This design comes from an exercise in tuning for small area, a short achievable clock period and few clock cycles on the open sky130 flow, not from production work.
RTL that was checked went through simulation tests only; none was proved equivalent to the original.
The series may have gaps, and a smaller design here may also do less where the tests do not look.
Only the layout flow was run in runs 2 to 5; the RTL was not checked for function there.

==> flow/design.v <==
`default_nettype none
module mac_array_32x32 #(
    parameter int ROWS = 32,
    parameter int COLS = 32
) (
    input  logic        clk,
    input  logic        rst_n,
    input  logic        valid,            
    input  logic        clear_acc,        
    input  wire  [COLS*8-1:0]  act_in_flat,       
    input  wire  [ROWS*COLS*8-1:0] w_in_flat,    
    output wire  [ROWS*32-1:0] acc_out_flat,          
    output logic        done                          
);
    reg signed [31:0] acc [0:ROWS-1];
    integer r, c;
    logic signed [31:0] partial;
    logic signed [15:0] prod16;
    always_ff @(posedge clk or negedge rst_n) begin
        if (!rst_n) begin
            for (r = 0; r < ROWS; r = r + 1)
                acc[r] <= 32'sd0;
            done <= 1'b0;
        end else begin
            done <= valid;
            if (valid) begin
                for (r = 0; r < ROWS; r = r + 1) begin
                    partial = 32'sd0;
                    for (c = 0; c < COLS; c = c + 1) begin
                        prod16 = $signed(w_in_flat[(r * COLS + c)*8 +: 8]) * $signed(act_in_flat[c*8 +: 8]);
                        partial = partial + {{16{prod16[15]}}, prod16};
                    end
                    if (clear_acc)
                        acc[r] <= partial;
                    else
                        acc[r] <= acc[r] + partial;
                end
            end
        end
    end
    genvar gi;
    generate
        for (gi = 0; gi < ROWS; gi = gi + 1) begin : gen_pack
            assign acc_out_flat[gi*32 +: 32] = acc[gi];
        end
    endgenerate
endmodule
`default_nettype wire
`default_nettype none
module post_process_array #(
    parameter int LANES   = 32,
    parameter int SCALE_Q = 16
) (
    input  logic        clk,
    input  logic        rst_n,
    input  logic        valid,
    input  wire  [LANES*32-1:0] acc_in_flat,    
    input  wire  [LANES*32-1:0] bias_flat,      
    input  logic [15:0]        scale,
    input  logic               skip_relu,       
    output wire  [LANES*8-1:0] result_flat,     
    output wire  [LANES*32-1:0] result_int32_flat,  
    output reg                 done
);
    reg v1, v2, v3;
    reg signed [31:0] biased_r [0:LANES-1];
    reg signed [31:0] relu_r [0:LANES-1];
    reg signed [7:0] result_int [0:LANES-1];
    wire signed [47:0] prod_w  [0:LANES-1];
    wire signed [31:0] rnd_w   [0:LANES-1];
    wire signed [7:0]  clamp_w [0:LANES-1];
    genvar gi;
    generate
        for (gi = 0; gi < LANES; gi = gi + 1) begin : gen_pp
            assign prod_w[gi]  = relu_r[gi] * $signed({1'b0, scale});
            assign rnd_w[gi]   = prod_w[gi] >>> SCALE_Q;
            assign clamp_w[gi] = (rnd_w[gi] > 32'sd127)  ? 8'sd127  :
                                 (rnd_w[gi] < -32'sd128) ? -8'sd128 :
                                 rnd_w[gi][7:0];
            assign result_flat[gi*8 +: 8] = result_int[gi];
            assign result_int32_flat[gi*32 +: 32] = relu_r[gi];
        end
    endgenerate
    integer i;
    always @(posedge clk or negedge rst_n) begin
        if (!rst_n) begin
            v1 <= 1'b0;
            v2 <= 1'b0;
            v3 <= 1'b0;
            done <= 1'b0;
            for (i = 0; i < LANES; i = i + 1) begin
                biased_r[i]   <= 32'sd0;
                relu_r[i]     <= 32'sd0;
                result_int[i] <= 8'sd0;
            end
        end else begin
            v1 <= valid;
            v2 <= v1;
            v3 <= v2;
            done <= v3;
            if (valid) begin
                for (i = 0; i < LANES; i = i + 1)
                    biased_r[i] <= $signed(acc_in_flat[i*32 +: 32]) + $signed(bias_flat[i*32 +: 32]);
            end
            if (v1) begin
                for (i = 0; i < LANES; i = i + 1)
                    relu_r[i] <= skip_relu ? biased_r[i] :
                                 ((biased_r[i][31] == 1'b0) ? biased_r[i] : ((biased_r[i] >>> 3) - (biased_r[i] >>> 5)));
            end
            if (v2) begin
                for (i = 0; i < LANES; i = i + 1)
                    result_int[i] <= clamp_w[i];
            end
        end
    end
endmodule
`default_nettype wire
`default_nettype none
module conv_engine_array #(
    parameter int ROWS    = 4,
    parameter int COLS    = 4,
    parameter int SCALE_Q = 16
) (
    input  logic        clk,
    input  logic        rst_n,
    input  logic        start,
    input  logic [10:0] c_in,
    input  logic [10:0] c_out,
    input  logic [3:0]  kernel_size,      
    output logic [12:0] patch_rd_addr,
    input  logic [COLS*8-1:0] patch_rd_data_wide,   
    output logic [21:0] weight_rd_addr,
    input  logic [COLS*8-1:0] weight_rd_data_wide,  
    output logic [8:0]  bias_rd_ch,
    input  logic signed [31:0] bias_rd_data,
    input  logic [15:0] scale,
    input  logic        skip_relu,      
    output logic        out_valid,
    output logic [8:0]  out_ch_base,
    output logic [5:0]  out_count,        
    output wire  [ROWS*8-1:0] out_data_flat,    
    output wire  [ROWS*32-1:0] out_int32_flat,  
    output logic        done
);
    reg signed [7:0] act_reg  [0:COLS-1];
    reg signed [7:0] w_reg    [0:ROWS*COLS-1];    
    reg signed [31:0] bias_reg [0:ROWS-1];
    logic        arr_valid, arr_clear, arr_done;
    wire [ROWS*32-1:0] acc_flat;
    wire [COLS*8-1:0]  act_flat;
    wire [ROWS*COLS*8-1:0] w_flat;
    wire [ROWS*32-1:0] bias_flat;
    wire [ROWS*32-1:0] arr_acc_flat;
    mac_array_32x32 #(.ROWS(ROWS), .COLS(COLS)) u_mac_array (
        .clk(clk), .rst_n(rst_n),
        .valid(arr_valid), .clear_acc(arr_clear),
        .act_in_flat(act_flat), .w_in_flat(w_flat),
        .acc_out_flat(acc_flat), .done(arr_done)
    );
    reg signed [31:0] arr_acc [0:ROWS-1];
    logic        pp_valid, pp_done;
    wire [ROWS*8-1:0] pp_result_flat;
    wire [ROWS*32-1:0] pp_result_int32_flat;
    post_process_array #(.LANES(ROWS), .SCALE_Q(SCALE_Q)) u_post (
        .clk(clk), .rst_n(rst_n),
        .valid(pp_valid),
        .acc_in_flat(arr_acc_flat), .bias_flat(bias_flat), .scale(scale),
        .skip_relu(skip_relu),
        .result_flat(pp_result_flat),
        .result_int32_flat(pp_result_int32_flat),
        .done(pp_done)
    );
    reg signed [7:0] pp_result [0:ROWS-1];
    reg signed [31:0] pp_result_int32 [0:ROWS-1];
    reg signed [7:0] out_data_int [0:ROWS-1];
    reg signed [31:0] out_data_int32 [0:ROWS-1];
    genvar gk;
    generate
        for (gk = 0; gk < COLS; gk = gk + 1) begin : gen_act_pack
            assign act_flat[gk*8 +: 8] = act_reg[gk];
        end
        for (gk = 0; gk < ROWS*COLS; gk = gk + 1) begin : gen_w_pack
            assign w_flat[gk*8 +: 8] = w_reg[gk];
        end
        for (gk = 0; gk < ROWS; gk = gk + 1) begin : gen_acc_pack
            assign bias_flat[gk*32 +: 32] = bias_reg[gk];
            assign arr_acc_flat[gk*32 +: 32] = arr_acc[gk];
        end
        for (gk = 0; gk < ROWS; gk = gk + 1) begin : gen_out_pack
            assign out_data_flat[gk*8 +: 8] = out_data_int[gk];
            assign out_int32_flat[gk*32 +: 32] = out_data_int32[gk];
        end
    endgenerate
    logic [10:0] k_sq;            
    logic [20:0] macs_per_ch;     
    typedef enum logic [3:0] {
        S_IDLE,
        S_INIT,
        S_BIAS_REQ,
        S_BIAS_LATCH,
        S_WLOAD_ROW,
        S_WLOAD_LATCH,
        S_ALOAD,
        S_ALOAD_LATCH,
        S_MAC_FIRE,
        S_MAC_WAIT,
        S_POST_PROCESS,
        S_PP_WAIT,
        S_OUTPUT,
        S_DONE
    } state_t;
    state_t state;
    integer cout_base;
    integer cin_base;
    integer kpos;
    logic   first_mac;            
    integer ld_r;                
    integer ld_b;                
    integer active_rows;         
    integer cin_actual;          
    integer ii, jj;              
    always_ff @(posedge clk or negedge rst_n) begin
        if (!rst_n) begin
            state       <= S_IDLE;
            arr_valid   <= 1'b0;
            arr_clear   <= 1'b0;
            pp_valid    <= 1'b0;
            out_valid   <= 1'b0;
            done        <= 1'b0;
            patch_rd_addr  <= 13'd0;
            weight_rd_addr <= 22'd0;
            bias_rd_ch     <= 9'd0;
            out_ch_base    <= 9'd0;
            out_count      <= 6'd0;
            cout_base <= 0; cin_base <= 0; kpos <= 0;
            first_mac <= 1'b0;
            ld_r <= 0; ld_b <= 0;
            for (ii = 0; ii < ROWS; ii = ii + 1) begin
                arr_acc[ii]          <= 32'sd0;
                pp_result[ii]        <= 8'sd0;
                pp_result_int32[ii]  <= 32'sd0;
                out_data_int[ii]     <= 8'sd0;
                out_data_int32[ii]   <= 32'sd0;
            end
        end else begin
            arr_valid <= 1'b0;
            pp_valid  <= 1'b0;
            out_valid <= 1'b0;
            done      <= 1'b0;
            case (state)
                S_IDLE: begin
                    if (start) state <= S_INIT;
                end
                S_INIT: begin
                    k_sq        <= (kernel_size == 4'd3) ? 11'd9 : 11'd1;
                    macs_per_ch <= (kernel_size == 4'd3) ? (c_in * 21'd9) : {10'd0, c_in};
                    cout_base   <= 0;
                    for (ii = 0; ii < ROWS; ii = ii + 1) begin
                        act_reg[ii]  <= 8'sd0;
                        bias_reg[ii] <= 32'sd0;
                        for (jj = 0; jj < COLS; jj = jj + 1)
                            w_reg[ii*COLS+jj] <= 8'sd0;
                    end
                    ld_b  <= 0;
                    state <= S_BIAS_REQ;
                end
                S_BIAS_REQ: begin
                    active_rows = (cout_base + ROWS <= c_out) ? ROWS : (c_out - cout_base);
                    if (ld_b < active_rows) begin
                        bias_rd_ch <= (cout_base + ld_b);
                        state      <= S_BIAS_LATCH;
                    end else begin
                        for (ii = 0; ii < ROWS; ii = ii + 1)
                            if (ii >= active_rows) bias_reg[ii] <= 32'sd0;
                        kpos      <= 0;
                        cin_base  <= 0;
                        first_mac <= 1'b1;
                        ld_r      <= 0;
                        for (ii = 0; ii < ROWS; ii = ii + 1) begin
                            act_reg[ii] <= 8'sd0;
                            for (jj = 0; jj < COLS; jj = jj + 1)
                                w_reg[ii*COLS+jj] <= 8'sd0;
                        end
                        state <= S_WLOAD_ROW;
                    end
                end
                S_BIAS_LATCH: begin
                    bias_reg[ld_b] <= bias_rd_data;
                    ld_b  <= ld_b + 1;
                    state <= S_BIAS_REQ;
                end
                S_WLOAD_ROW: begin
                    active_rows = (cout_base + ROWS <= c_out) ? ROWS : (c_out - cout_base);
                    if (ld_r < active_rows) begin
                        weight_rd_addr <= (cout_base + ld_r) * macs_per_ch +
                                         kpos * c_in + cin_base;
                        state <= S_WLOAD_LATCH;
                    end else begin
                        state <= S_ALOAD;
                    end
                end
                S_WLOAD_LATCH: begin
                    cin_actual = (cin_base + COLS <= c_in) ? COLS : (c_in - cin_base);
                    for (jj = 0; jj < COLS; jj = jj + 1) begin
                        if (jj < cin_actual)
                            w_reg[ld_r*COLS+jj] <= $signed(weight_rd_data_wide[jj*8 +: 8]);
                        else
                            w_reg[ld_r*COLS+jj] <= 8'sd0;
                    end
                    ld_r  <= ld_r + 1;
                    state <= S_WLOAD_ROW;
                end
                S_ALOAD: begin
                    patch_rd_addr <= kpos * c_in + cin_base;
                    state <= S_ALOAD_LATCH;
                end
                S_ALOAD_LATCH: begin
                    cin_actual = (cin_base + COLS <= c_in) ? COLS : (c_in - cin_base);
                    for (jj = 0; jj < COLS; jj = jj + 1) begin
                        if (jj < cin_actual)
                            act_reg[jj] <= $signed(patch_rd_data_wide[jj*8 +: 8]);
                        else
                            act_reg[jj] <= 8'sd0;
                    end
                    state <= S_MAC_FIRE;
                end
                S_MAC_FIRE: begin
                    arr_valid <= 1'b1;
                    arr_clear <= first_mac;
                    first_mac <= 1'b0;
                    state     <= S_MAC_WAIT;
                end
                S_MAC_WAIT: begin
                    if (arr_done) begin
                        if (cin_base + COLS < c_in) begin
                            cin_base <= cin_base + COLS;
                            ld_r <= 0;
                            state <= S_WLOAD_ROW;
                        end
                        else if (kpos + 1 < k_sq) begin
                            kpos     <= kpos + 1;
                            cin_base <= 0;
                            ld_r <= 0;
                            state <= S_WLOAD_ROW;
                        end
                        else begin
                            for (ii = 0; ii < ROWS; ii = ii + 1)
                                arr_acc[ii] <= $signed(acc_flat[ii*32 +: 32]);
                            state <= S_POST_PROCESS;
                        end
                    end
                end
                S_POST_PROCESS: begin
                    pp_valid <= 1'b1;
                    state    <= S_PP_WAIT;
                end
                S_PP_WAIT: begin
                    if (pp_done) begin
                        for (ii = 0; ii < ROWS; ii = ii + 1) begin
                            pp_result[ii] <= $signed(pp_result_flat[ii*8 +: 8]);
                            pp_result_int32[ii] <= $signed(pp_result_int32_flat[ii*32 +: 32]);
                        end
                        state <= S_OUTPUT;
                    end
                end
                S_OUTPUT: begin
                    active_rows = (cout_base + ROWS <= c_out) ? ROWS : (c_out - cout_base);
                    out_valid   <= 1'b1;
                    out_ch_base <= cout_base[8:0];
                    out_count   <= active_rows[5:0];
                    for (ii = 0; ii < ROWS; ii = ii + 1) begin
                        out_data_int[ii]   <= pp_result[ii];
                        out_data_int32[ii] <= pp_result_int32[ii];
                    end
                    if (cout_base + ROWS < c_out) begin
                        cout_base <= cout_base + ROWS;
                        ld_b      <= 0;
                        state     <= S_BIAS_REQ;
                    end else begin
                        state <= S_DONE;
                    end
                end
                S_DONE: begin
                    done  <= 1'b1;
                    state <= S_IDLE;
                end
                default: state <= S_IDLE;
            endcase
        end
    end
endmodule
`default_nettype wire
==> flow/run.sh <==
#!/bin/bash
# synth_recipe.tcl (not shown) runs the flow's synth.tcl, then flattens the netlist and writes it again
# the make line also repeats each setting of config.mk as NAME=value (left out here)
make -C /OpenROAD-flow-scripts/flow DESIGN_CONFIG=/design/flow/config.mk WORK_HOME=/design/flow/orfs CLKGATE_MAP_FILE= SYNTH_SCRIPT=/design/flow/synth_recipe.tcl finish
==> flow/config.mk <==
export PLATFORM = sky130hd
export DESIGN_NAME = conv_engine_array
export DESIGN_NICKNAME = conv_engine_array
export VERILOG_FILES = /design/flow/design.v
export SDC_FILE = /design/flow/constraint.sdc
export NUM_CORES = 4
export LEC_CHECK = 0
export CAP_MARGIN = 20
export CORE_MARGIN = 2
export CORE_UTILIZATION = 45
export PLACE_DENSITY = 0.6
export SLEW_MARGIN = 20
==> flow/constraint.sdc <==
create_clock -name core_clock -period 13.5 [get_ports {clk}]
set_input_delay 2.7000 -clock core_clock [delete_from_list [all_inputs] [get_ports {clk}]]
set_output_delay 2.7000 -clock core_clock [all_outputs]
set_load 0.01 [all_outputs]
==> reports/results.txt, run 1 <==
Worst-path clk slew -> 60 ps
GR Util met2 -> 0.416
Setup Viol. Count Final -> 0
met3 Use GR -> 0.0311
Post-synth EDFFs -> 304
f_max -> 77.5 MHz
Starting Density -> 0.451
DRT antenna net count -> 0
gr ovfl total -> 0
CTS tree -> yes
final worst-path cycle share -> 0.956
Required @ worst endpoint -> 14300 ps
drt via density -> 5.22
clock latency (worst-skew pair) -> 950 ps
Avg WL per Cell -> 19.9 um
status -> complete, no violations
Crit Path Class -> input port to flip-flop
largest net degree at the start of global routing -> 167
Post-synth ARST share -> 0.782
Max Clock Skew -> 90.0 ps
CP Launch Type -> input port
synthesized instance count -> 21801
post-synthesis sequential area ratio -> 0.180
die area -> 454000 um2
most frequent cells in the layout -> inv_1, fa_1, nand2_1, and2_1, ha_1
DR DRC count -> 0
final wirelength -> 555000 um
Slew headroom -> 0.201
Final Hold Vio Count -> 0
max cap viols -> 0
Final HPWL DP -> 440000 um
crit path time final -> 12910 ps
GRT Overall Usage -> 0.249
Max Transition Viols Final -> 0
Crit-path slowest cell -> a2111oi_0
Top Ports -> 363
DR vias -> 145867
share of post-route cells with drive strength above 1 -> 0.0464
Max clock buf depth -> 4
height of the chip -> 674 um
met1 GRT Util -> 0.344
commonest non-fill, non-tap cell in the layout -> inv_1
fin nets -> 26893
GRT busiest layer -> met2
first-pass GRT wire length -> 885000 um
crit path DAT -> 13700 ps
initial DRC count -> 9116
RSZ-0062 raised after global routing -> no
IO Port Bufs -> 360
clock root cell -> clkbuf_16
Netlist Area Pre-Place -> 202000 um2
worst slew pin tran -> 1200 ps
Synth warnings -> 15
initial antenna violation count -> 36
Critical Path End Type -> flip-flop
Area Overhead vs Synth -> 8.36%
global placement routability congestion -> 0.888
Worst Hold Class -> flip-flop to flip-flop
number of global-route vias before repair -> 151674
post-route setup TNS -> 0 ps
critical path peak fanout -> 6
CP max stage delay -> 620 ps
hold_buf cts -> 0
width of the die -> 674 um
Most used DFF post-synth -> dfrtp_1
Netlist cell types -> 105
first drt pass iteration count -> 6
Avg Cell Area, Syn -> 9.27 um2
Yosys reg bits -> 1396
Testbench counts for the RTL of run 1, summed over its fixed seeds: cycles 56,830.
[run 1: synthesized netlist by cell type (49+ instances only)]
master    instances  area [um2]
a211oi_1         58         435
a21o_1          229        1720
a21oi_1         939        4700
a31oi_1          92         576
and2_1         1704       10700
and3_1           94         588
buf_1            52         195
clkbuf_1        805        3020
dfrtp_1        1092       27300
edfxtp_1        304        9130
fa_1           3352       67100
ha_1           1581       19800
inv_1          4190       15700
mux2_1           78         878
mux2_2          259        2920
mux2i_1          73         731
nand2_1        2862       10700
nand2b_1        183        1140
nand3_1         200        1000
nand4_1          90         563
nor2_1          826        3100
nor2b_1         101         632
nor3_1          204        1020
o211ai_1         61         458
o21a_1           87         653
o21ai_0         497        2490
o21bai_1        188        1410
o31ai_1          49         368
or3_1            78         488
xnor2_1         674        5900
xor2_1          232        2030
[run 1: worst max-delay path: cells and delay by family]
family | cells | cell delay (ps)
mux | 1 | 260
fa+ha+maj | 10 | 4500
buf+inv | 9 | 1290
compound gates | 3 | 900
simple gates | 2 | 400
xor+xnor | 16 | 3670
[run 1: routing by layer]
layer	up-vias	share of wire
met5	-	0.00015
met4	12	0.030
met3	693	0.053
met2	3419	0.47
met1	74165	0.44
li1	67578	-
[run 1: kinds of logic after synthesis]
kind of cell | after synthesis | share of synthesized area
and+or+nand+nor | 6529 | 0.155
buffers and inverters | 5079 | 0.0946
adders and majority gates | 4933 | 0.430
AOI/OAI and AO/OA | 2539 | 0.0775
DFF | 1396 | 0.180
xor gates and xnor gates | 912 | 0.0400
muxes | 411 | 0.0225
other | 2 | 0.0000372
[run 1: through the flow]
| stage | worst slack [ps] | cells | utilization | hold slack [ps] | instance area (um2) |
|---|---|---|---|---|---|
| after floorplan | 150 | 21808 | - | 331 | 202000 |
| after global placement | -876 | 27585 | 0.475 | 445 | 213000 |
| after detailed placement | -883 | 27586 | 0.475 | 448 | 213000 |
| after CTS | 121 | 27915 | 0.488 | 424 | 219000 |
| after global routing | 58.6 | 27921 | 0.488 | 467 | 219000 |
| final | 595 | 27932 | 0.489 | 430 | 219000 |
[run 1: what timing repair did]
item,CTS,global route
setup buffers,0,0
setup endpoints to repair,0,1
endpoints found under the hold margin,0,0
resized for setup,0,11
[run 1: final timing paths]
| kind | from | end | slack (ps) | depth (start not counted) |
|---|---|---|---|---|
| max | c_in[5] | weight_rd_addr[21] | 590 | 41 |
| min | pp_result_int32[3][17] | out_data_int32[3][17] | 430 | 2 |
| max reg2reg | act_reg[1][0] | u_mac_array.acc[1][29] | 1420 | 39 |
| min reg2reg | pp_result_int32[3][17] | out_data_int32[3][17] | 430 | 2 |
| max in group asynchronous | rst_n | out_data_int32[3][2] | 8150 | 5 |
| min in group asynchronous | rst_n | patch_rd_addr[5] | 1700 | 1 |
[run 1: area by class of cell]
type / count / area, um2
Tap cell: 5952 / 7450
Antenna cell: 16 / 40.0
Timing Repair Buffer: 711 / 6340
Fill cell: 42756 / 229000
Clock inverter: 78 / 1050
Multi-Input combinational cell: 15333 / 147000
Clock buffer: 251 / 5140
Sequential cell: 1396 / 36500
Inverter: 4195 / 15800
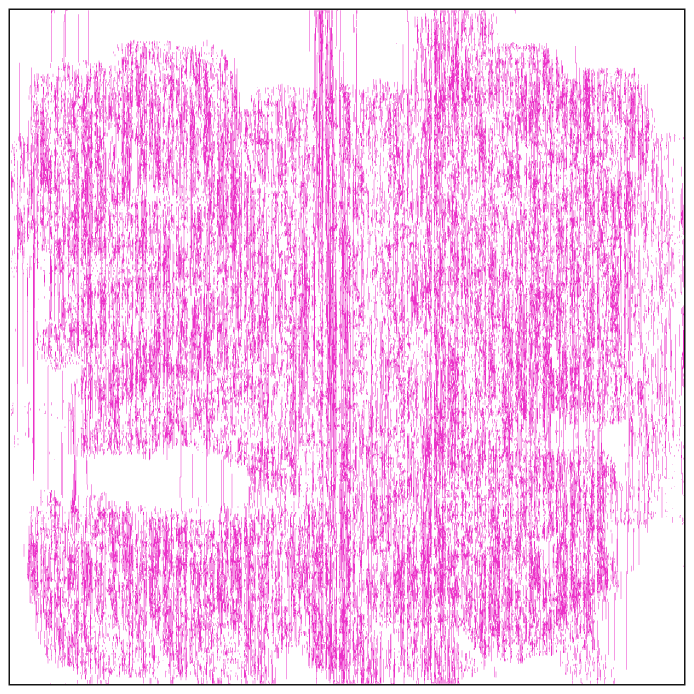
Run 1: M2 wires
Drawn at 1 px/um.
wire length on this layer: 262 mm
main direction: vertical
share of all routed wire: 47%
nets with wire on the layer: 22419

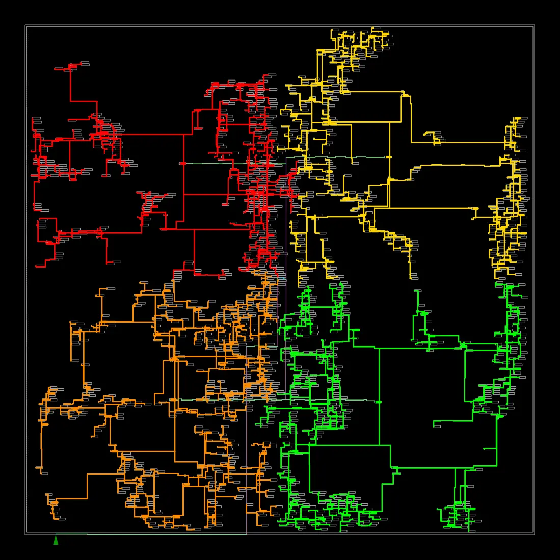
Run 1: clock tree branches
CTS sink cnt: 1396
H-tree Lvls: 4
Seq Cell Count: 1396
TritonCTS buffer count: 181

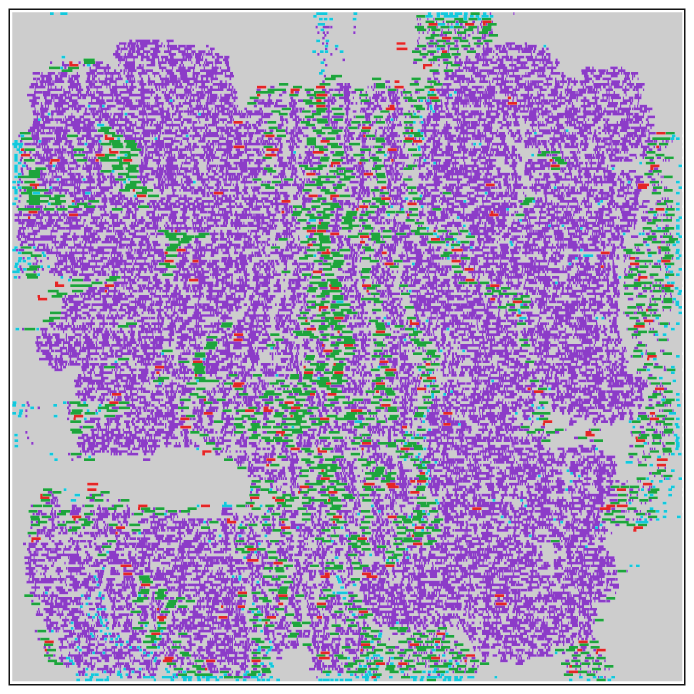
Run 1: cell classes on the final placement
Drawn at 1 px/um. Fill, decap, tap and diode cells in gray.
[remaining buffers and delay cells] cyan | cells: 711
[combinational and other logic] purple | cells: 19528
[clock drivers and dummy loads] red | cells: 329
[sequential cells] green | cells: 1396
Core Area: 448000 um2
Rows: 246

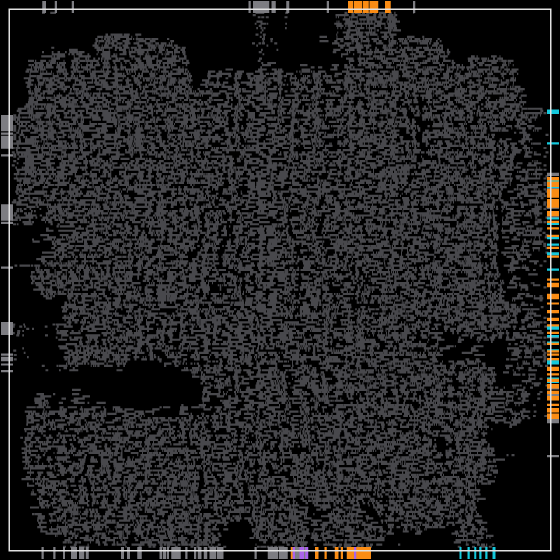
Run 1: pin placement
Pins as bars across the die edge, other pins in gray.
[out_int32_flat] orange | pins: 128 | direction: output | edge: 63 right, 35 bottom, 30 top
[out_data_flat] cyan | pins: 32 | direction: output | edge: 25 right, 7 bottom
[out_count] purple | pins: 6 | direction: output | edge: bottom

Run 1, zoomed window:
Region (325, 325) to (350, 350) um. Cells in gray, sequential cells in the stronger gray; small squares are vias.
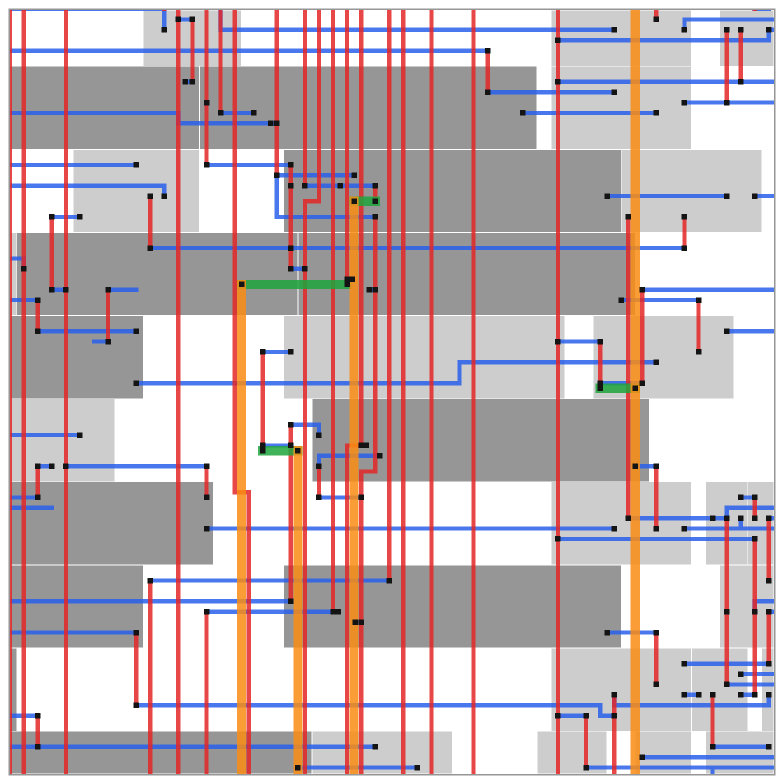

--- run 2 (changed files replaced; the others as in run 1) ---
==> flow/design.v <==
`default_nettype none
module mac_array_32x32 (
    input  wire [31:0]        w,
    input  wire [31:0]        a,
    output wire signed [17:0] y
);
    assign y = $signed(w[7:0])   * $signed(a[7:0])   +
               $signed(w[15:8])  * $signed(a[15:8])  +
               $signed(w[23:16]) * $signed(a[23:16]) +
               $signed(w[31:24]) * $signed(a[31:24]);
endmodule
`default_nettype wire
`default_nettype none
module post_process_array (
    input  wire signed [31:0] r,
    input  wire        [15:0] scale,
    output wire signed [7:0]  q
);
    wire big_pos = ~r[31] & (|r[30:23]);
    wire big_neg =  r[31] & ~(&r[30:23]);
    wire snz     = |scale;
    wire signed [39:0] p = $signed(r[23:0]) * $signed({1'b0, scale});
    wire signed [23:0] m = p[39:16];
    wire hi = ~m[23] & (|m[22:7]);
    wire lo =  m[23] & ~(&m[22:7]);
    wire big     = big_pos | big_neg;
    assign q = (snz & big_pos) | (~big & hi) ? 8'sd127  :
               (snz & big_neg) | (~big & lo) ? -8'sd128 :
               big ? 8'sd0 : m[7:0];
endmodule
`default_nettype wire
`default_nettype none
module conv_engine_array #(
    parameter int ROWS    = 4,
    parameter int COLS    = 4,
    parameter int SCALE_Q = 16
) (
    input  logic        clk,
    input  logic        rst_n,
    input  logic        start,
    input  logic [10:0] c_in,
    input  logic [10:0] c_out,
    input  logic [3:0]  kernel_size,
    output logic [12:0] patch_rd_addr,
    input  logic [COLS*8-1:0] patch_rd_data_wide,
    output logic [21:0] weight_rd_addr,
    input  logic [COLS*8-1:0] weight_rd_data_wide,
    output logic [8:0]  bias_rd_ch,
    input  logic signed [31:0] bias_rd_data,
    input  logic [15:0] scale,
    input  logic        skip_relu,
    output logic        out_valid,
    output logic [8:0]  out_ch_base,
    output logic [5:0]  out_count,
    output wire  [ROWS*8-1:0] out_data_flat,
    output wire  [ROWS*32-1:0] out_int32_flat,
    output logic        done
);
    logic [8:0]  cin_q;
    logic        k3_q;
    logic [8:0]  coutm1_q;       
    logic [15:0] scale_q;
    logic        skip_q;
    logic [10:0] lastq_q;        
    logic [1:0]  rlast_q;        
    wire  [13:0] nm1 = (k3_q ? ({cin_q, 3'b000} + {5'd0, cin_q}) : {5'd0, cin_q}) - 14'd1;
    always_ff @(posedge clk) begin
        cin_q    <= c_in[8:0];
        k3_q     <= (kernel_size == 4'd3);
        coutm1_q <= c_out[8:0] - 9'd1;
        scale_q  <= scale;
        skip_q   <= skip_relu;
        lastq_q  <= nm1[12:2];
        rlast_q  <= nm1[1:0];
    end
    logic        st1, run;
    logic [10:0] pos;            
    logic [8:0]  och;            
    logic [21:0] waddr;
    wire f_last   = (pos == lastq_q);
    wire f_lastch = (och == coutm1_q);
    assign weight_rd_addr = waddr;
    assign patch_rd_addr  = {pos, 2'b00};
    always_ff @(posedge clk or negedge rst_n) begin
        if (!rst_n) begin
            st1 <= 1'b0;
            run <= 1'b0;
        end else begin
            st1 <= start;
            if (st1)
                run <= 1'b1;
            else if (run && f_last && f_lastch)
                run <= 1'b0;
        end
    end
    always_ff @(posedge clk) begin
        if (st1) begin
            pos   <= 11'd0;
            och   <= 9'd0;
            waddr <= 22'd0;
        end else if (run) begin
            if (f_last) begin
                pos   <= 11'd0;
                och   <= och + 9'd1;
                waddr <= waddr + {19'd0, {1'b0, rlast_q} + 3'd1};
            end else begin
                pos   <= pos + 11'd1;
                waddr <= waddr + 22'd4;
            end
        end
    end
    logic        d_v, d_first, d_last, d_end;
    logic [31:0] d_w, d_a;
    always_ff @(posedge clk or negedge rst_n) begin
        if (!rst_n) d_v <= 1'b0;
        else        d_v <= run;
    end
    always_ff @(posedge clk) begin
        d_first <= (pos == 11'd0);
        d_last  <= f_last;
        d_end   <= f_last & f_lastch;
        d_w     <= weight_rd_data_wide;
        for (int j = 0; j < 4; j++)
            d_a[j*8 +: 8] <= (!f_last || j <= rlast_q) ? patch_rd_data_wide[j*8 +: 8] : 8'd0;
    end
    logic        s_v, s_first, s_last, s_end;
    logic signed [17:0] s_sum;
    wire  signed [17:0] dot;
    mac_array_32x32 u_dot (.w(d_w), .a(d_a), .y(dot));
    always_ff @(posedge clk or negedge rst_n) begin
        if (!rst_n) s_v <= 1'b0;
        else        s_v <= d_v;
    end
    always_ff @(posedge clk) begin
        s_first <= d_first;
        s_last  <= d_last;
        s_end   <= d_end;
        s_sum   <= dot;
    end
    logic        a_v, a_end;
    logic [8:0]  ach;            
    logic [1:0]  a_lane;
    logic signed [31:0] acc;
    assign bias_rd_ch = ach;
    always_ff @(posedge clk or negedge rst_n) begin
        if (!rst_n) a_v <= 1'b0;
        else        a_v <= s_v & s_last;
    end
    always_ff @(posedge clk) begin
        if (st1)
            ach <= 9'd0;
        else if (s_v && s_last)
            ach <= ach + 9'd1;
        a_end  <= s_end;
        a_lane <= ach[1:0];
        if (s_v)
            acc <= (s_first ? bias_rd_data : acc) + {{14{s_sum[17]}}, s_sum};
    end
    logic        r_v, r_end;
    logic [1:0]  r_lane;
    logic signed [31:0] r;
    always_ff @(posedge clk or negedge rst_n) begin
        if (!rst_n) r_v <= 1'b0;
        else        r_v <= a_v;
    end
    always_ff @(posedge clk) begin
        r_end  <= a_end;
        r_lane <= a_lane;
        r      <= (skip_q || !acc[31]) ? acc : ((acc >>> 3) - (acc >>> 5));
    end
    wire signed [7:0] q;
    post_process_array u_q (.r(r), .scale(scale_q), .q(q));
    logic [7:0]  o8  [0:ROWS-1];
    logic [31:0] o32 [0:ROWS-1];
    logic [6:0]  tile;
    always_ff @(posedge clk or negedge rst_n) begin
        if (!rst_n) begin
            out_valid <= 1'b0;
            done      <= 1'b0;
        end else begin
            out_valid <= r_v & (r_end | (r_lane == 2'd3));
            done      <= r_v & r_end;
        end
    end
    always_ff @(posedge clk) begin
        if (start)
            tile <= 7'd0;
        else if (out_valid)
            tile <= tile + 7'd1;
        out_count <= r_end ? {3'd0, {1'b0, coutm1_q[1:0]} + 3'd1} : 6'd4;
        if (r_v)
            for (int l = 0; l < ROWS; l++)
                if (r_lane == l[1:0]) begin
                    o8[l]  <= q;
                    o32[l] <= r;
                end
    end
    assign out_ch_base = {tile, 2'b00};
    genvar gl;
    generate
        for (gl = 0; gl < ROWS; gl++) begin : g_out
            assign out_data_flat[gl*8 +: 8]   = o8[gl];
            assign out_int32_flat[gl*32 +: 32] = o32[gl];
        end
    endgenerate
endmodule
`default_nettype wire
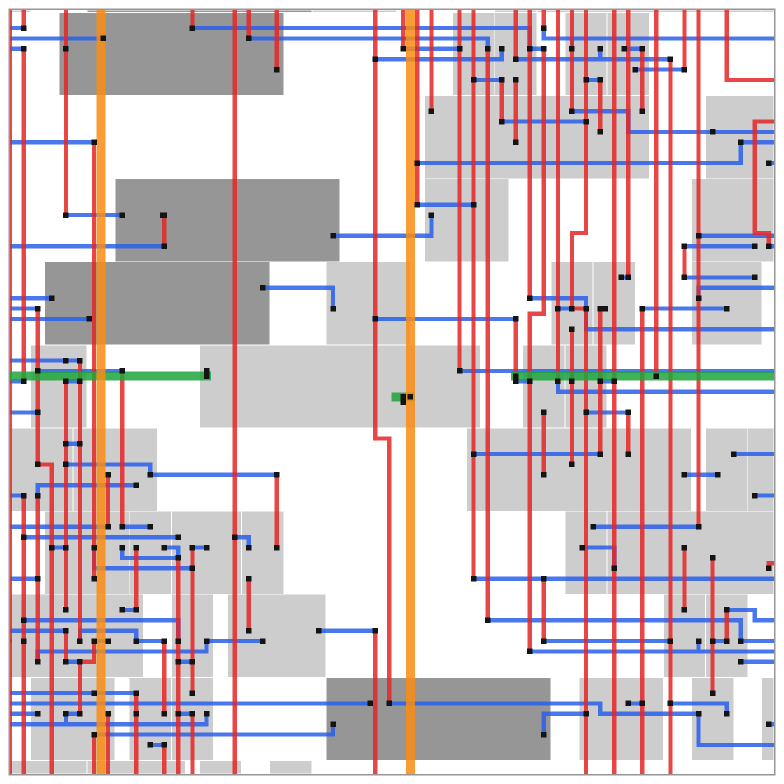
Run 2: zoomed window
Region (141, 141) to (166, 166) um. Cells in gray, sequential cells in the stronger gray; small squares are vias.
[metal 4] orange
[metal 1] blue
[metal 3] green
[metal 2] red
cells with their middle in the window: 40
most frequent: nand2_1 (12), inv_1 (4), dfxtp_1 (4)
sequential cells in the window: 4
netlist names of flops here include: r (4)

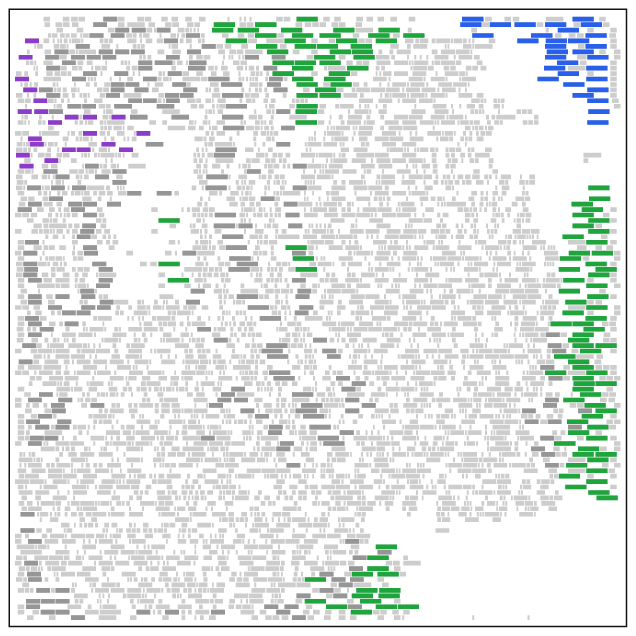
Run 2: sequential cells colored by netlist name
Drawn at 2 px/um.
[waddr] purple | placed flops: 22 | where: top left
[o8] blue | placed flops: 32 | where: top right
[o32] green | placed flops: 128
not colored: 254

==> run 2 against run 1 <==
Still clean; non-clock buffer count decreased by 320; area after synthesis decreased by 79%; die area is 79% lower; routed wire length shrank 82%; critical path type is now flip-flop to flip-flop; critical endpoint is now o8[3][4]; largest cell class unchanged.
==> reports/results.txt, run 2 <==
post-synthesis sequential area ratio -> 0.257
Synth Area in Compound Gates -> 0.0669
DR vias -> 28828
HP Start -> a_lane[1]
Synth area leaders -> fa_1, edfxtp_1, dfxtp_1
IO Port Bufs -> 351
Yosys reg bits -> 436
clock root cell -> clkbuf_16
DR DRC count -> 0
Required @ worst endpoint -> 13900 ps
crit path time final -> 8380 ps
Starting Density -> 0.454
Core Area -> 91500 um2
Post-synth ARST share -> 0.0183
most area-hungry cell type in the Yosys netlist -> fa_1
Top Ports -> 363
fillers -> 8351
Multi-input gate area -> 27300 um2
fin worst setup slack -> 5120 ps
Finished Layout Cells -> 5770
global placement routability congestion -> 0.856
number of global-route vias before repair -> 30380
post-route setup TNS -> 0 ps
Worst-path clk slew -> 60 ps
multiplexer share of the synthesized area -> 0.00373
count leader, synth -> inv_1
share of post-route cells with drive strength above 1 -> 0.0336
Max Clock Skew -> 49.2 ps
Synth warnings -> 3
Crit Path Class -> flip-flop to flip-flop
dpl cell area -> 46500 um2
Netlist cell types -> 79
final worst-path cycle share -> 0.621
fin nets -> 5615
RSZ-0062 raised after global routing -> no
width of the die -> 308 um
first-pass GRT wire length -> 162000 um
CP Launch Type -> flip-flop
CTS resizes -> 0
TritonCTS buffer count -> 49
Slew headroom -> 0.236
status -> complete, no violations
largest net degree at the start of global routing -> 66
Avg WL per Cell -> 17.2 um
Reg-to-Reg Start -> r[4]
Worst Setup SP -> r[4]
Worst Hold Class -> flip-flop to flip-flop
Post-synth top cells -> inv_1, fa_1, nand2_1
CTS tree -> yes
final wirelength -> 99500 um
Setup Viol. Count Final -> 0
Finished Cell Area -> 48300 um2
initial DRC count -> 1479
max cap viols -> 0
most frequent cells in the layout -> inv_1, fa_1, nand2_1, clkdlybuf4s50_1, and2_1
hold_buf cts -> 0
Most used DFF post-synth -> dfxtp_1
drt via density -> 5.00
Netlist Area Pre-Place -> 41600 um2
Critical Path End Type -> flip-flop
Final Hold Vio Count -> 0
initial antenna violation count -> 9
Setup Fix Bufs, Post-CTS -> 0
GRT Overall Usage -> 0.216
crit path DAT -> 8780 ps
simple-gate share of the synthesized area -> 0.144
worst slack, placed -> 5170 ps
height of the chip -> 308 um
gr ovfl total -> 0
H-tree Lvls -> 2
Final HPWL DP -> 76700 um
Synth top area share -> 0.302
clock latency (worst-skew pair) -> 660 ps
worst slew pin tran -> 1140 ps
critical path peak fanout -> 20
Post-synth EDFFs -> 192
commonest non-fill, non-tap cell in the layout -> inv_1
Cell Count Post-Placement -> 5676
[run 2: through the flow]
step	util	hold WS, ps
after floorplan	-	310
after global placement	0.508	311
after detailed placement	0.508	312
after CTS	0.527	326
after global routing	0.527	334
final	0.527	325
[run 2: cells by family (layout without fill, tap and decap cells)]
group | Yosys count | count (layout)
flops | 436 | 436
simple gates | 1192 | 1192
xor+xnor | 229 | 229
buf+inv | 943 | 1332
other cells | 1 | 10
fa+ha+maj | 932 | 932
mux | 15 | 15
compound gates | 438 | 438
[run 2: path summary, 6_finish.rpt]
path,to,slack (ps),cells past startpoint
worst max register to register,o8[3][4],5120,23
worst max-delay path,o8[3][4],5120,23
worst min register to register,r_lane[1],320,0
max in group asynchronous,s_v,10880,1
min in group asynchronous,st1,2340,1
worst min-delay path,r_lane[1],320,0
[run 2: per-layer routing]
layer / vias to the layer above / part of all wire / GRT usage
met5: - / 0.00064 / 0
met4: 12 / 0.031 / 0.0649
met3: 162 / 0.058 / 0.0438
met2: 633 / 0.48 / 0.365
met1: 14263 / 0.43 / 0.281
li1: 13758 / - / -
[run 2: area by class of cell]
class,instances,share of cell area
Clock inverter,23,0.00612
Antenna cell,3,0.000156
Inverter,850,0.0661
Multi-Input combinational cell,2813,0.566
Tap cell,1186,0.0307
Timing Repair Buffer,391,0.0790
Clock buffer,68,0.0303
Sequential cell,436,0.221
[run 2: worst max-delay path, stage by stage (launching register included)]
cell and delay [ps]:
dfxtp_1 1000, nand2_1 170, fa_1 540, inv_1 60
fa_1 390, inv_1 90, fa_1 390, inv_1 80
fa_1 440, fa_1 560, inv_1 70, fa_1 540
inv_1 50, ha_1 310, o21ai_0 780, nor2_1 170
o211ai_2 270, a21oi_1 170, o311ai_1 520, nand2_1 120
or4_4 450, nor4_4 320, a41oi_4 210, o211ai_1 460
Run 2, M2 wires:
Drawn at 2 px/um.
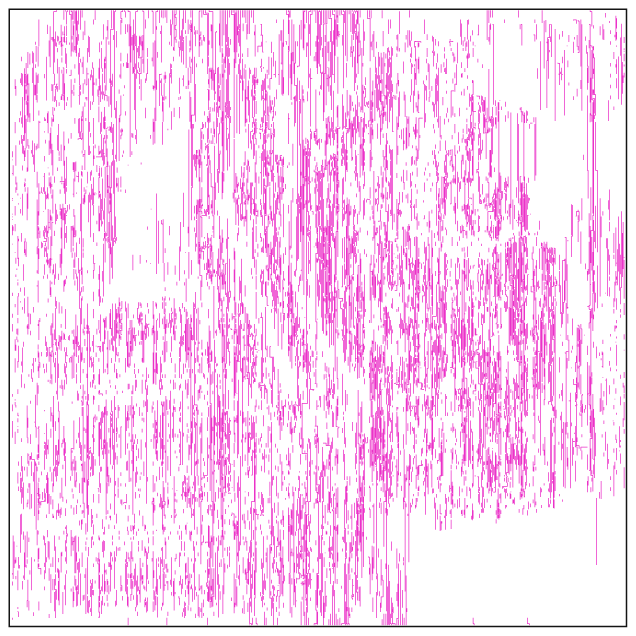

==> run 3: too many edits to list; what changed since run 2 <==
flow/design.v: 207 -> 1221 lines; modules unchanged: 0
  mac_array_32x32: edited, 10 -> 8 lines
  dot4_csa: new, 735 lines
  post_process_array: edited, 17 -> 33 lines
  qmul_csa: new, 244 lines
  conv_engine_array: edited, 174 -> 195 lines
==> module qmul_csa as of run 3 <==
module qmul_csa (
    input  wire [23:0] r,
    input  wire [3:0]  d,
    input  wire [23:0] t,
    output wire [27:0] s,
    output wire [27:0] c
);
    wire pq0_0 = d[0] & r[0];
    wire pq0_1 = d[0] & r[1];
    wire pq0_2 = d[0] & r[2];
    wire pq0_3 = d[0] & r[3];
    wire pq0_4 = d[0] & r[4];
    wire pq0_5 = d[0] & r[5];
    wire pq0_6 = d[0] & r[6];
    wire pq0_7 = d[0] & r[7];
    wire pq0_8 = d[0] & r[8];
    wire pq0_9 = d[0] & r[9];
    wire pq0_10 = d[0] & r[10];
    wire pq0_11 = d[0] & r[11];
    wire pq0_12 = d[0] & r[12];
    wire pq0_13 = d[0] & r[13];
    wire pq0_14 = d[0] & r[14];
    wire pq0_15 = d[0] & r[15];
    wire pq0_16 = d[0] & r[16];
    wire pq0_17 = d[0] & r[17];
    wire pq0_18 = d[0] & r[18];
    wire pq0_19 = d[0] & r[19];
    wire pq0_20 = d[0] & r[20];
    wire pq0_21 = d[0] & r[21];
    wire pq0_22 = d[0] & r[22];
    wire pq0_23 = ~(d[0] & r[23]);
    wire pq1_0 = d[1] & r[0];
    wire pq1_1 = d[1] & r[1];
    wire pq1_2 = d[1] & r[2];
    wire pq1_3 = d[1] & r[3];
    wire pq1_4 = d[1] & r[4];
    wire pq1_5 = d[1] & r[5];
    wire pq1_6 = d[1] & r[6];
    wire pq1_7 = d[1] & r[7];
    wire pq1_8 = d[1] & r[8];
    wire pq1_9 = d[1] & r[9];
    wire pq1_10 = d[1] & r[10];
    wire pq1_11 = d[1] & r[11];
    wire pq1_12 = d[1] & r[12];
    wire pq1_13 = d[1] & r[13];
    wire pq1_14 = d[1] & r[14];
    wire pq1_15 = d[1] & r[15];
    wire pq1_16 = d[1] & r[16];
    wire pq1_17 = d[1] & r[17];
    wire pq1_18 = d[1] & r[18];
    wire pq1_19 = d[1] & r[19];
    wire pq1_20 = d[1] & r[20];
    wire pq1_21 = d[1] & r[21];
    wire pq1_22 = d[1] & r[22];
    wire pq1_23 = ~(d[1] & r[23]);
    wire pq2_0 = d[2] & r[0];
    wire pq2_1 = d[2] & r[1];
    wire pq2_2 = d[2] & r[2];
    wire pq2_3 = d[2] & r[3];
    wire pq2_4 = d[2] & r[4];
    wire pq2_5 = d[2] & r[5];
    wire pq2_6 = d[2] & r[6];
    wire pq2_7 = d[2] & r[7];
    wire pq2_8 = d[2] & r[8];
    wire pq2_9 = d[2] & r[9];
    wire pq2_10 = d[2] & r[10];
    wire pq2_11 = d[2] & r[11];
    wire pq2_12 = d[2] & r[12];
    wire pq2_13 = d[2] & r[13];
    wire pq2_14 = d[2] & r[14];
    wire pq2_15 = d[2] & r[15];
    wire pq2_16 = d[2] & r[16];
    wire pq2_17 = d[2] & r[17];
    wire pq2_18 = d[2] & r[18];
    wire pq2_19 = d[2] & r[19];
    wire pq2_20 = d[2] & r[20];
    wire pq2_21 = d[2] & r[21];
    wire pq2_22 = d[2] & r[22];
    wire pq2_23 = ~(d[2] & r[23]);
    wire pq3_0 = d[3] & r[0];
    wire pq3_1 = d[3] & r[1];
    wire pq3_2 = d[3] & r[2];
    wire pq3_3 = d[3] & r[3];
    wire pq3_4 = d[3] & r[4];
    wire pq3_5 = d[3] & r[5];
    wire pq3_6 = d[3] & r[6];
    wire pq3_7 = d[3] & r[7];
    wire pq3_8 = d[3] & r[8];
    wire pq3_9 = d[3] & r[9];
    wire pq3_10 = d[3] & r[10];
    wire pq3_11 = d[3] & r[11];
    wire pq3_12 = d[3] & r[12];
    wire pq3_13 = d[3] & r[13];
    wire pq3_14 = d[3] & r[14];
    wire pq3_15 = d[3] & r[15];
    wire pq3_16 = d[3] & r[16];
    wire pq3_17 = d[3] & r[17];
    wire pq3_18 = d[3] & r[18];
    wire pq3_19 = d[3] & r[19];
    wire pq3_20 = d[3] & r[20];
    wire pq3_21 = d[3] & r[21];
    wire pq3_22 = d[3] & r[22];
    wire pq3_23 = ~(d[3] & r[23]);
    wire hs0 = pq0_3 ^ pq1_2;
    wire hc0 = pq0_3 & pq1_2;
    wire fs1 = pq0_4 ^ pq1_3 ^ pq2_2;
    wire fc1 = (pq0_4 & pq1_3) | (pq0_4 & pq2_2) | (pq1_3 & pq2_2);
    wire fs2 = pq0_5 ^ pq1_4 ^ pq2_3;
    wire fc2 = (pq0_5 & pq1_4) | (pq0_5 & pq2_3) | (pq1_4 & pq2_3);
    wire fs3 = pq0_6 ^ pq1_5 ^ pq2_4;
    wire fc3 = (pq0_6 & pq1_5) | (pq0_6 & pq2_4) | (pq1_5 & pq2_4);
    wire fs4 = pq0_7 ^ pq1_6 ^ pq2_5;
    wire fc4 = (pq0_7 & pq1_6) | (pq0_7 & pq2_5) | (pq1_6 & pq2_5);
    wire fs5 = pq0_8 ^ pq1_7 ^ pq2_6;
    wire fc5 = (pq0_8 & pq1_7) | (pq0_8 & pq2_6) | (pq1_7 & pq2_6);
    wire fs6 = pq0_9 ^ pq1_8 ^ pq2_7;
    wire fc6 = (pq0_9 & pq1_8) | (pq0_9 & pq2_7) | (pq1_8 & pq2_7);
    wire fs7 = pq0_10 ^ pq1_9 ^ pq2_8;
    wire fc7 = (pq0_10 & pq1_9) | (pq0_10 & pq2_8) | (pq1_9 & pq2_8);
    wire fs8 = pq0_11 ^ pq1_10 ^ pq2_9;
    wire fc8 = (pq0_11 & pq1_10) | (pq0_11 & pq2_9) | (pq1_10 & pq2_9);
    wire fs9 = pq0_12 ^ pq1_11 ^ pq2_10;
    wire fc9 = (pq0_12 & pq1_11) | (pq0_12 & pq2_10) | (pq1_11 & pq2_10);
    wire fs10 = pq0_13 ^ pq1_12 ^ pq2_11;
    wire fc10 = (pq0_13 & pq1_12) | (pq0_13 & pq2_11) | (pq1_12 & pq2_11);
    wire fs11 = pq0_14 ^ pq1_13 ^ pq2_12;
    wire fc11 = (pq0_14 & pq1_13) | (pq0_14 & pq2_12) | (pq1_13 & pq2_12);
    wire fs12 = pq0_15 ^ pq1_14 ^ pq2_13;
    wire fc12 = (pq0_15 & pq1_14) | (pq0_15 & pq2_13) | (pq1_14 & pq2_13);
    wire fs13 = pq0_16 ^ pq1_15 ^ pq2_14;
    wire fc13 = (pq0_16 & pq1_15) | (pq0_16 & pq2_14) | (pq1_15 & pq2_14);
    wire fs14 = pq0_17 ^ pq1_16 ^ pq2_15;
    wire fc14 = (pq0_17 & pq1_16) | (pq0_17 & pq2_15) | (pq1_16 & pq2_15);
    wire fs15 = pq0_18 ^ pq1_17 ^ pq2_16;
    wire fc15 = (pq0_18 & pq1_17) | (pq0_18 & pq2_16) | (pq1_17 & pq2_16);
    wire fs16 = pq0_19 ^ pq1_18 ^ pq2_17;
    wire fc16 = (pq0_19 & pq1_18) | (pq0_19 & pq2_17) | (pq1_18 & pq2_17);
    wire fs17 = pq0_20 ^ pq1_19 ^ pq2_18;
    wire fc17 = (pq0_20 & pq1_19) | (pq0_20 & pq2_18) | (pq1_19 & pq2_18);
    wire fs18 = pq0_21 ^ pq1_20 ^ pq2_19;
    wire fc18 = (pq0_21 & pq1_20) | (pq0_21 & pq2_19) | (pq1_20 & pq2_19);
    wire fs19 = pq0_22 ^ pq1_21 ^ pq2_20;
    wire fc19 = (pq0_22 & pq1_21) | (pq0_22 & pq2_20) | (pq1_21 & pq2_20);
    wire fs20 = pq0_23 ^ pq1_22 ^ pq2_21;
    wire fc20 = (pq0_23 & pq1_22) | (pq0_23 & pq2_21) | (pq1_22 & pq2_21);
    wire hs21 = pq0_2 ^ pq1_1;
    wire hc21 = pq0_2 & pq1_1;
    wire fs22 = hs0 ^ pq2_1 ^ pq3_0;
    wire fc22 = (hs0 & pq2_1) | (hs0 & pq3_0) | (pq2_1 & pq3_0);
    wire fs23 = hc0 ^ fs1 ^ pq3_1;
    wire fc23 = (hc0 & fs1) | (hc0 & pq3_1) | (fs1 & pq3_1);
    wire fs24 = fc1 ^ fs2 ^ pq3_2;
    wire fc24 = (fc1 & fs2) | (fc1 & pq3_2) | (fs2 & pq3_2);
    wire fs25 = fc2 ^ fs3 ^ pq3_3;
    wire fc25 = (fc2 & fs3) | (fc2 & pq3_3) | (fs3 & pq3_3);
    wire fs26 = fc3 ^ fs4 ^ pq3_4;
    wire fc26 = (fc3 & fs4) | (fc3 & pq3_4) | (fs4 & pq3_4);
    wire fs27 = fc4 ^ fs5 ^ pq3_5;
    wire fc27 = (fc4 & fs5) | (fc4 & pq3_5) | (fs5 & pq3_5);
    wire fs28 = fc5 ^ fs6 ^ pq3_6;
    wire fc28 = (fc5 & fs6) | (fc5 & pq3_6) | (fs6 & pq3_6);
    wire fs29 = fc6 ^ fs7 ^ pq3_7;
    wire fc29 = (fc6 & fs7) | (fc6 & pq3_7) | (fs7 & pq3_7);
    wire fs30 = fc7 ^ fs8 ^ pq3_8;
    wire fc30 = (fc7 & fs8) | (fc7 & pq3_8) | (fs8 & pq3_8);
    wire fs31 = fc8 ^ fs9 ^ pq3_9;
    wire fc31 = (fc8 & fs9) | (fc8 & pq3_9) | (fs9 & pq3_9);
    wire fs32 = fc9 ^ fs10 ^ pq3_10;
    wire fc32 = (fc9 & fs10) | (fc9 & pq3_10) | (fs10 & pq3_10);
    wire fs33 = fc10 ^ fs11 ^ pq3_11;
    wire fc33 = (fc10 & fs11) | (fc10 & pq3_11) | (fs11 & pq3_11);
    wire fs34 = fc11 ^ fs12 ^ pq3_12;
    wire fc34 = (fc11 & fs12) | (fc11 & pq3_12) | (fs12 & pq3_12);
    wire fs35 = fc12 ^ fs13 ^ pq3_13;
    wire fc35 = (fc12 & fs13) | (fc12 & pq3_13) | (fs13 & pq3_13);
    wire fs36 = fc13 ^ fs14 ^ pq3_14;
    wire fc36 = (fc13 & fs14) | (fc13 & pq3_14) | (fs14 & pq3_14);
    wire fs37 = fc14 ^ fs15 ^ pq3_15;
    wire fc37 = (fc14 & fs15) | (fc14 & pq3_15) | (fs15 & pq3_15);
    wire fs38 = fc15 ^ fs16 ^ pq3_16;
    wire fc38 = (fc15 & fs16) | (fc15 & pq3_16) | (fs16 & pq3_16);
    wire fs39 = fc16 ^ fs17 ^ pq3_17;
    wire fc39 = (fc16 & fs17) | (fc16 & pq3_17) | (fs17 & pq3_17);
    wire fs40 = fc17 ^ fs18 ^ pq3_18;
    wire fc40 = (fc17 & fs18) | (fc17 & pq3_18) | (fs18 & pq3_18);
    wire fs41 = fc18 ^ fs19 ^ pq3_19;
    wire fc41 = (fc18 & fs19) | (fc18 & pq3_19) | (fs19 & pq3_19);
    wire fs42 = fc19 ^ fs20 ^ pq3_20;
    wire fc42 = (fc19 & fs20) | (fc19 & pq3_20) | (fs20 & pq3_20);
    wire fs43 = fc20 ^ pq1_23 ^ pq2_22;
    wire fc43 = (fc20 & pq1_23) | (fc20 & pq2_22) | (pq1_23 & pq2_22);
    wire hs44 = pq0_1 ^ pq1_0;
    wire hc44 = pq0_1 & pq1_0;
    wire fs45 = hs21 ^ pq2_0 ^ t[2];
    wire fc45 = (hs21 & pq2_0) | (hs21 & t[2]) | (pq2_0 & t[2]);
    wire fs46 = hc21 ^ fs22 ^ t[3];
    wire fc46 = (hc21 & fs22) | (hc21 & t[3]) | (fs22 & t[3]);
    wire fs47 = fc22 ^ fs23 ^ t[4];
    wire fc47 = (fc22 & fs23) | (fc22 & t[4]) | (fs23 & t[4]);
    wire fs48 = fc23 ^ fs24 ^ t[5];
    wire fc48 = (fc23 & fs24) | (fc23 & t[5]) | (fs24 & t[5]);
    wire fs49 = fc24 ^ fs25 ^ t[6];
    wire fc49 = (fc24 & fs25) | (fc24 & t[6]) | (fs25 & t[6]);
    wire fs50 = fc25 ^ fs26 ^ t[7];
    wire fc50 = (fc25 & fs26) | (fc25 & t[7]) | (fs26 & t[7]);
    wire fs51 = fc26 ^ fs27 ^ t[8];
    wire fc51 = (fc26 & fs27) | (fc26 & t[8]) | (fs27 & t[8]);
    wire fs52 = fc27 ^ fs28 ^ t[9];
    wire fc52 = (fc27 & fs28) | (fc27 & t[9]) | (fs28 & t[9]);
    wire fs53 = fc28 ^ fs29 ^ t[10];
    wire fc53 = (fc28 & fs29) | (fc28 & t[10]) | (fs29 & t[10]);
    wire fs54 = fc29 ^ fs30 ^ t[11];
    wire fc54 = (fc29 & fs30) | (fc29 & t[11]) | (fs30 & t[11]);
    wire fs55 = fc30 ^ fs31 ^ t[12];
    wire fc55 = (fc30 & fs31) | (fc30 & t[12]) | (fs31 & t[12]);
    wire fs56 = fc31 ^ fs32 ^ t[13];
    wire fc56 = (fc31 & fs32) | (fc31 & t[13]) | (fs32 & t[13]);
    wire fs57 = fc32 ^ fs33 ^ t[14];
    wire fc57 = (fc32 & fs33) | (fc32 & t[14]) | (fs33 & t[14]);
    wire fs58 = fc33 ^ fs34 ^ t[15];
    wire fc58 = (fc33 & fs34) | (fc33 & t[15]) | (fs34 & t[15]);
    wire fs59 = fc34 ^ fs35 ^ t[16];
    wire fc59 = (fc34 & fs35) | (fc34 & t[16]) | (fs35 & t[16]);
    wire fs60 = fc35 ^ fs36 ^ t[17];
    wire fc60 = (fc35 & fs36) | (fc35 & t[17]) | (fs36 & t[17]);
    wire fs61 = fc36 ^ fs37 ^ t[18];
    wire fc61 = (fc36 & fs37) | (fc36 & t[18]) | (fs37 & t[18]);
    wire fs62 = fc37 ^ fs38 ^ t[19];
    wire fc62 = (fc37 & fs38) | (fc37 & t[19]) | (fs38 & t[19]);
    wire fs63 = fc38 ^ fs39 ^ t[20];
    wire fc63 = (fc38 & fs39) | (fc38 & t[20]) | (fs39 & t[20]);
    wire fs64 = fc39 ^ fs40 ^ t[21];
    wire fc64 = (fc39 & fs40) | (fc39 & t[21]) | (fs40 & t[21]);
    wire fs65 = fc40 ^ fs41 ^ t[22];
    wire fc65 = (fc40 & fs41) | (fc40 & t[22]) | (fs41 & t[22]);
    wire fs66 = fc41 ^ fs42 ^ ~t[23];
    wire fc66 = (fc41 & fs42) | (fc41 & ~t[23]) | (fs42 & ~t[23]);
    wire fs67 = fc42 ^ fs43 ^ pq3_21;
    wire fc67 = (fc42 & fs43) | (fc42 & pq3_21) | (fs43 & pq3_21);
    wire fs68 = fc43 ^ pq2_23 ^ pq3_22;
    wire fc68 = (fc43 & pq2_23) | (fc43 & pq3_22) | (pq2_23 & pq3_22);
    assign s = {1'b1, fc68, fc67, fc66, fc65, fc64, fc63, fc62, fc61, fc60, fc59, fc58, fc57, fc56, fc55, fc54, fc53, fc52, fc51, fc50, fc49, fc48, fc47, fc46, fc45, hc44, hs44, pq0_0};
    assign c = {1'b0, pq3_23, fs68, fs67, fs66, fs65, fs64, fs63, fs62, fs61, fs60, fs59, fs58, fs57, fs56, fs55, fs54, fs53, fs52, fs51, fs50, fs49, fs48, fs47, fs46, fs45, t[1], t[0]};
endmodule
==> module mac_array_32x32 as of run 3 <==
module mac_array_32x32 (
    input  wire [31:0] w,
    input  wire [31:0] a,
    output wire [17:0] s,
    output wire [17:0] c
);
    dot4_csa u_csa (.w(w), .a(a), .s(s), .c(c));
endmodule
==> module post_process_array as of run 3 <==
module post_process_array (
    input  wire               clk,
    input  wire        [3:0]  qs,
    input  wire signed [31:0] r,
    input  wire        [15:0] scale,
    output wire signed [7:0]  q
);
    logic signed [23:0] t;
    wire [3:0] dig = ({4{qs[0]}} & scale[3:0])  | ({4{qs[1]}} & scale[7:4]) |
                     ({4{qs[2]}} & scale[11:8]) | ({4{qs[3]}} & scale[15:12]);
    wire [23:0] tin = qs[0] ? 24'd0 : t;
    wire [27:0] ps, pc;
    qmul_csa u_csa (.r(r[23:0]), .d(dig), .t(tin), .s(ps), .c(pc));
    wire [27:0] sum = ps + pc;       
    wire big_pos = ~r[31] & (|r[30:23]);
    wire big_neg =  r[31] & ~(&r[30:23]);
    logic bp, bn;
    always_ff @(posedge clk) begin
        t <= sum[27:4];
        if (qs[3]) begin
            bp <= big_pos;
            bn <= big_neg;
        end
    end
    wire signed [23:0] m = t;
    wire big     = bp | bn;
    wire snz     = |scale;
    wire hi = ~m[23] & (|m[22:7]);
    wire lo =  m[23] & ~(&m[22:7]);
    assign q = (snz & bp) | (~big & hi) ? 8'sd127  :
               (snz & bn) | (~big & lo) ? -8'sd128 :
               big ? 8'sd0 : m[7:0];
endmodule
==> flow/flow/run.sh (new file) <==
#!/bin/bash
# The standard layout (standard.sh: unchanged synthesis, floorplan, place,
# CTS, route), with repair_timing asked for extra setup slack so that the
# achieved period is pushed below the constraint.
set -euo pipefail
bash standard.sh SETUP_SLACK_MARGIN=9 finish > standard_flow.log 2>&1
==> flow/standard.sh (new file) <==
#!/bin/bash
# synth_recipe.tcl (not shown) runs the flow's synth.tcl, then flattens the netlist and writes it again
# the make line also repeats each setting of config.mk as NAME=value (left out here)
make -C /OpenROAD-flow-scripts/flow DESIGN_CONFIG=/design/flow/config.mk WORK_HOME=/design/flow/orfs CLKGATE_MAP_FILE= SYNTH_SCRIPT=/design/flow/synth_recipe.tcl "${@:-finish}"
--- a/flow/config.mk
+++ b/flow/config.mk
@@ -8,5 +8,5 @@
 export CAP_MARGIN = 20
 export CORE_MARGIN = 2
-export CORE_UTILIZATION = 45
+export CORE_UTILIZATION = 35
 export PLACE_DENSITY = 0.6
 export SLEW_MARGIN = 20
removed: flow/run.sh
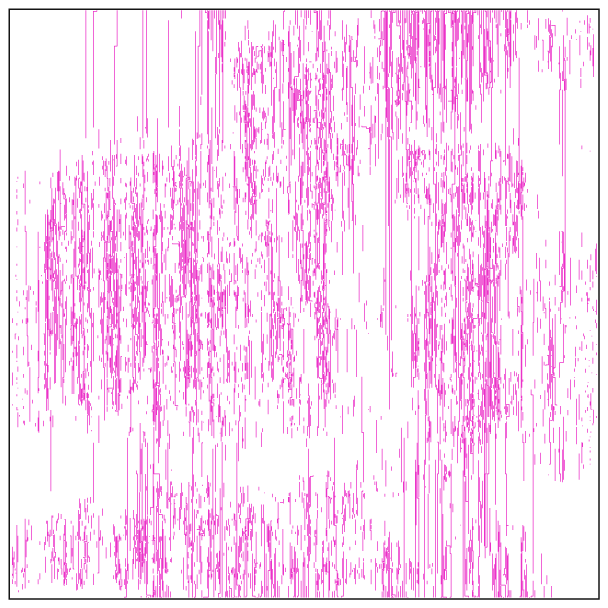
Run 3: M2 wires
Drawn at 2 px/um.
wire length on this layer: 37.1 mm
longest straight run: 135 um
main direction: vertical
nets with wire on the layer: 3005
final wirelength: 73900 um
GR Util met2: 0.299
DR vias: 19495

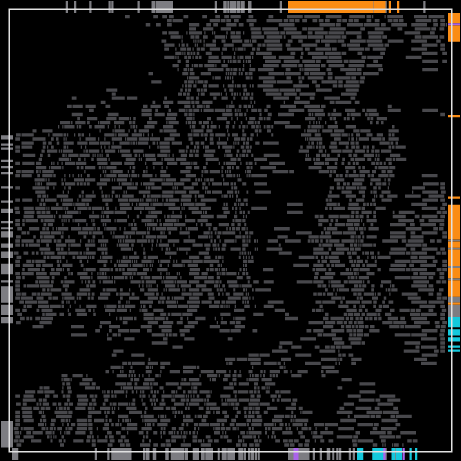
Run 3: pin placement
Drawn at 1.5 px/um. Pins as bars across the die edge, other pins in gray.
[out_count] purple | pins: 6 | direction: output | edge: 5 bottom, 1 right
[out_int32_flat] orange | pins: 128 | direction: output | edge: 71 top, 57 right
[out_data_flat] cyan | pins: 32 | direction: output | edge: 20 bottom, 12 right

==> run 3 against run 2 <==
Flip-flop and latch count increased by 85; critical path depth decreased by 5; via count decreased by 32%; count of clock-buffer cells in the layout increased by 12; register-to-register slack improved by 3600 ps; still clean on timing, DRC and antenna; critical path type unchanged; maximum frequency increased by 75%; utilization decreased by 7.9 points; final cell count decreased by 27%.
==> reports/results.txt, run 3 <==
post-route setup TNS -> 0 ps
count leader, synth -> inv_1
width of the die -> 294 um
XOR/XNOR share of the synthesized area -> 0.0413
Max Clock Skew -> 33.9 ps
Worst Hold Class -> flip-flop to flip-flop
initial antenna violation count -> 2
global placement routability congestion -> 0.850
Post-synth EDFFs -> 200
largest family of logic cells by synthesized area -> adder cells
Synth warnings -> 4
Netlist cell types -> 69
Rows -> 106
CP max stage delay -> 570 ps
fillers -> 7770
most frequent cells in the layout -> clkdlybuf4s50_1, inv_1, fa_1, dfxtp_1, and2_1
crit-path cells -> a22oi_2 -> nand2_4 -> buf_12 -> and2_4 -> fa_2 -> fa_2 -> fa_1 -> ha_2 -> a21o_1 -> a21o_1 -> o211ai_1 -> o22ai_2 -> a31o_4 -> a41o_1 -> o211ai_1 -> buf_4 -> mux2i_1 -> nand2_1
fin worst setup slack -> 8710 ps
Post-synth ARST share -> 0.0230
DRT antenna net count -> 0
Avg Cell Area, Syn -> 11.2 um2
Critical Path End Type -> flip-flop
number of global-route vias before repair -> 20027
simple-gate share of the synthesized area -> 0.149
RSZ-0062 raised after global routing -> yes
Core Area -> 83400 um2
f_max -> 209 MHz
Crit Path Class -> flip-flop to flip-flop
Area Overhead vs Synth -> 27.1%
CP Depth -> 18
fin util -> 0.449
worst slack, placed -> 7420 ps
Post-synth top cells -> inv_1, dfxtp_1, fa_1
crit path time final -> 4790 ps
Worst-path clk slew -> 60 ps
CTS tree -> yes
max cap viols -> 0
dpl cell area -> 34300 um2
CP Launch Type -> flip-flop
final worst-path cycle share -> 0.355
Final Hold Vio Count -> 0
initial DRC count -> 859
H-tree Lvls -> 2
worst path buffer plus inverter count -> 2
Finished Cell Area -> 37400 um2
die area -> 86500 um2
status -> complete, no violations
TritonCTS buffer count -> 60
multiplexer share of the synthesized area -> 0.00591
gr ovfl total -> 0
Worst Setup SP -> qs[0]
DR DRC count -> 0
-- run 3: cell count changes after synthesis, moves of 49 or more --
cell     previous run  this run
fa_1              627       309
o21ai_0           130        81
and2_1            321       272
ha_1              305       118
inv_1             850       326
dfxtp_1           236       309
xnor2_1           142        80
nand2_1           447       216
-- run 3: cell type report --
class	instances	area [um2]	area share
flip-flops and latches	521	12600	0.336
diodes	2	5.00	0.000134
clock inverters	33	455	0.0122
multi-input cells	1751	16000	0.429
well taps	1080	1350	0.0361
repair buffers	407	3980	0.106
clock buffers	80	1770	0.0474
inverters	326	1220	0.0327
-- run 3: worst register-to-register path, delay by kind of cell, from the launching register on --
family,cells,cell delay (ps)
fa+ha+maj,4,1730
compound gates,8,1590
flops,1,510
simple gates,3,340
buf+inv,2,320
mux,1,180
-- run 3: logic make-up after synthesis --
logic type / after synthesis
DFF: 521
and+or+nand+nor: 836
buffers and inverters: 373
muxes: 17
xor gates and xnor gates: 139
other: 1
AOI/OAI and AO/OA: 322
adders and majority gates: 427
-- run 3: metal layers --
metal | track usage | wire, um
met5 | 0 | 0
met4 | 0.0528 | 1770
met3 | 0.0264 | 2990
met2 | 0.299 | 37100
met1 | 0.217 | 32000
-- run 3: what timing repair did --
action / CTS / global route
endpoints found under the setup margin: 37 / 32
buffers inserted: 41 / 6
gates cloned: 3 / 0
pin swaps: 62 / 63
resized for setup: 76 / 89
-- run 3: through the flow --
step | std cells | hold WS [ps]
floorplan | 2642 | 310
global placement | 4035 | 313
detailed placement | 4035 | 312
CTS | 4192 | 330
global route | 4200 | 337
finish | 4200 | 324
-- run 3: worst paths after layout --
check / end / slack (ps)
hold / removal: a_end / 320
hold reg to reg: a_end / 320
max in group asynchronous: qs[0] / 10370
min in group asynchronous: first_cyc / 2540
setup reg to reg: u_q.t[21] / 8710
setup / recovery: u_q.t[21] / 8710
Run 3, sequential cells colored by netlist name:
Drawn at 2 px/um.
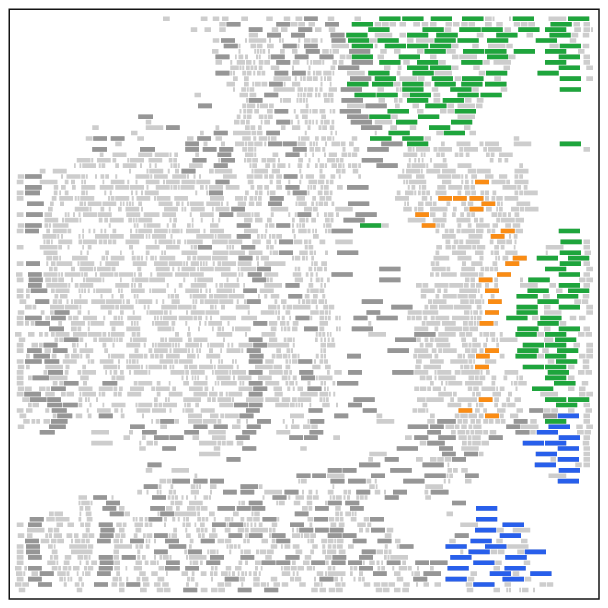

==> run 4, diff against run 3 <==
==> flow/run.sh (new file) <==
#!/bin/bash
# synth_recipe.tcl (not shown) runs the flow's synth.tcl, then flattens the netlist and writes it again
# the make line also repeats each setting of config.mk as NAME=value (left out here)
make -C /OpenROAD-flow-scripts/flow DESIGN_CONFIG=/design/flow/config.mk WORK_HOME=/design/flow/orfs CLKGATE_MAP_FILE= SYNTH_SCRIPT=/design/flow/synth_recipe.tcl finish
--- a/flow/config.mk
+++ b/flow/config.mk
@@ -9,4 +9,5 @@
 export CORE_MARGIN = 2
 export CORE_UTILIZATION = 35
 export PLACE_DENSITY = 0.6
+export SETUP_SLACK_MARGIN = 5
 export SLEW_MARGIN = 20
removed: flow/flow/run.sh
removed: flow/standard.sh
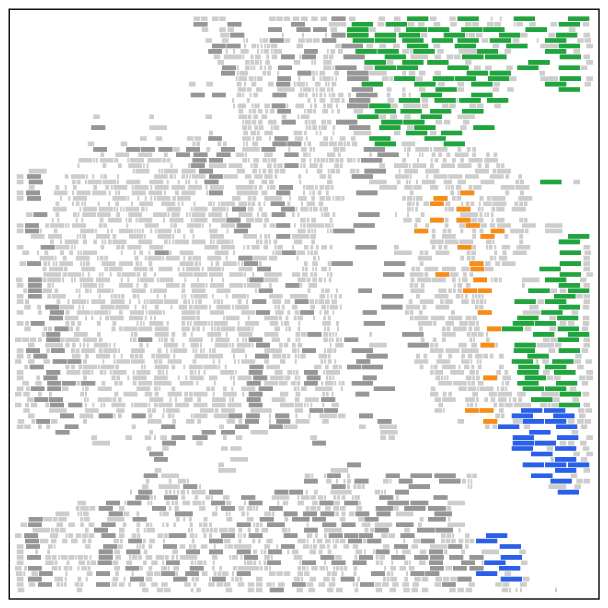
Run 4: sequential cells colored by netlist name
Drawn at 2 px/um.
[u_q.t] orange | placed flops: 24 | where: right middle
[o32] green | placed flops: 128
[o8] blue | placed flops: 32 | where: bottom right
not colored: 337
register area: 12500 um2
Seq/total area: 0.345
fin util: 0.434

==> run 4 against run 3 <==
Still clean on timing, DRC and antenna; worst setup slack worse by 1700 ps; utilization decreased by 1.4 points; count of clock-buffer cells in the layout fell by 1; design area fell by 3.2%; flip-flop and latch count is the same; global-route usage is 0.79 points lower; via count fell by 0.88%; synthesized cell count stayed put; final cell count decreased by 1.3%; routed wire length fell by 4.1%; die area unchanged; critical path type unchanged; critical endpoint is now u_q.t[22]; largest cell class unchanged.
==> reports/results.txt, run 4 <==
critical path peak fanout -> 29
Synth warnings -> 4
CP Launch Type -> flip-flop
Required @ worst endpoint -> 14050 ps
DR DRC count -> 0
max cap viols -> 0
TritonCTS buffer count -> 58
global placement routability congestion -> 0.859
Worst-path clk slew -> 60 ps
first drt pass iteration count -> 5
initial antenna violation count -> 3
reg2reg setup slack -> 6970 ps
Avg Cell Area, Syn -> 11.2 um2
status -> complete, no violations
CP max stage delay -> 770 ps
Starting Density -> 0.353
Crit Path Class -> flip-flop to flip-flop
CTS sink cnt -> 521
Worst Hold Class -> flip-flop to flip-flop
HP Start -> s_end
die area -> 86500 um2
most area-hungry cell type in the Yosys netlist -> dfxtp_1
post-route setup TNS -> 0 ps
Top Ports -> 363
clock root cell -> clkbuf_16
Yosys reg bits -> 521
Slew headroom -> 0.280
Post-synth top cells -> inv_1, dfxtp_1, fa_1
f_max -> 153 MHz
H-tree Lvls -> 2
Netlist cell types -> 69
share of post-route cells with drive strength above 1 -> 0.0428
first-pass GRT wire length -> 111000 um
worst-case reg-to-reg path depth -> 18
Setup Fix Bufs, Post-CTS -> 0
RSZ-0062 raised after global routing -> no
Area Overhead vs Synth -> 23.0%
DRT antenna net count -> 0
width of the die -> 294 um
fin nets -> 3584
final hold slack -> 327 ps
initial DRC count -> 821
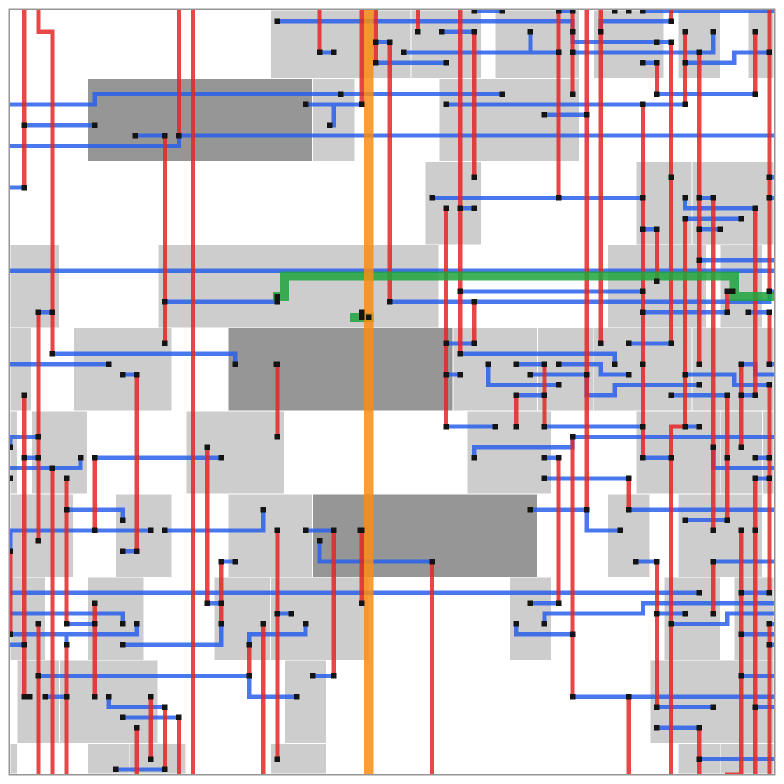
Run 4: zoomed window
Region (135, 135) to (160, 160) um. Cells in gray, sequential cells in the stronger gray; small squares are vias.
[metal 3] green
[metal 4] orange
[metal 2] red
[metal 1] blue
netlist names of flops here include: acc (3)
sequential cells in the window: 3
most frequent: a21oi_1 (7), inv_1 (5)
cells with their middle in the window: 41

[run 4: cell families after synthesis]
family / count (synthesis) / share of synthesized area
fa+ha+maj: 427 / 0.260
other cells: 1 / 0.000127
buf+inv: 373 / 0.0485
xor+xnor: 139 / 0.0413
compound gates: 322 / 0.0703
flops: 521 / 0.424
mux: 17 / 0.00591
simple gates: 836 / 0.149
[run 4: per-stage QoR]
stage                util  instance area (um2)  worst slack, ps
floorplan               -                29500             8480
global placement    0.410                34200             6910
detailed placement  0.410                34200             6790
CTS                 0.434                36200             6750
global route        0.434                36200             6560
finish              0.434                36200             6970
[run 4: cell type report]
| class | count | area, um2 |
|---|---|---|
| Antenna cell | 2 | 5.00 |
| Clock buffer | 79 | 1680 |
| Fill cell | 7981 | 47200 |
| Multi-Input combinational cell | 1748 | 15600 |
| Sequential cell | 521 | 12500 |
| Timing Repair Buffer | 360 | 3580 |
| Clock inverter | 30 | 329 |
| Inverter | 326 | 1220 |
| Tap cell | 1080 | 1350 |
[run 4: worst max path at each step]
| stage | from | endpoint | cells past startpoint |
|---|---|---|---|
| 4_1_cts | qs[0] | u_q.t[22] | 18 |
| 2_1_floorplan | qs[3] | u_q.t[9] | 19 |
| 3_3_place_gp | qs[0] | u_q.t[22] | 18 |
| 6_report | qs[0] | u_q.t[22] | 18 |
| 3_5_place_dp | qs[0] | u_q.t[22] | 18 |
| 5_1_grt | qs[0] | u_q.t[22] | 18 |
[run 4: worst register-to-register path, stage by stage (launching register included)]
cell and delay [ps]:
dfrtp_1 770, a22oi_1 540, nand2_1 600, and2_1 420, fa_1 530, inv_1 60
fa_1 510, inv_1 60, fa_1 460, ha_1 350, o2111ai_1 140, a2111oi_2 360
a211oi_1 120, o22ai_1 410, a31o_2 270, a41o_1 260, o211ai_1 190, a21oi_1 260
xor2_1 160
[run 4: metal layers]
layer	track usage	up-vias	routed length (um)
li1	-	9385	-
met1	0.216	9437	31900
met2	0.279	408	34500
met3	0.0230	94	2990
met4	0.0441	0	1570
met5	0	-	0
Run 4, pin placement:
Drawn at 1.5 px/um. Pins as bars across the die edge, other pins in gray.
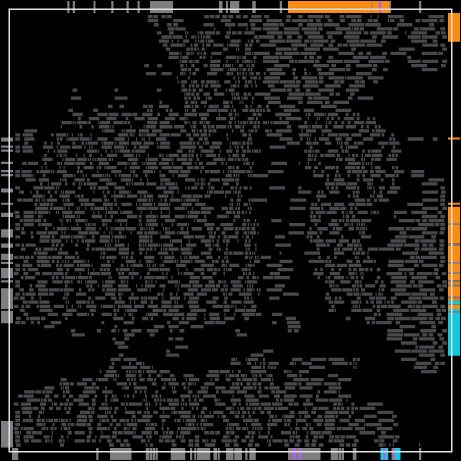

## Run 5: large edit since run 4, in outline
flow/design.v: 1221 -> 1039 lines; modules unchanged: 0
  booth_enc4: new, 20 lines
  mac_array_32x32: edited, 8 -> 10 lines
  dot4_csa: edited, 735 -> 451 lines
  post_process_array: edited, 33 -> 38 lines
  qmul_csa: edited, 244 -> 302 lines
  conv_engine_array: edited, 195 -> 212 lines
==> module mac_array_32x32 as of run 5 <==
module mac_array_32x32 (
    input  wire [31:0] w,
    input  wire [15:0] one,
    input  wire [15:0] two,
    input  wire [15:0] neg,
    output wire [17:0] s,
    output wire [17:0] c
);
    dot4_csa u_csa (.w(w), .one(one), .two(two), .neg(neg), .s(s), .c(c));
endmodule
==> module booth_enc4 as of run 5 <==
module booth_enc4 (
    input  wire [31:0] a,
    output wire [15:0] one,
    output wire [15:0] two,
    output wire [15:0] neg
);
    genvar p, k;
    generate
        for (p = 0; p < 4; p++) begin : g_p
            for (k = 0; k < 4; k++) begin : g_k
                wire a2 = a[p*8 + 2*k + 1];
                wire a1 = a[p*8 + 2*k];
                wire a0 = (k == 0) ? 1'b0 : a[p*8 + 2*k - 1];
                assign one[p*4 + k] = a1 ^ a0;
                assign two[p*4 + k] = (a2 & ~a1 & ~a0) | (~a2 & a1 & a0);
                assign neg[p*4 + k] = a2;
            end
        end
    endgenerate
endmodule
==> module post_process_array as of run 5 <==
module post_process_array (
    input  wire               clk,
    input  wire        [3:0]  qs,
    input  wire        [3:0]  dig,
    input  wire signed [31:0] r,
    input  wire        [15:0] scale,
    output wire signed [7:0]  q
);
    logic [23:0] us, uc;
    logic        ui;
    wire [23:0] us_in = qs[0] ? 24'h800000 : us;
    wire [23:0] uc_in = qs[0] ? 24'h000000 : uc;
    wire        ui_in = ~qs[0] & ui;
    wire [27:0] ps, pc;
    qmul_csa u_csa (.r(r[23:0]), .d(dig), .us(us_in), .uc(uc_in), .ui(ui_in), .s(ps), .c(pc));
    wire [4:0] lo = {1'b0, ps[3:0]} + {1'b0, pc[3:0]};
    wire big_pos = ~r[31] & (|r[30:23]);
    wire big_neg =  r[31] & ~(&r[30:23]);
    logic bp, bn;
    always_ff @(posedge clk) begin
        us <= ps[27:4];
        uc <= pc[27:4];
        ui <= lo[4];
        if (qs[3]) begin
            bp <= big_pos;
            bn <= big_neg;
        end
    end
    wire [23:0] u = us + uc + {23'd0, ui};
    wire signed [23:0] m = {~u[23], u[22:0]};      
    wire big     = bp | bn;
    wire snz     = |scale;
    wire hi = ~m[23] & (|m[22:7]);
    wire lo_ = m[23] & ~(&m[22:7]);
    assign q = (snz & bp) | (~big & hi)  ? 8'sd127  :
               (snz & bn) | (~big & lo_) ? -8'sd128 :
               big ? 8'sd0 : m[7:0];
endmodule
==> module conv_engine_array as of run 5 <==
module conv_engine_array #(
    parameter int ROWS    = 4,
    parameter int COLS    = 4,
    parameter int SCALE_Q = 16
) (
    input  logic        clk,
    input  logic        rst_n,
    input  logic        start,
    input  logic [10:0] c_in,
    input  logic [10:0] c_out,
    input  logic [3:0]  kernel_size,
    output logic [12:0] patch_rd_addr,
    input  logic [COLS*8-1:0] patch_rd_data_wide,
    output logic [21:0] weight_rd_addr,
    input  logic [COLS*8-1:0] weight_rd_data_wide,
    output logic [8:0]  bias_rd_ch,
    input  logic signed [31:0] bias_rd_data,
    input  logic [15:0] scale,
    input  logic        skip_relu,
    output logic        out_valid,
    output logic [8:0]  out_ch_base,
    output logic [5:0]  out_count,
    output wire  [ROWS*8-1:0] out_data_flat,
    output wire  [ROWS*32-1:0] out_int32_flat,
    output logic        done
);
    logic [8:0]  cin_q;
    logic        k3_q;
    logic [8:0]  coutm1_q;       
    logic [15:0] scale_q;
    logic        skip_q;
    logic [10:0] lastq_q;        
    logic [1:0]  rlast_q;        
    wire  [13:0] nm1 = (k3_q ? ({cin_q, 3'b000} + {5'd0, cin_q}) : {5'd0, cin_q}) - 14'd1;
    always_ff @(posedge clk) begin
        cin_q    <= c_in[8:0];
        k3_q     <= (kernel_size == 4'd3);
        coutm1_q <= c_out[8:0] - 9'd1;
        scale_q  <= scale;
        skip_q   <= skip_relu;
        lastq_q  <= nm1[12:2];
        rlast_q  <= nm1[1:0];
    end
    logic        run;
    logic [10:0] pos;            
    logic [8:0]  och;            
    logic [21:0] waddr;
    logic [1:0]  gcnt;           
    logic        first_cyc;      
    wire f_last   = first_cyc ? (~k3_q & (cin_q <= 9'd4)) : (pos == lastq_q);
    wire f_lastch = (och == coutm1_q);
    wire f_go     = run & (~f_last | (&gcnt));    
    assign weight_rd_addr = waddr;
    assign patch_rd_addr  = {pos, 2'b00};
    always_ff @(posedge clk or negedge rst_n) begin
        if (!rst_n) begin
            run       <= 1'b0;
            first_cyc <= 1'b0;
        end else begin
            first_cyc <= start;
            if (start)
                run <= 1'b1;
            else if (f_go && f_last && f_lastch)
                run <= 1'b0;
        end
    end
    always_ff @(posedge clk) begin
        if (start) begin
            pos   <= 11'd0;
            och   <= 9'd0;
            waddr <= 22'd0;
            gcnt  <= 2'd0;
        end else if (f_go) begin
            if (f_last) begin
                pos   <= 11'd0;
                och   <= och + 9'd1;
                waddr <= waddr + {19'd0, {1'b0, rlast_q} + 3'd1};
                gcnt  <= 2'd0;
            end else begin
                pos   <= pos + 11'd1;
                waddr <= waddr + 22'd4;
                if (~&gcnt) gcnt <= gcnt + 2'd1;
            end
        end else if (~&gcnt) begin
            gcnt <= gcnt + 2'd1;
        end
    end
    logic        d_v, d_first, d_last, d_end;
    logic [31:0] d_w;
    logic [15:0] d_one, d_two, d_neg;    
    wire  [31:0] a_m;
    wire  [15:0] e_one, e_two, e_neg;
    genvar gj;
    generate
        for (gj = 0; gj < 4; gj++) begin : g_am
            assign a_m[gj*8 +: 8] = (f_go && (!f_last || gj <= rlast_q)) ?
                                    patch_rd_data_wide[gj*8 +: 8] : 8'd0;
        end
    endgenerate
    booth_enc4 u_enc (.a(a_m), .one(e_one), .two(e_two), .neg(e_neg));
    always_ff @(posedge clk or negedge rst_n) begin
        if (!rst_n) d_v <= 1'b0;
        else        d_v <= f_go;
    end
    always_ff @(posedge clk) begin
        d_first <= f_go & (pos == 11'd0);
        d_last  <= f_last;
        d_end   <= f_last & f_lastch;
        d_w     <= weight_rd_data_wide;
        d_one   <= e_one;
        d_two   <= e_two;
        d_neg   <= e_neg;
    end
    logic        s_v, s_first, s_last, s_end;
    logic [17:0] s_s, s_c;
    logic [8:0]  dch;            
    logic [31:0] bias_q;
    wire  [17:0] dot_s, dot_c;
    mac_array_32x32 u_dot (.w(d_w), .one(d_one), .two(d_two), .neg(d_neg), .s(dot_s), .c(dot_c));
    assign bias_rd_ch = dch;
    always_ff @(posedge clk or negedge rst_n) begin
        if (!rst_n) s_v <= 1'b0;
        else        s_v <= d_v;
    end
    always_ff @(posedge clk) begin
        if (start)
            dch <= 9'd0;
        else if (d_v && d_last)
            dch <= dch + 9'd1;
        s_first <= d_first;
        s_last  <= d_last;
        s_end   <= d_end;
        s_s     <= dot_s;
        s_c     <= dot_c;
        bias_q  <= bias_rd_data + {4'hf, ~lastq_q, 17'd0};
    end
    logic        a_v, a_end;
    logic [1:0]  alane, a_lane;
    logic signed [31:0] acc;
    always_ff @(posedge clk or negedge rst_n) begin
        if (!rst_n) a_v <= 1'b0;
        else        a_v <= s_v & s_last;
    end
    always_ff @(posedge clk) begin
        if (start)
            alane <= 2'd0;
        else if (s_v && s_last)
            alane <= alane + 2'd1;
        a_end  <= s_end;
        a_lane <= alane;
        acc <= (s_first ? bias_q : acc) + {14'd0, s_s & {18{s_v}}} + {14'd0, s_c & {18{s_v}}};
    end
    logic        r_end;
    logic [1:0]  r_lane;
    logic signed [31:0] r;
    logic [4:0]  qs;             
    always_ff @(posedge clk or negedge rst_n) begin
        if (!rst_n) qs <= 4'd0;
        else        qs <= {qs[3:0], a_v};
    end
    always_ff @(posedge clk) begin
        if (a_v) begin
            r_end  <= a_end;
            r_lane <= a_lane;
            r      <= (skip_q || !acc[31]) ? acc : ((acc >>> 3) - (acc >>> 5));
        end
    end
    wire signed [7:0] q;
    logic [3:0]  dig;            
    always_ff @(posedge clk)
        dig <= a_v   ? scale_q[3:0]   :
               qs[0] ? scale_q[7:4]   :
               qs[1] ? scale_q[11:8]  : scale_q[15:12];
    post_process_array u_q (.clk(clk), .qs(qs[3:0]), .dig(dig), .r(r), .scale(scale_q), .q(q));
    logic [7:0]  o8  [0:ROWS-1];
    logic [31:0] o32 [0:ROWS-1];
    logic [6:0]  tile;
    logic        q_end;
    logic [1:0]  q_lane;
    always_ff @(posedge clk or negedge rst_n) begin
        if (!rst_n) begin
            out_valid <= 1'b0;
            done      <= 1'b0;
        end else begin
            out_valid <= qs[4] & (q_end | (q_lane == 2'd3));
            done      <= qs[4] & q_end;
        end
    end
    always_ff @(posedge clk) begin
        if (start)
            tile <= 7'd0;
        else if (out_valid)
            tile <= tile + 7'd1;
        if (qs[3]) begin
            q_end  <= r_end;
            q_lane <= r_lane;
        end
        out_count <= q_end ? {3'd0, {1'b0, coutm1_q[1:0]} + 3'd1} : 6'd4;
        for (int l = 0; l < ROWS; l++) begin
            if (qs[3] && r_lane == l[1:0]) o32[l] <= r;
            if (qs[4] && q_lane == l[1:0]) o8[l]  <= q;
        end
    end
    assign out_ch_base = {tile, 2'b00};
    genvar gl;
    generate
        for (gl = 0; gl < ROWS; gl++) begin : g_out
            assign out_data_flat[gl*8 +: 8]   = o8[gl];
            assign out_int32_flat[gl*32 +: 32] = o32[gl];
        end
    endgenerate
endmodule
==> flow/flow/run.sh (new file) <==
#!/bin/bash
# The standard layout (standard.sh: unchanged synthesis, floorplan, place,
# CTS, route), with repair_timing asked for extra setup slack so that the
# achieved period is pushed below the constraint.
set -euo pipefail
bash standard.sh SETUP_SLACK_MARGIN=9.5 finish > standard_flow.log 2>&1
==> flow/standard.sh (new file) <==
#!/bin/bash
# synth_recipe.tcl (not shown) runs the flow's synth.tcl, then flattens the netlist and writes it again
# the make line also repeats each setting of config.mk as NAME=value (left out here)
make -C /OpenROAD-flow-scripts/flow DESIGN_CONFIG=/design/flow/config.mk WORK_HOME=/design/flow/orfs CLKGATE_MAP_FILE= SYNTH_SCRIPT=/design/flow/synth_recipe.tcl "${@:-finish}"
--- a/flow/config.mk
+++ b/flow/config.mk
@@ -10,4 +10,3 @@
 export CORE_UTILIZATION = 35
 export PLACE_DENSITY = 0.6
-export SETUP_SLACK_MARGIN = 5
 export SLEW_MARGIN = 20
removed: flow/run.sh
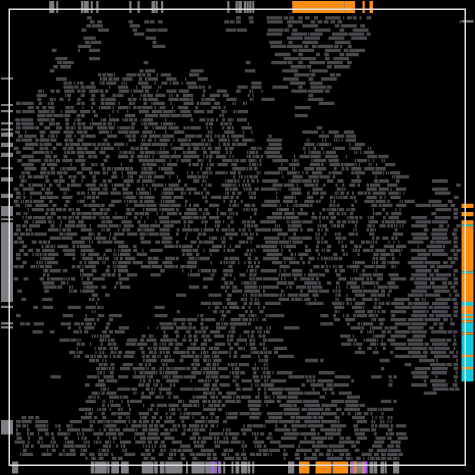
Run 5: pin placement
Drawn at 1.5 px/um. Pins as bars across the die edge, other pins in gray.
IO Port Bufs: 351
height of the chip: 303 um
width of the die: 303 um

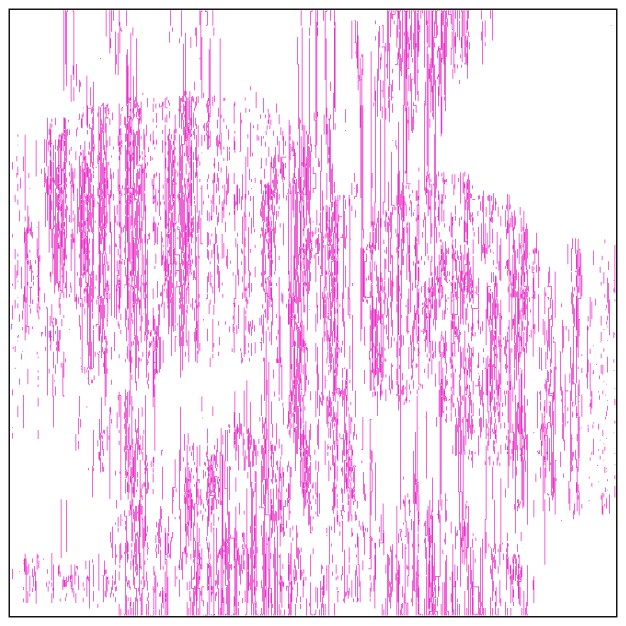
Run 5: M2 wires
Drawn at 2 px/um.
DR vias: 21386
GR Util met2: 0.313
final wirelength: 78600 um

==> run 5 against run 4 <==
Utilization rose by 0.53 points; first-iteration DRC count grew 0.24%; still clean; routed wire length grew 11%; register-to-register slack better by 2700 ps; clock skew increased by 9.1 ps; critical path type is now input port to flip-flop; highest routed layer is now met5.
==> reports/results.txt, run 5 <==
status -> complete, no violations
Worst-path clk slew -> 60 ps
Final Hold Vio Count -> 0
crit path time final -> 4150 ps
initial antenna violation count -> 10
Post-synth ARST share -> 0.0212
Highest Signal Layer -> met5
f_max -> 241 MHz
CP Launch Type -> input port
first drt pass iteration count -> 5
most frequent cells in the layout -> inv_1, dfxtp_1, fa_1, nand2_1, edfxtp_1
fin nets -> 3777
Final HPWL DP -> 60600 um
multiplexer share of the synthesized area -> 0.0111
Synth area leaders -> dfxtp_1, edfxtp_1, fa_1
Core Area -> 88500 um2
XOR/XNOR share of the synthesized area -> 0.0884
Top Ports -> 363
DR DRC count -> 0
Reg-to-Reg Start -> d_w[4]
worst slew pin tran -> 1070 ps
Most used DFF post-synth -> dfxtp_1
TritonCTS buffer count -> 66
largest net degree at the start of global routing -> 68
Max clock buf depth -> 3
clock latency (worst-skew pair) -> 630 ps
GRT Overall Usage -> 0.170
DRT antenna net count -> 0
Netlist cell types -> 85
Post-synth EDFFs -> 200
max cap viols -> 0
drt via density -> 4.76
commonest non-fill, non-tap cell in the layout -> inv_1
most area-hungry cell type in the Yosys netlist -> dfxtp_1
Detail Route met3 WL -> 3970 um
critical path peak fanout -> 2
H-tree Lvls -> 3
global placement routability congestion -> 0.919
Synth Area in Compound Gates -> 0.100
reg2reg setup slack -> 9620 ps
fillers -> 8326
Max Transition Viols Final -> 0
largest family of logic cells by synthesized area -> adder cells
Slew headroom -> 0.286
Yosys reg bits -> 565
Area Overhead vs Synth -> 24.3%
Post-synth top cells -> dfxtp_1, inv_1, fa_1
Rows -> 109
share of post-route cells with drive strength above 1 -> 0.133
post-route setup TNS -> 0 ps
Crit Path Class -> input port to flip-flop
hold path endpoint -> s_end
Max Clock Skew -> 47.7 ps
count leader, synth -> dfxtp_1
CTS tree -> yes
initial DRC count -> 823
met1 wire length -> 31900 um
Required @ worst endpoint -> 14010 ps
post-synthesis sequential area ratio -> 0.427
number of global-route vias before repair -> 21803
clock root cell -> clkbuf_16
DR WL met2 -> 40700 um
Avg Cell Area, Syn -> 10.7 um2
Worst Setup SP -> bias_rd_data[17]
Critical Path End Type -> flip-flop
final worst-path cycle share -> 0.307
worst-case reg-to-reg path depth -> 9
first-pass GRT wire length -> 122000 um
hold_buf cts -> 0
reg2reg end -> s_c[5]
[run 5: cell types whose count changed after synthesis, moves of 15 or more]
cell      before  now
a22oi_1        8  112
o21ai_0       81  113
a21o_1        44   29
inv_1        326  295
and2_1       272   84
nor2_1       112  149
xor2_1        59  144
fa_1         309  234
nand3_1       21   39
xnor2_1       80  172
a21oi_1       79  110
clkbuf_1      38  112
dfxtp_1      309  353
[run 5: timing repair]
item                                    4_1_cts  5_1_grt
resized for setup                           556      173
gates cloned                                  1        1
pin swaps                                    26       50
setup buffers                                18       12
endpoints found under the setup margin      270      139
[run 5: layout make-up]
class	count	area [um2]	area share
Clock inverter	36	437	0.0112
Inverter	297	1120	0.0288
Tap cell	1165	1460	0.0375
Clock buffer	84	1790	0.0460
Sequential cell	565	13600	0.349
Multi-Input combinational cell	1947	16700	0.430
Timing Repair Buffer	395	3780	0.0972
[run 5: through the flow]
stage | setup slack [ps] | area, um2 | cells | util
global placement | 8230 | 35900 | 4337 | 0.406
floorplan | 8840 | 31400 | 2941 | -
detailed placement | 8190 | 35900 | 4337 | 0.406
finish | 9350 | 38900 | 4489 | 0.440
global route | 9240 | 38900 | 4489 | 0.440
CTS | 9360 | 38500 | 4476 | 0.435
[run 5: how the worst max path moves through the flow]
stage | end | slack, ps | depth (start not counted)
finish | bias_q[27] | 9350 | 15
detailed placement | bias_q[31] | 8190 | 13
CTS | bias_q[31] | 9360 | 13
global route | bias_q[27] | 9240 | 15
global placement | bias_q[31] | 8230 | 13
floorplan | bias_q[31] | 8840 | 12
[run 5: cell families (layout without fill, tap and decap cells)]
family	count (synthesis)	after routing
AND/OR/NAND/NOR	741	741
AO/OA/AOI/OAI	486	486
other	1	7
multiplexers	34	34
buffers and inverters	429	812
XOR/XNOR	316	316
adder cells (fa/ha/maj)	363	363
flip-flops	565	565
[run 5: worst max-delay path, cell delays in order]
cell and delay (ps):
buf_6 90, ha_4 150, fa_2 340, a21o_1 170, a21oi_2 140, o21bai_1 110, a21oi_2 150, o21bai_1 100
a21oi_2 140, buf_4 130, buf_6 80, buf_6 100, nor2_4 30, o21ai_2 160, a21oi_2 70
[run 5: routing by layer]
metal  GRT usage  vias to the layer above
met1       0.200                    10295
met3      0.0305                      129
li1            -                    10482
met2       0.313                      468
met5           0                        -
met4      0.0513                       12
Run 5, clock tree branches:
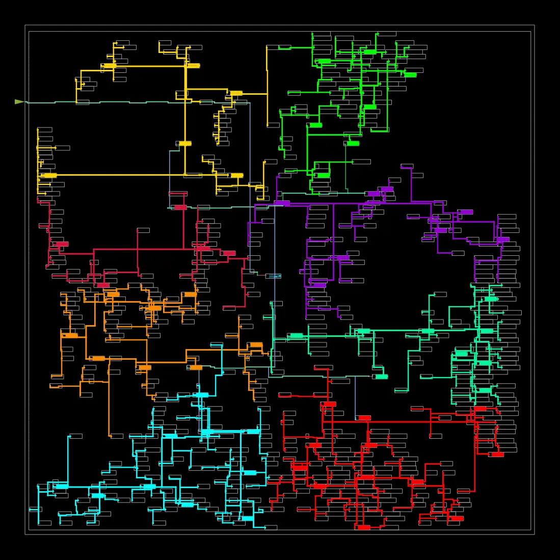

==> run 6, diff against run 5 <==
--- a/flow/design.v
+++ b/flow/design.v
@@ -939,26 +939,22 @@
     end
     logic        s_v, s_first, s_last, s_end;
     logic [17:0] s_s, s_c;
-    logic [8:0]  dch;            
-    logic [31:0] bias_q;
+    logic [31:0] bias_d, bias_q;
     wire  [17:0] dot_s, dot_c;
     mac_array_32x32 u_dot (.w(d_w), .one(d_one), .two(d_two), .neg(d_neg), .s(dot_s), .c(dot_c));
-    assign bias_rd_ch = dch;
+    assign bias_rd_ch = och;
     always_ff @(posedge clk or negedge rst_n) begin
         if (!rst_n) s_v <= 1'b0;
         else        s_v <= d_v;
     end
     always_ff @(posedge clk) begin
-        if (start)
-            dch <= 9'd0;
-        else if (d_v && d_last)
-            dch <= dch + 9'd1;
         s_first <= d_first;
         s_last  <= d_last;
         s_end   <= d_end;
         s_s     <= dot_s;
         s_c     <= dot_c;
-        bias_q  <= bias_rd_data + {4'hf, ~lastq_q, 17'd0};
+        bias_d  <= bias_rd_data;
+        bias_q  <= bias_d + {4'hf, ~lastq_q, 17'd0};
     end
     logic        a_v, a_end;
     logic [1:0]  alane, a_lane;
==> flow/flow/run.sh (replaced) <==
#!/bin/bash
# The standard layout (standard.sh: unchanged synthesis, floorplan, place,
# CTS, route) with two changes to how it is made:
#  - repair_timing is asked for extra setup slack, so that the achieved period
#    is pushed below the constraint;
#  - the port buffers that buffer_ports inserts are plain buffers (buf_1,
#    which repair may upsize) rather than the delay cells it picks by default.
set -euo pipefail
bash standard.sh SETUP_SLACK_MARGIN=9.7 \
  "BUFFER_PORTS_ARGS=-buffer_cell sky130_fd_sc_hd__buf_1" finish > standard_flow.log 2>&1
--- a/flow/config.mk
+++ b/flow/config.mk
@@ -8,5 +8,6 @@
 export CAP_MARGIN = 20
 export CORE_MARGIN = 2
 export CORE_UTILIZATION = 35
+export CTS_BUF_LIST = sky130_fd_sc_hd__clkbuf_4 sky130_fd_sc_hd__clkbuf_8
 export PLACE_DENSITY = 0.6
 export SLEW_MARGIN = 20
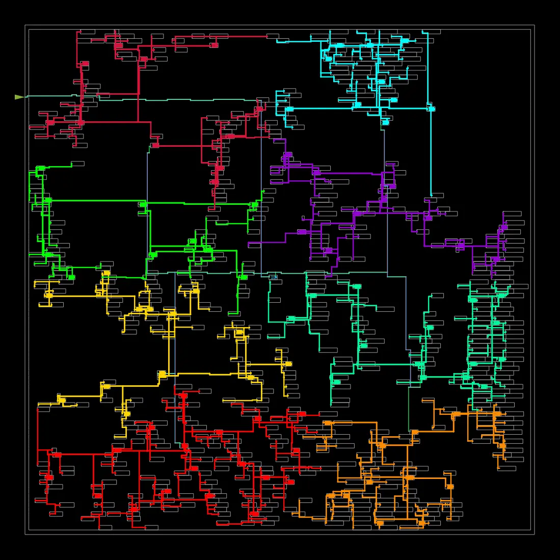
Run 6: clock tree branches
Seq Cell Count: 588
TritonCTS buffer count: 103
H-tree Lvls: 3
clock root cell: clkbuf_8
CTS sink cnt: 588

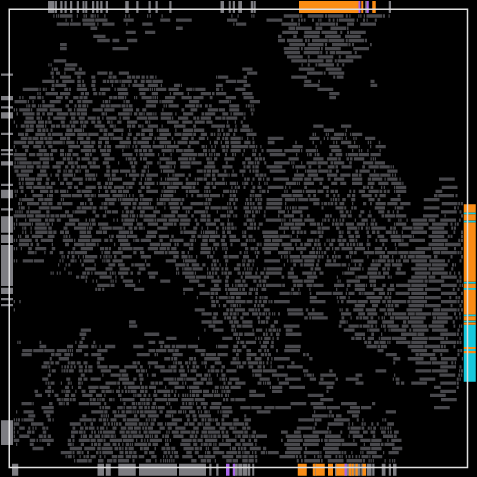
Run 6: pin placement
Drawn at 1.5 px/um. Pins as bars across the die edge, other pins in gray.
height of the chip: 305 um
width of the die: 305 um

==> run 6 against run 5 <==
Maximum frequency grew 2.9%; area after synthesis grew 1.0%; utilization shrank 0.55 points; die area grew 1.0%; first-iteration DRC count grew 13%; clock skew grew 39 ps; largest cell class unchanged; flip-flop and latch count grew 23; count of clock-buffer cells in the layout grew 57; register-to-register slack lost 60 ps.
==> reports/results.txt, run 6 <==
status -> complete, no violations
dpl cell area -> 34100 um2
initial antenna violation count -> 12
most flop-heavy register -> o32
CP Launch Type -> flip-flop
post-route setup TNS -> 0 ps
synthesized instance count -> 2929
Max clock buf depth -> 3
Core Area -> 89700 um2
Synth area leaders -> dfxtp_1, edfxtp_1, fa_1
Crit-path slowest cell -> edfxtp_1
share of post-route cells with drive strength above 1 -> 0.226
Synth top area share -> 0.238
multiplexer share of the synthesized area -> 0.0101
Setup Viol. Count Final -> 0
most area-hungry cell type in the Yosys netlist -> dfxtp_1
Final HPWL DP -> 60500 um
Max Clock Skew -> 87.0 ps
Critical Path End Type -> output pin
Avg Cell Area, Syn -> 10.8 um2
Synth warnings -> 4
GRT Overall Usage -> 0.173
initial DRC count -> 927
Avg WL per Cell -> 17.6 um
Most used DFF post-synth -> dfxtp_1
Top Ports -> 363
critical path peak fanout -> 1
crit-path cells -> buf_1
Final Hold Vio Count -> 0
gr ovfl total -> 0
fin nets -> 3864
Post-synth EDFFs -> 200
DR vias -> 22186
Synth Area in Compound Gates -> 0.0955
Finished Layout Cells -> 4624
CP Depth -> 1
Worst-path clk slew -> 70 ps
Max Transition Viols Final -> 0
crit path time final -> 4030 ps
Worst Hold Class -> flip-flop to flip-flop
first-pass GRT wire length -> 126000 um
Netlist cell types -> 84
worst slew pin tran -> 1090 ps
Post-synth top cells -> dfxtp_1, inv_1, fa_1
Area Overhead vs Synth -> 23.2%
DRT antenna net count -> 0
post-synthesis sequential area ratio -> 0.437
max cap viols -> 0
clock latency (worst-skew pair) -> 790 ps
Required @ worst endpoint -> 10800 ps
final worst-path cycle share -> 0.299
Post-Synth Adder-Cell Area -> 0.199
f_max -> 248 MHz
number of global-route vias before repair -> 22869
RSZ-0062 raised after global routing -> yes
worst path buffer plus inverter count -> 1
die area -> 92800 um2
XOR/XNOR share of the synthesized area -> 0.0873
cell family with most CP delay -> flip-flops
IO Port Bufs -> 351
simple-gate share of the synthesized area -> 0.117
first drt pass iteration count -> 5
Starting Density -> 0.352
hold path depth -> 0
Finished Cell Area -> 39000 um2
hold_buf cts -> 0
Post-synth ARST share -> 0.0204
drt via density -> 4.80
largest net degree at the start of global routing -> 72
largest family of logic cells by synthesized area -> adder cells
CP max stage delay -> 420 ps
Crit Path Class -> flip-flop to output pin
most frequent cells in the layout -> inv_1, dfxtp_1, edfxtp_1, nand2_1, fa_1
crit path DAT -> 1330 ps
CTS tree -> yes
Cell Count Post-Placement -> 4335
DR DRC count -> 0
Rows -> 110
global placement routability congestion -> 0.882
count leader, synth -> dfxtp_1
Testbench counts for the RTL of run 6, summed over its fixed seeds: cycles 14,425.
-- run 6: cell count changes after synthesis, sizes merged, moves of 9 or more --
cell / before / now
or3: 22 / 10
clkbuf: 115 / 124
nor3: 39 / 27
nor2: 150 / 162
nand3: 39 / 56
a21oi: 112 / 93
nand2: 218 / 199
dfxtp: 353 / 376
o21ai: 122 / 101
-- run 6: path summary, 6_finish.rpt --
path	start	to	slack (ps)
worst min-delay path	d_last	s_last	300
worst max-delay path	o8[0][6]	out_data_flat[6]	9470
worst max register to register	d_one[5]	s_c[8]	9560
max in group asynchronous	rst_n	s_v	10790
worst min register to register	d_last	s_last	300
min in group asynchronous	rst_n	run	2030
-- run 6: logic make-up after synthesis --
kind of cell               count (synthesis)
buffers and inverters                    443
AOI/OAI and AO/OA                        453
xor gates and xnor gates                 315
DFF                                      588
adders and majority gates                362
other                                      1
and+or+nand+nor                          736
muxes                                     31
-- run 6: cell type report --
class                   instances  area (um2)
well taps                    1176        1470
clock inverters                50         661
repair buffers                458        2810
inverters                     305        1150
diodes                          2        5.00
multi-input cells            1904       16900
clock buffers                 141        1780
flip-flops and latches        588       14200
fillers                      8558       50800
-- run 6: repair_timing --
action	4_1_cts	5_1_grt
gates resized for setup	381	216
endpoints found under the setup margin	280	275
cloned	2	0
pin swaps	67	70
setup buffers	73	21
-- run 6: stage by stage --
stage | utilization | worst slack (ps) | hold WS [ps]
after floorplan | - | 9690 | 310
after CTS | 0.426 | 9360 | 309
final | 0.434 | 9470 | 305
after detailed placement | 0.379 | 8710 | 312
after global routing | 0.434 | 9390 | 317
after global placement | 0.379 | 8740 | 311
-- run 6: per-layer routing --
layer  global-route usage  routed length, um
met1                0.202              32800
met2                0.312              42100
met3               0.0332               3990
met4               0.0650               2430
met5                    0                 77
Run 6, M2 wires:
Drawn at 2 px/um.
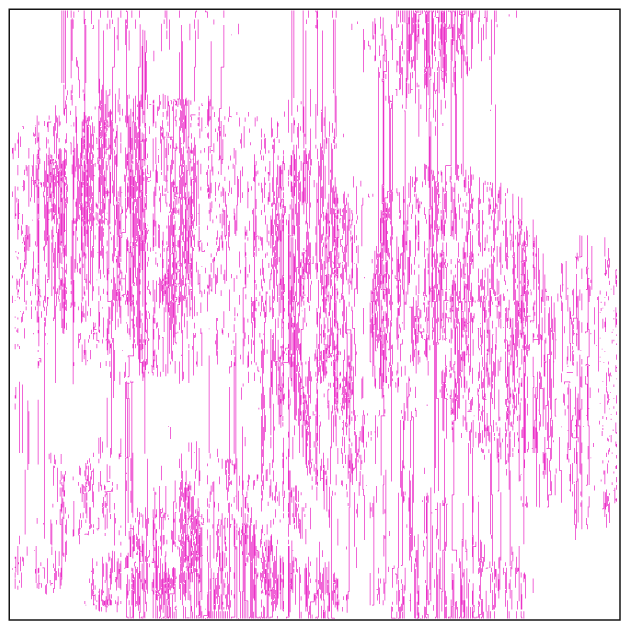

==> run 7, diff against run 6 <==
--- a/flow/config.mk
+++ b/flow/config.mk
@@ -8,6 +8,5 @@
 export CAP_MARGIN = 20
 export CORE_MARGIN = 2
 export CORE_UTILIZATION = 35
-export CTS_BUF_LIST = sky130_fd_sc_hd__clkbuf_4 sky130_fd_sc_hd__clkbuf_8
 export PLACE_DENSITY = 0.6
 export SLEW_MARGIN = 20
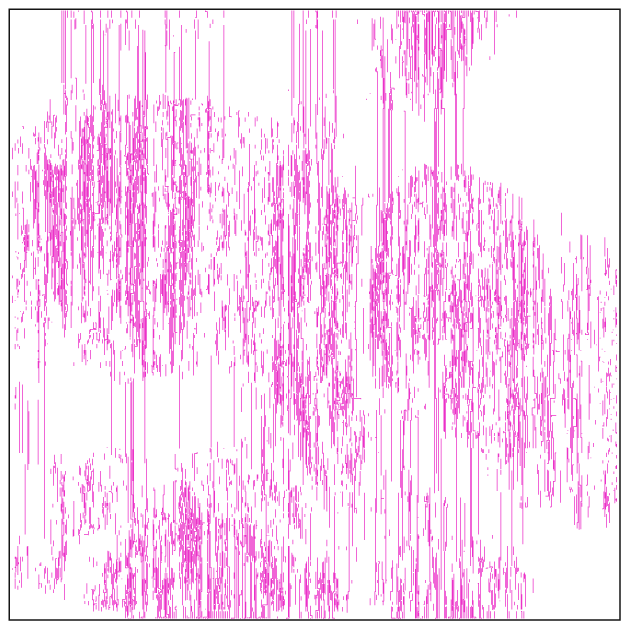
Run 7: M2 wires
Drawn at 2 px/um.
GR Util met2: 0.306
DR vias: 21887
final wirelength: 80500 um

==> run 7 against run 6 <==
Still clean on timing, DRC and antenna; area after synthesis unchanged; synthesized cell count unchanged; global-route usage down 0.091 points.
==> reports/results.txt, run 7 <==
Max Transition Viols Final -> 0
Max clock buf depth -> 3
fillers -> 8551
initial antenna violation count -> 12
Starting Density -> 0.352
status -> complete, no violations
global placement routability congestion -> 0.882
Post-synth top cells -> dfxtp_1, inv_1, fa_1
crit path time final -> 3900 ps
final worst-path cycle share -> 0.289
gr ovfl total -> 0
Required @ worst endpoint -> 14060 ps
die area -> 92800 um2
HP Start -> bias_d[9]
Critical Path End Type -> flip-flop
max cap viols -> 0
most flop-heavy register -> o32
Rows -> 110
Post-synth EDFFs -> 200
clock latency (worst-skew pair) -> 630 ps
share of post-route cells with drive strength above 1 -> 0.207
most area-hungry cell type in the Yosys netlist -> dfxtp_1
hold_buf cts -> 0
Worst Setup SP -> d_one[2]
Reg-to-Reg Start -> d_one[2]
post-synthesis sequential area ratio -> 0.437
first drt pass iteration count -> 5
Final Hold Vio Count -> 0
Worst-path clk slew -> 60 ps
Yosys reg bits -> 588
Top Ports -> 363
TritonCTS buffer count -> 69
CP Launch Type -> flip-flop
Slew headroom -> 0.289
number of global-route vias before repair -> 22544
Synth warnings -> 4
final hold slack -> 325 ps
Max Clock Skew -> 28.0 ps
largest net degree at the start of global routing -> 72
Worst Hold Class -> flip-flop to flip-flop
Post-synth ARST share -> 0.0204
IO Port Bufs -> 351
synthesized instance count -> 2929
Multi-input gate area -> 16800 um2
register area -> 14200 um2
Netlist Area Pre-Place -> 31600 um2
width of the die -> 305 um
Core Area -> 89700 um2
initial DRC count -> 856
Netlist cell types -> 84
GRT Overall Usage -> 0.172
Avg Cell Area, Syn -> 10.8 um2
CTS tree -> yes
worst slew pin tran -> 1070 ps
fin nets -> 3828
most frequent cells in the layout -> inv_1, dfxtp_1, fa_1, edfxtp_1, nand2_1
clock root cell -> clkbuf_16
f_max -> 257 MHz
Most used DFF post-synth -> dfxtp_1
first-pass GRT wire length -> 125000 um
Crit Path Class -> flip-flop to flip-flop
critical path peak fanout -> 6
DR DRC count -> 0
RSZ-0062 raised after global routing -> yes
CTS sink cnt -> 588
Setup Viol. Count Final -> 0
height of the chip -> 305 um
Avg WL per Cell -> 17.7 um
post-route setup TNS -> 0 ps
H-tree Lvls -> 3
drt via density -> 4.80
commonest non-fill, non-tap cell in the layout -> inv_1
Synth area leaders -> dfxtp_1, edfxtp_1, fa_1
count leader, synth -> dfxtp_1
crit path DAT -> 4450 ps
Synth top area share -> 0.238
Area Overhead vs Synth -> 22.9%
Final HPWL DP -> 60500 um
DRT antenna net count -> 0
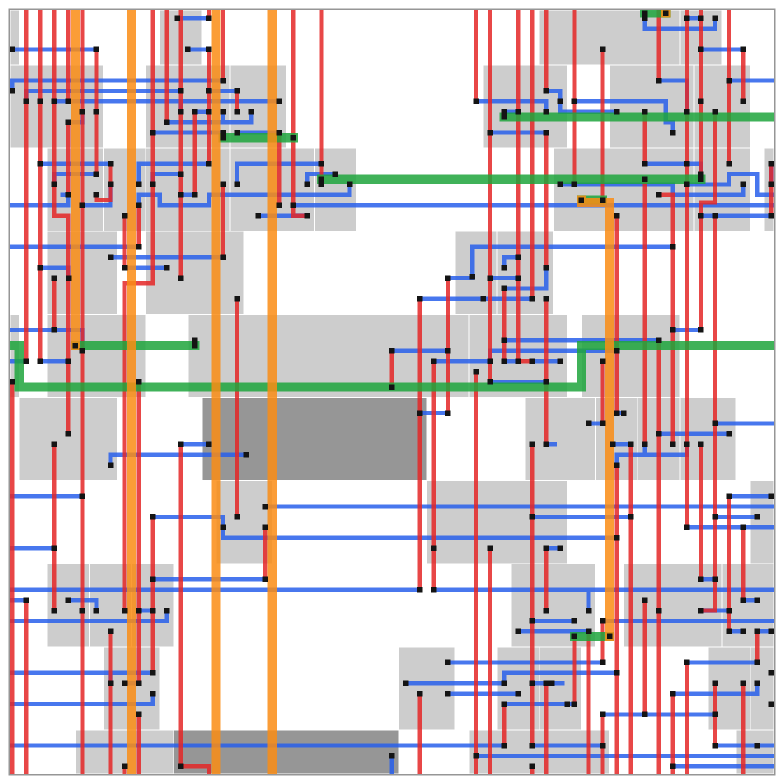
Run 7: zoomed window
Region (140, 140) to (165, 165) um. Cells in gray, sequential cells in the stronger gray; small squares are vias.
[metal 2] red
[metal 4] orange
[metal 1] blue
[metal 3] green
sequential cells in the window: 2
most frequent: o21ai_0 (7), nand2_1 (6)
netlist names of flops here include: acc (2)
cells with their middle in the window: 47

==> run 7: repair_timing <==
action,in CTS,in global routing
resized for setup,393,194
endpoints found under the setup margin,281,274
gates cloned,2,0
pin swaps,75,59
buffers inserted,71,21
==> run 7: kinds of logic (layout without fill, tap and decap cells) <==
| group | after synthesis | in the layout | synth area share |
|---|---|---|---|
| muxes | 31 | 31 | 0.0101 |
| adders and majority gates | 362 | 362 | 0.199 |
| DFF | 588 | 588 | 0.437 |
| AOI/OAI and AO/OA | 453 | 453 | 0.0955 |
| buffers and inverters | 443 | 885 | 0.0535 |
| and+or+nand+nor | 736 | 736 | 0.117 |
| xor gates and xnor gates | 315 | 315 | 0.0873 |
| other | 1 | 10 | 0.000119 |
==> run 7: cell type report <==
type	count	area share
clock buffers	94	0.0514
flip-flops and latches	588	0.364
diodes	3	0.000193
repair buffers	456	0.0717
well taps	1176	0.0379
multi-input cells	1904	0.434
inverters	305	0.0296
clock inverters	30	0.0114
==> run 7: layer usage <==
layer | part of all wire | track usage | routed length, um | up-vias
met5 | 0.00093 | 0 | 75 | -
met4 | 0.037 | 0.0738 | 2940 | 12
met3 | 0.044 | 0.0316 | 3510 | 172
met2 | 0.51 | 0.306 | 41100 | 515
met1 | 0.41 | 0.202 | 32900 | 10630
li1 | - | - | - | 10558
==> run 7: final timing paths <==
| kind | to | slack [ps] | depth (start not counted) |
|---|---|---|---|
| hold reg to reg | bias_q[9] | 330 | 0 |
| hold / removal | bias_q[9] | 330 | 0 |
| setup / recovery | s_c[11] | 9600 | 12 |
| setup reg to reg | s_c[11] | 9600 | 12 |
| min in group asynchronous | s_v | 2190 | 1 |
| max in group asynchronous | s_v | 10630 | 1 |
==> run 7: through the flow <==
step,instances,setup slack (ps),instance area (um2),utilization
finish,4556,9600,38900,0.433
global route,4555,9520,38800,0.433
CTS,4532,9550,38200,0.426
detailed placement,4335,8710,34100,0.379
global placement,4335,8740,34100,0.379
floorplan,2935,9690,31800,-
==> run 7: worst max-delay path, cell delays in order (launching register included) <==
cell and delay [ps]:
dfxtp_4 370, buf_6 130, a22oi_2 170, xor2_1 200, fa_2 470, inv_2 70, fa_2 460, fa_2 560
inv_2 40, fa_2 330, fa_1 480, inv_1 50, fa_2 500
Run 7, sequential cells colored by netlist name:
Drawn at 2 px/um.
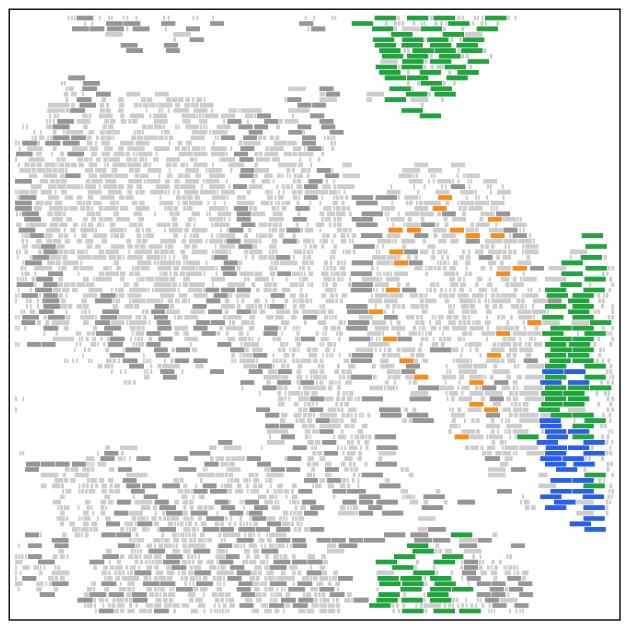

==> run 8, diff against run 7 <==
--- a/flow/flow/run.sh
+++ b/flow/flow/run.sh
@@ -6,5 +6,5 @@
 #  - the port buffers that buffer_ports inserts are plain buffers (buf_1,
 #    which repair may upsize) rather than the delay cells it picks by default.
 set -euo pipefail
-bash standard.sh SETUP_SLACK_MARGIN=9.7 \
+bash standard.sh SETUP_SLACK_MARGIN=9.3 \
   "BUFFER_PORTS_ARGS=-buffer_cell sky130_fd_sc_hd__buf_1" finish > standard_flow.log 2>&1
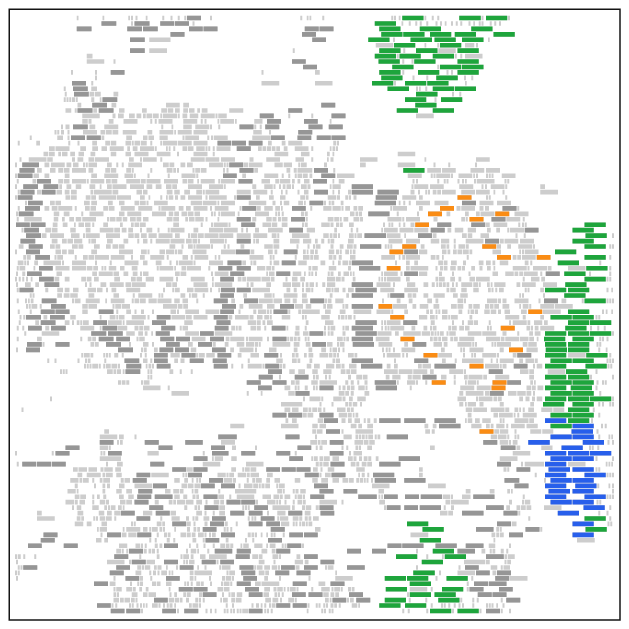
Run 8: sequential cells colored by netlist name
Drawn at 2 px/um.
[o32] green | placed flops: 128
[o8] blue | placed flops: 32 | where: bottom right
[u_q.us] orange | placed flops: 24 | where: right middle
not colored: 404

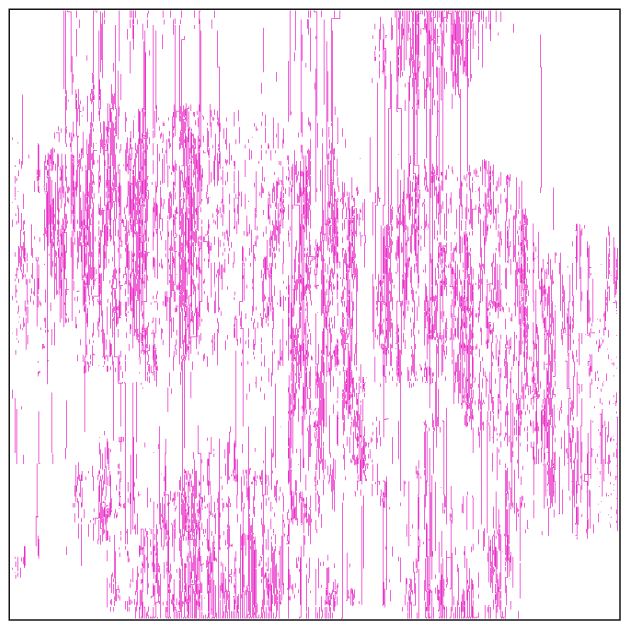
Run 8: M2 wires
Drawn at 2 px/um.
GR Util met2: 0.303
final wirelength: 78300 um
DR vias: 21352

==> run 8 against run 7 <==
Still clean; register-to-register slack worse by 210 ps; utilization down 2.6 points; maximum frequency decreased by 5.0%; non-clock buffer count down 87.
==> reports/results.txt, run 8 <==
status -> complete, no violations
Crit Path Class -> flip-flop to flip-flop
fin util -> 0.407
TritonCTS buffer count -> 69
f_max -> 244 MHz
Core Area -> 89700 um2
global placement routability congestion -> 0.893
Avg WL per Cell -> 17.5 um
hold path endpoint -> bias_q[10]
crit-path cells -> inv_1 -> fa_1 -> fa_1 -> nand2b_1 -> a21o_1 -> a21o_2 -> mux2i_1 -> a2111oi_2 -> buf_4 -> nor4b_1 -> and4_1 -> a31oi_2 -> o32ai_2 -> buf_4
fillers -> 8795
Critical Path End Type -> flip-flop
Netlist Area Pre-Place -> 31600 um2
post-synthesis sequential area ratio -> 0.437
Worst Hold Class -> flip-flop to flip-flop
Slew headroom -> 0.200
CP Launch Type -> flip-flop
hold path depth -> 0
Setup Viol. Count Final -> 0
gr ovfl total -> 0
first drt pass iteration count -> 5
Yosys reg bits -> 588
clock root cell -> clkbuf_16
max cap viols -> 0
simple-gate share of the synthesized area -> 0.117
Starting Density -> 0.352
most frequent cells in the layout -> buf_1, dfxtp_1, inv_1, fa_1, edfxtp_1
Cell Count Post-Placement -> 4336
number of global-route vias before repair -> 21935
Crit-path slowest cell -> a31oi_2
CTS sink cnt -> 588
Max clock buf depth -> 3
width of the die -> 305 um
most flop-heavy register -> o32
Post-synth ARST share -> 0.0204
Worst-path clk slew -> 60 ps
CTS tree -> yes
Post-Synth Adder-Cell Area -> 0.199
synthesized instance count -> 2929
Top Ports -> 363
HP Start -> bias_d[10]
initial antenna violation count -> 13
largest family of logic cells by synthesized area -> adder cells
IO Port Bufs -> 351
share of post-route cells with drive strength above 1 -> 0.0718
height of the chip -> 305 um
dpl cell area -> 34000 um2
DR DRC count -> 0
Synth top area share -> 0.238
XOR/XNOR share of the synthesized area -> 0.0873
GRT Overall Usage -> 0.167
Post-synth EDFFs -> 200
RSZ-0062 raised after global routing -> yes
Synth Area in Compound Gates -> 0.0955
Finished Cell Area -> 36600 um2
Area Overhead vs Synth -> 15.6%
Finished Layout Cells -> 4464
reg2reg end -> o8[0][0]
Synth warnings -> 4
Reg-to-Reg Start -> u_q.ui
CP max stage delay -> 590 ps
Multi-input gate area -> 16300 um2
crit path time final -> 4100 ps
worst-case reg-to-reg path depth -> 14
Post-synth top cells -> dfxtp_1, inv_1, fa_1
drt via density -> 4.78
initial DRC count -> 1025
Netlist cell types -> 84
DRT antenna net count -> 0
Required @ worst endpoint -> 13870 ps
[run 8: cell count changes in the layout (fill, tap and decap cells not counted), sizes merged, moves of 3 or more]
cell      delta
clkbuf     -113
buf         +23
clkinvlp     +5
bufinv       -4
clkinv       +3
[run 8: how the worst max path moves through the flow]
| stage | cells past startpoint | end | from | slack [ps] |
|---|---|---|---|---|
| global placement | 13 | acc[26] | s_first | 8590 |
| global route | 14 | o8[3][0] | u_q.ui | 9240 |
| detailed placement | 13 | acc[26] | s_first | 8560 |
| floorplan | 12 | s_c[8] | d_neg[9] | 9360 |
| finish | 14 | o8[0][0] | u_q.ui | 9400 |
| CTS | 10 | s_c[9] | d_neg[3] | 9300 |
[run 8: layer usage]
metal	up-vias	part of all wire	GRT usage
met5	-	0.00069	0
met4	10	0.031	0.0558
met3	149	0.044	0.0323
met2	491	0.51	0.303
met1	10316	0.42	0.198
li1	10386	-	-
[run 8: final cells by class]
type,count,share of cell area
Sequential cell,588,0.380
Inverter,305,0.0314
Clock inverter,32,0.0103
Tap cell,1176,0.0403
Antenna cell,1,0.0000685
Multi-Input combinational cell,1904,0.445
Timing Repair Buffer,369,0.0410
Clock buffer,89,0.0518
[run 8: logic make-up (layout without fill, tap and decap cells)]
group | Yosys count | after routing
simple gates | 736 | 736
fa+ha+maj | 362 | 362
xor+xnor | 315 | 315
compound gates | 453 | 453
flops | 588 | 588
mux | 31 | 31
buf+inv | 443 | 795
other cells | 1 | 8
[run 8: worst reg2reg max path: stages, from the launching register on]
cell	delay, ps
dfxtp_1	330
inv_1	60
fa_1	470
fa_1	470
nand2b_1	190
a21o_1	210
a21o_2	220
mux2i_1	140
a2111oi_2	290
buf_4	180
nor4b_1	40
and4_1	260
a31oi_2	600
o32ai_2	190
buf_4	220
[run 8: per-stage QoR]
step / setup WS [ps] / hold WS [ps]
3_5_place_dp: 8560 / 312
4_1_cts: 9300 / 303
5_1_grt: 9240 / 304
6_report: 9400 / 305
3_3_place_gp: 8590 / 312
2_1_floorplan: 9360 / 310
[run 8: what timing repair did]
item,4_1_cts,5_1_grt
gates cloned,0,1
setup buffers,3,2
endpoints found under the hold margin,0,0
gates resized for setup,18,56
pin swaps,4,5
setup endpoints to repair,48,50
hold buffers,0,0

-- separate check: timing with driven ports --
In the flow no input, the clock included, has a driving cell. The finished layouts below were timed again as built, in two steps.
Step 1: set_driving_cell puts a clkbuf_16 on clk and a buf_2 on each other input, an assumption about the parent block.
Step 2 adds t to the input delays and takes it off the output delays; t is the mean of the earliest and latest rising clock arrival at the registers after step 1. Input paths then give back, and output paths get back, about the clock's delay inside the block.
Three values: ideal ports, drivers, drivers and shift; two values: the first two.
run | shift t [ns] | setup slack, ns | hold WS [ns] | latest minus earliest clock arrival (ns) | worst register clock-pin slew, ns
run 1 | 1.026 | 0.595 / 0.686 / -0.341 | 0.430 / 0.430 / 0.430 | 0.101 / 0.101 | 0.07 / 0.07
run 2 | 0.707 | 5.122 / 5.122 / 5.122 | 0.325 / 0.325 / 0.325 | 0.051 / 0.051 | 0.07 / 0.07
run 3 | 0.699 | 8.712 / 8.712 / 8.712 | 0.324 / 0.324 / 0.324 | 0.034 / 0.035 | 0.07 / 0.07
run 4 | 0.675 | 6.967 / 6.967 / 6.967 | 0.327 / 0.327 / 0.327 | 0.043 / 0.043 | 0.07 / 0.07
run 5 | 0.670 | 9.349 / 9.336 / 8.666 | 0.309 / 0.309 / 0.309 | 0.049 / 0.050 | 0.06 / 0.06
run 6 | 0.809 | 9.467 / 9.404 / 9.393 | 0.305 / 0.305 / 0.305 | 0.090 / 0.090 | 0.07 / 0.07
run 7 | 0.681 | 9.601 / 9.544 / 9.329 | 0.325 / 0.325 / 0.325 | 0.031 / 0.030 | 0.06 / 0.06
run 8 | 0.671 | 9.396 / 9.396 / 9.371 | 0.305 / 0.305 / 0.305 | 0.039 / 0.039 | 0.07 / 0.07
With both steps, setup timing fails in run 1, where it was met with ideal ports. The setup slack of run 1, which loses most, moves by +0.091 ns with the drivers and by -0.936 ns with both steps.
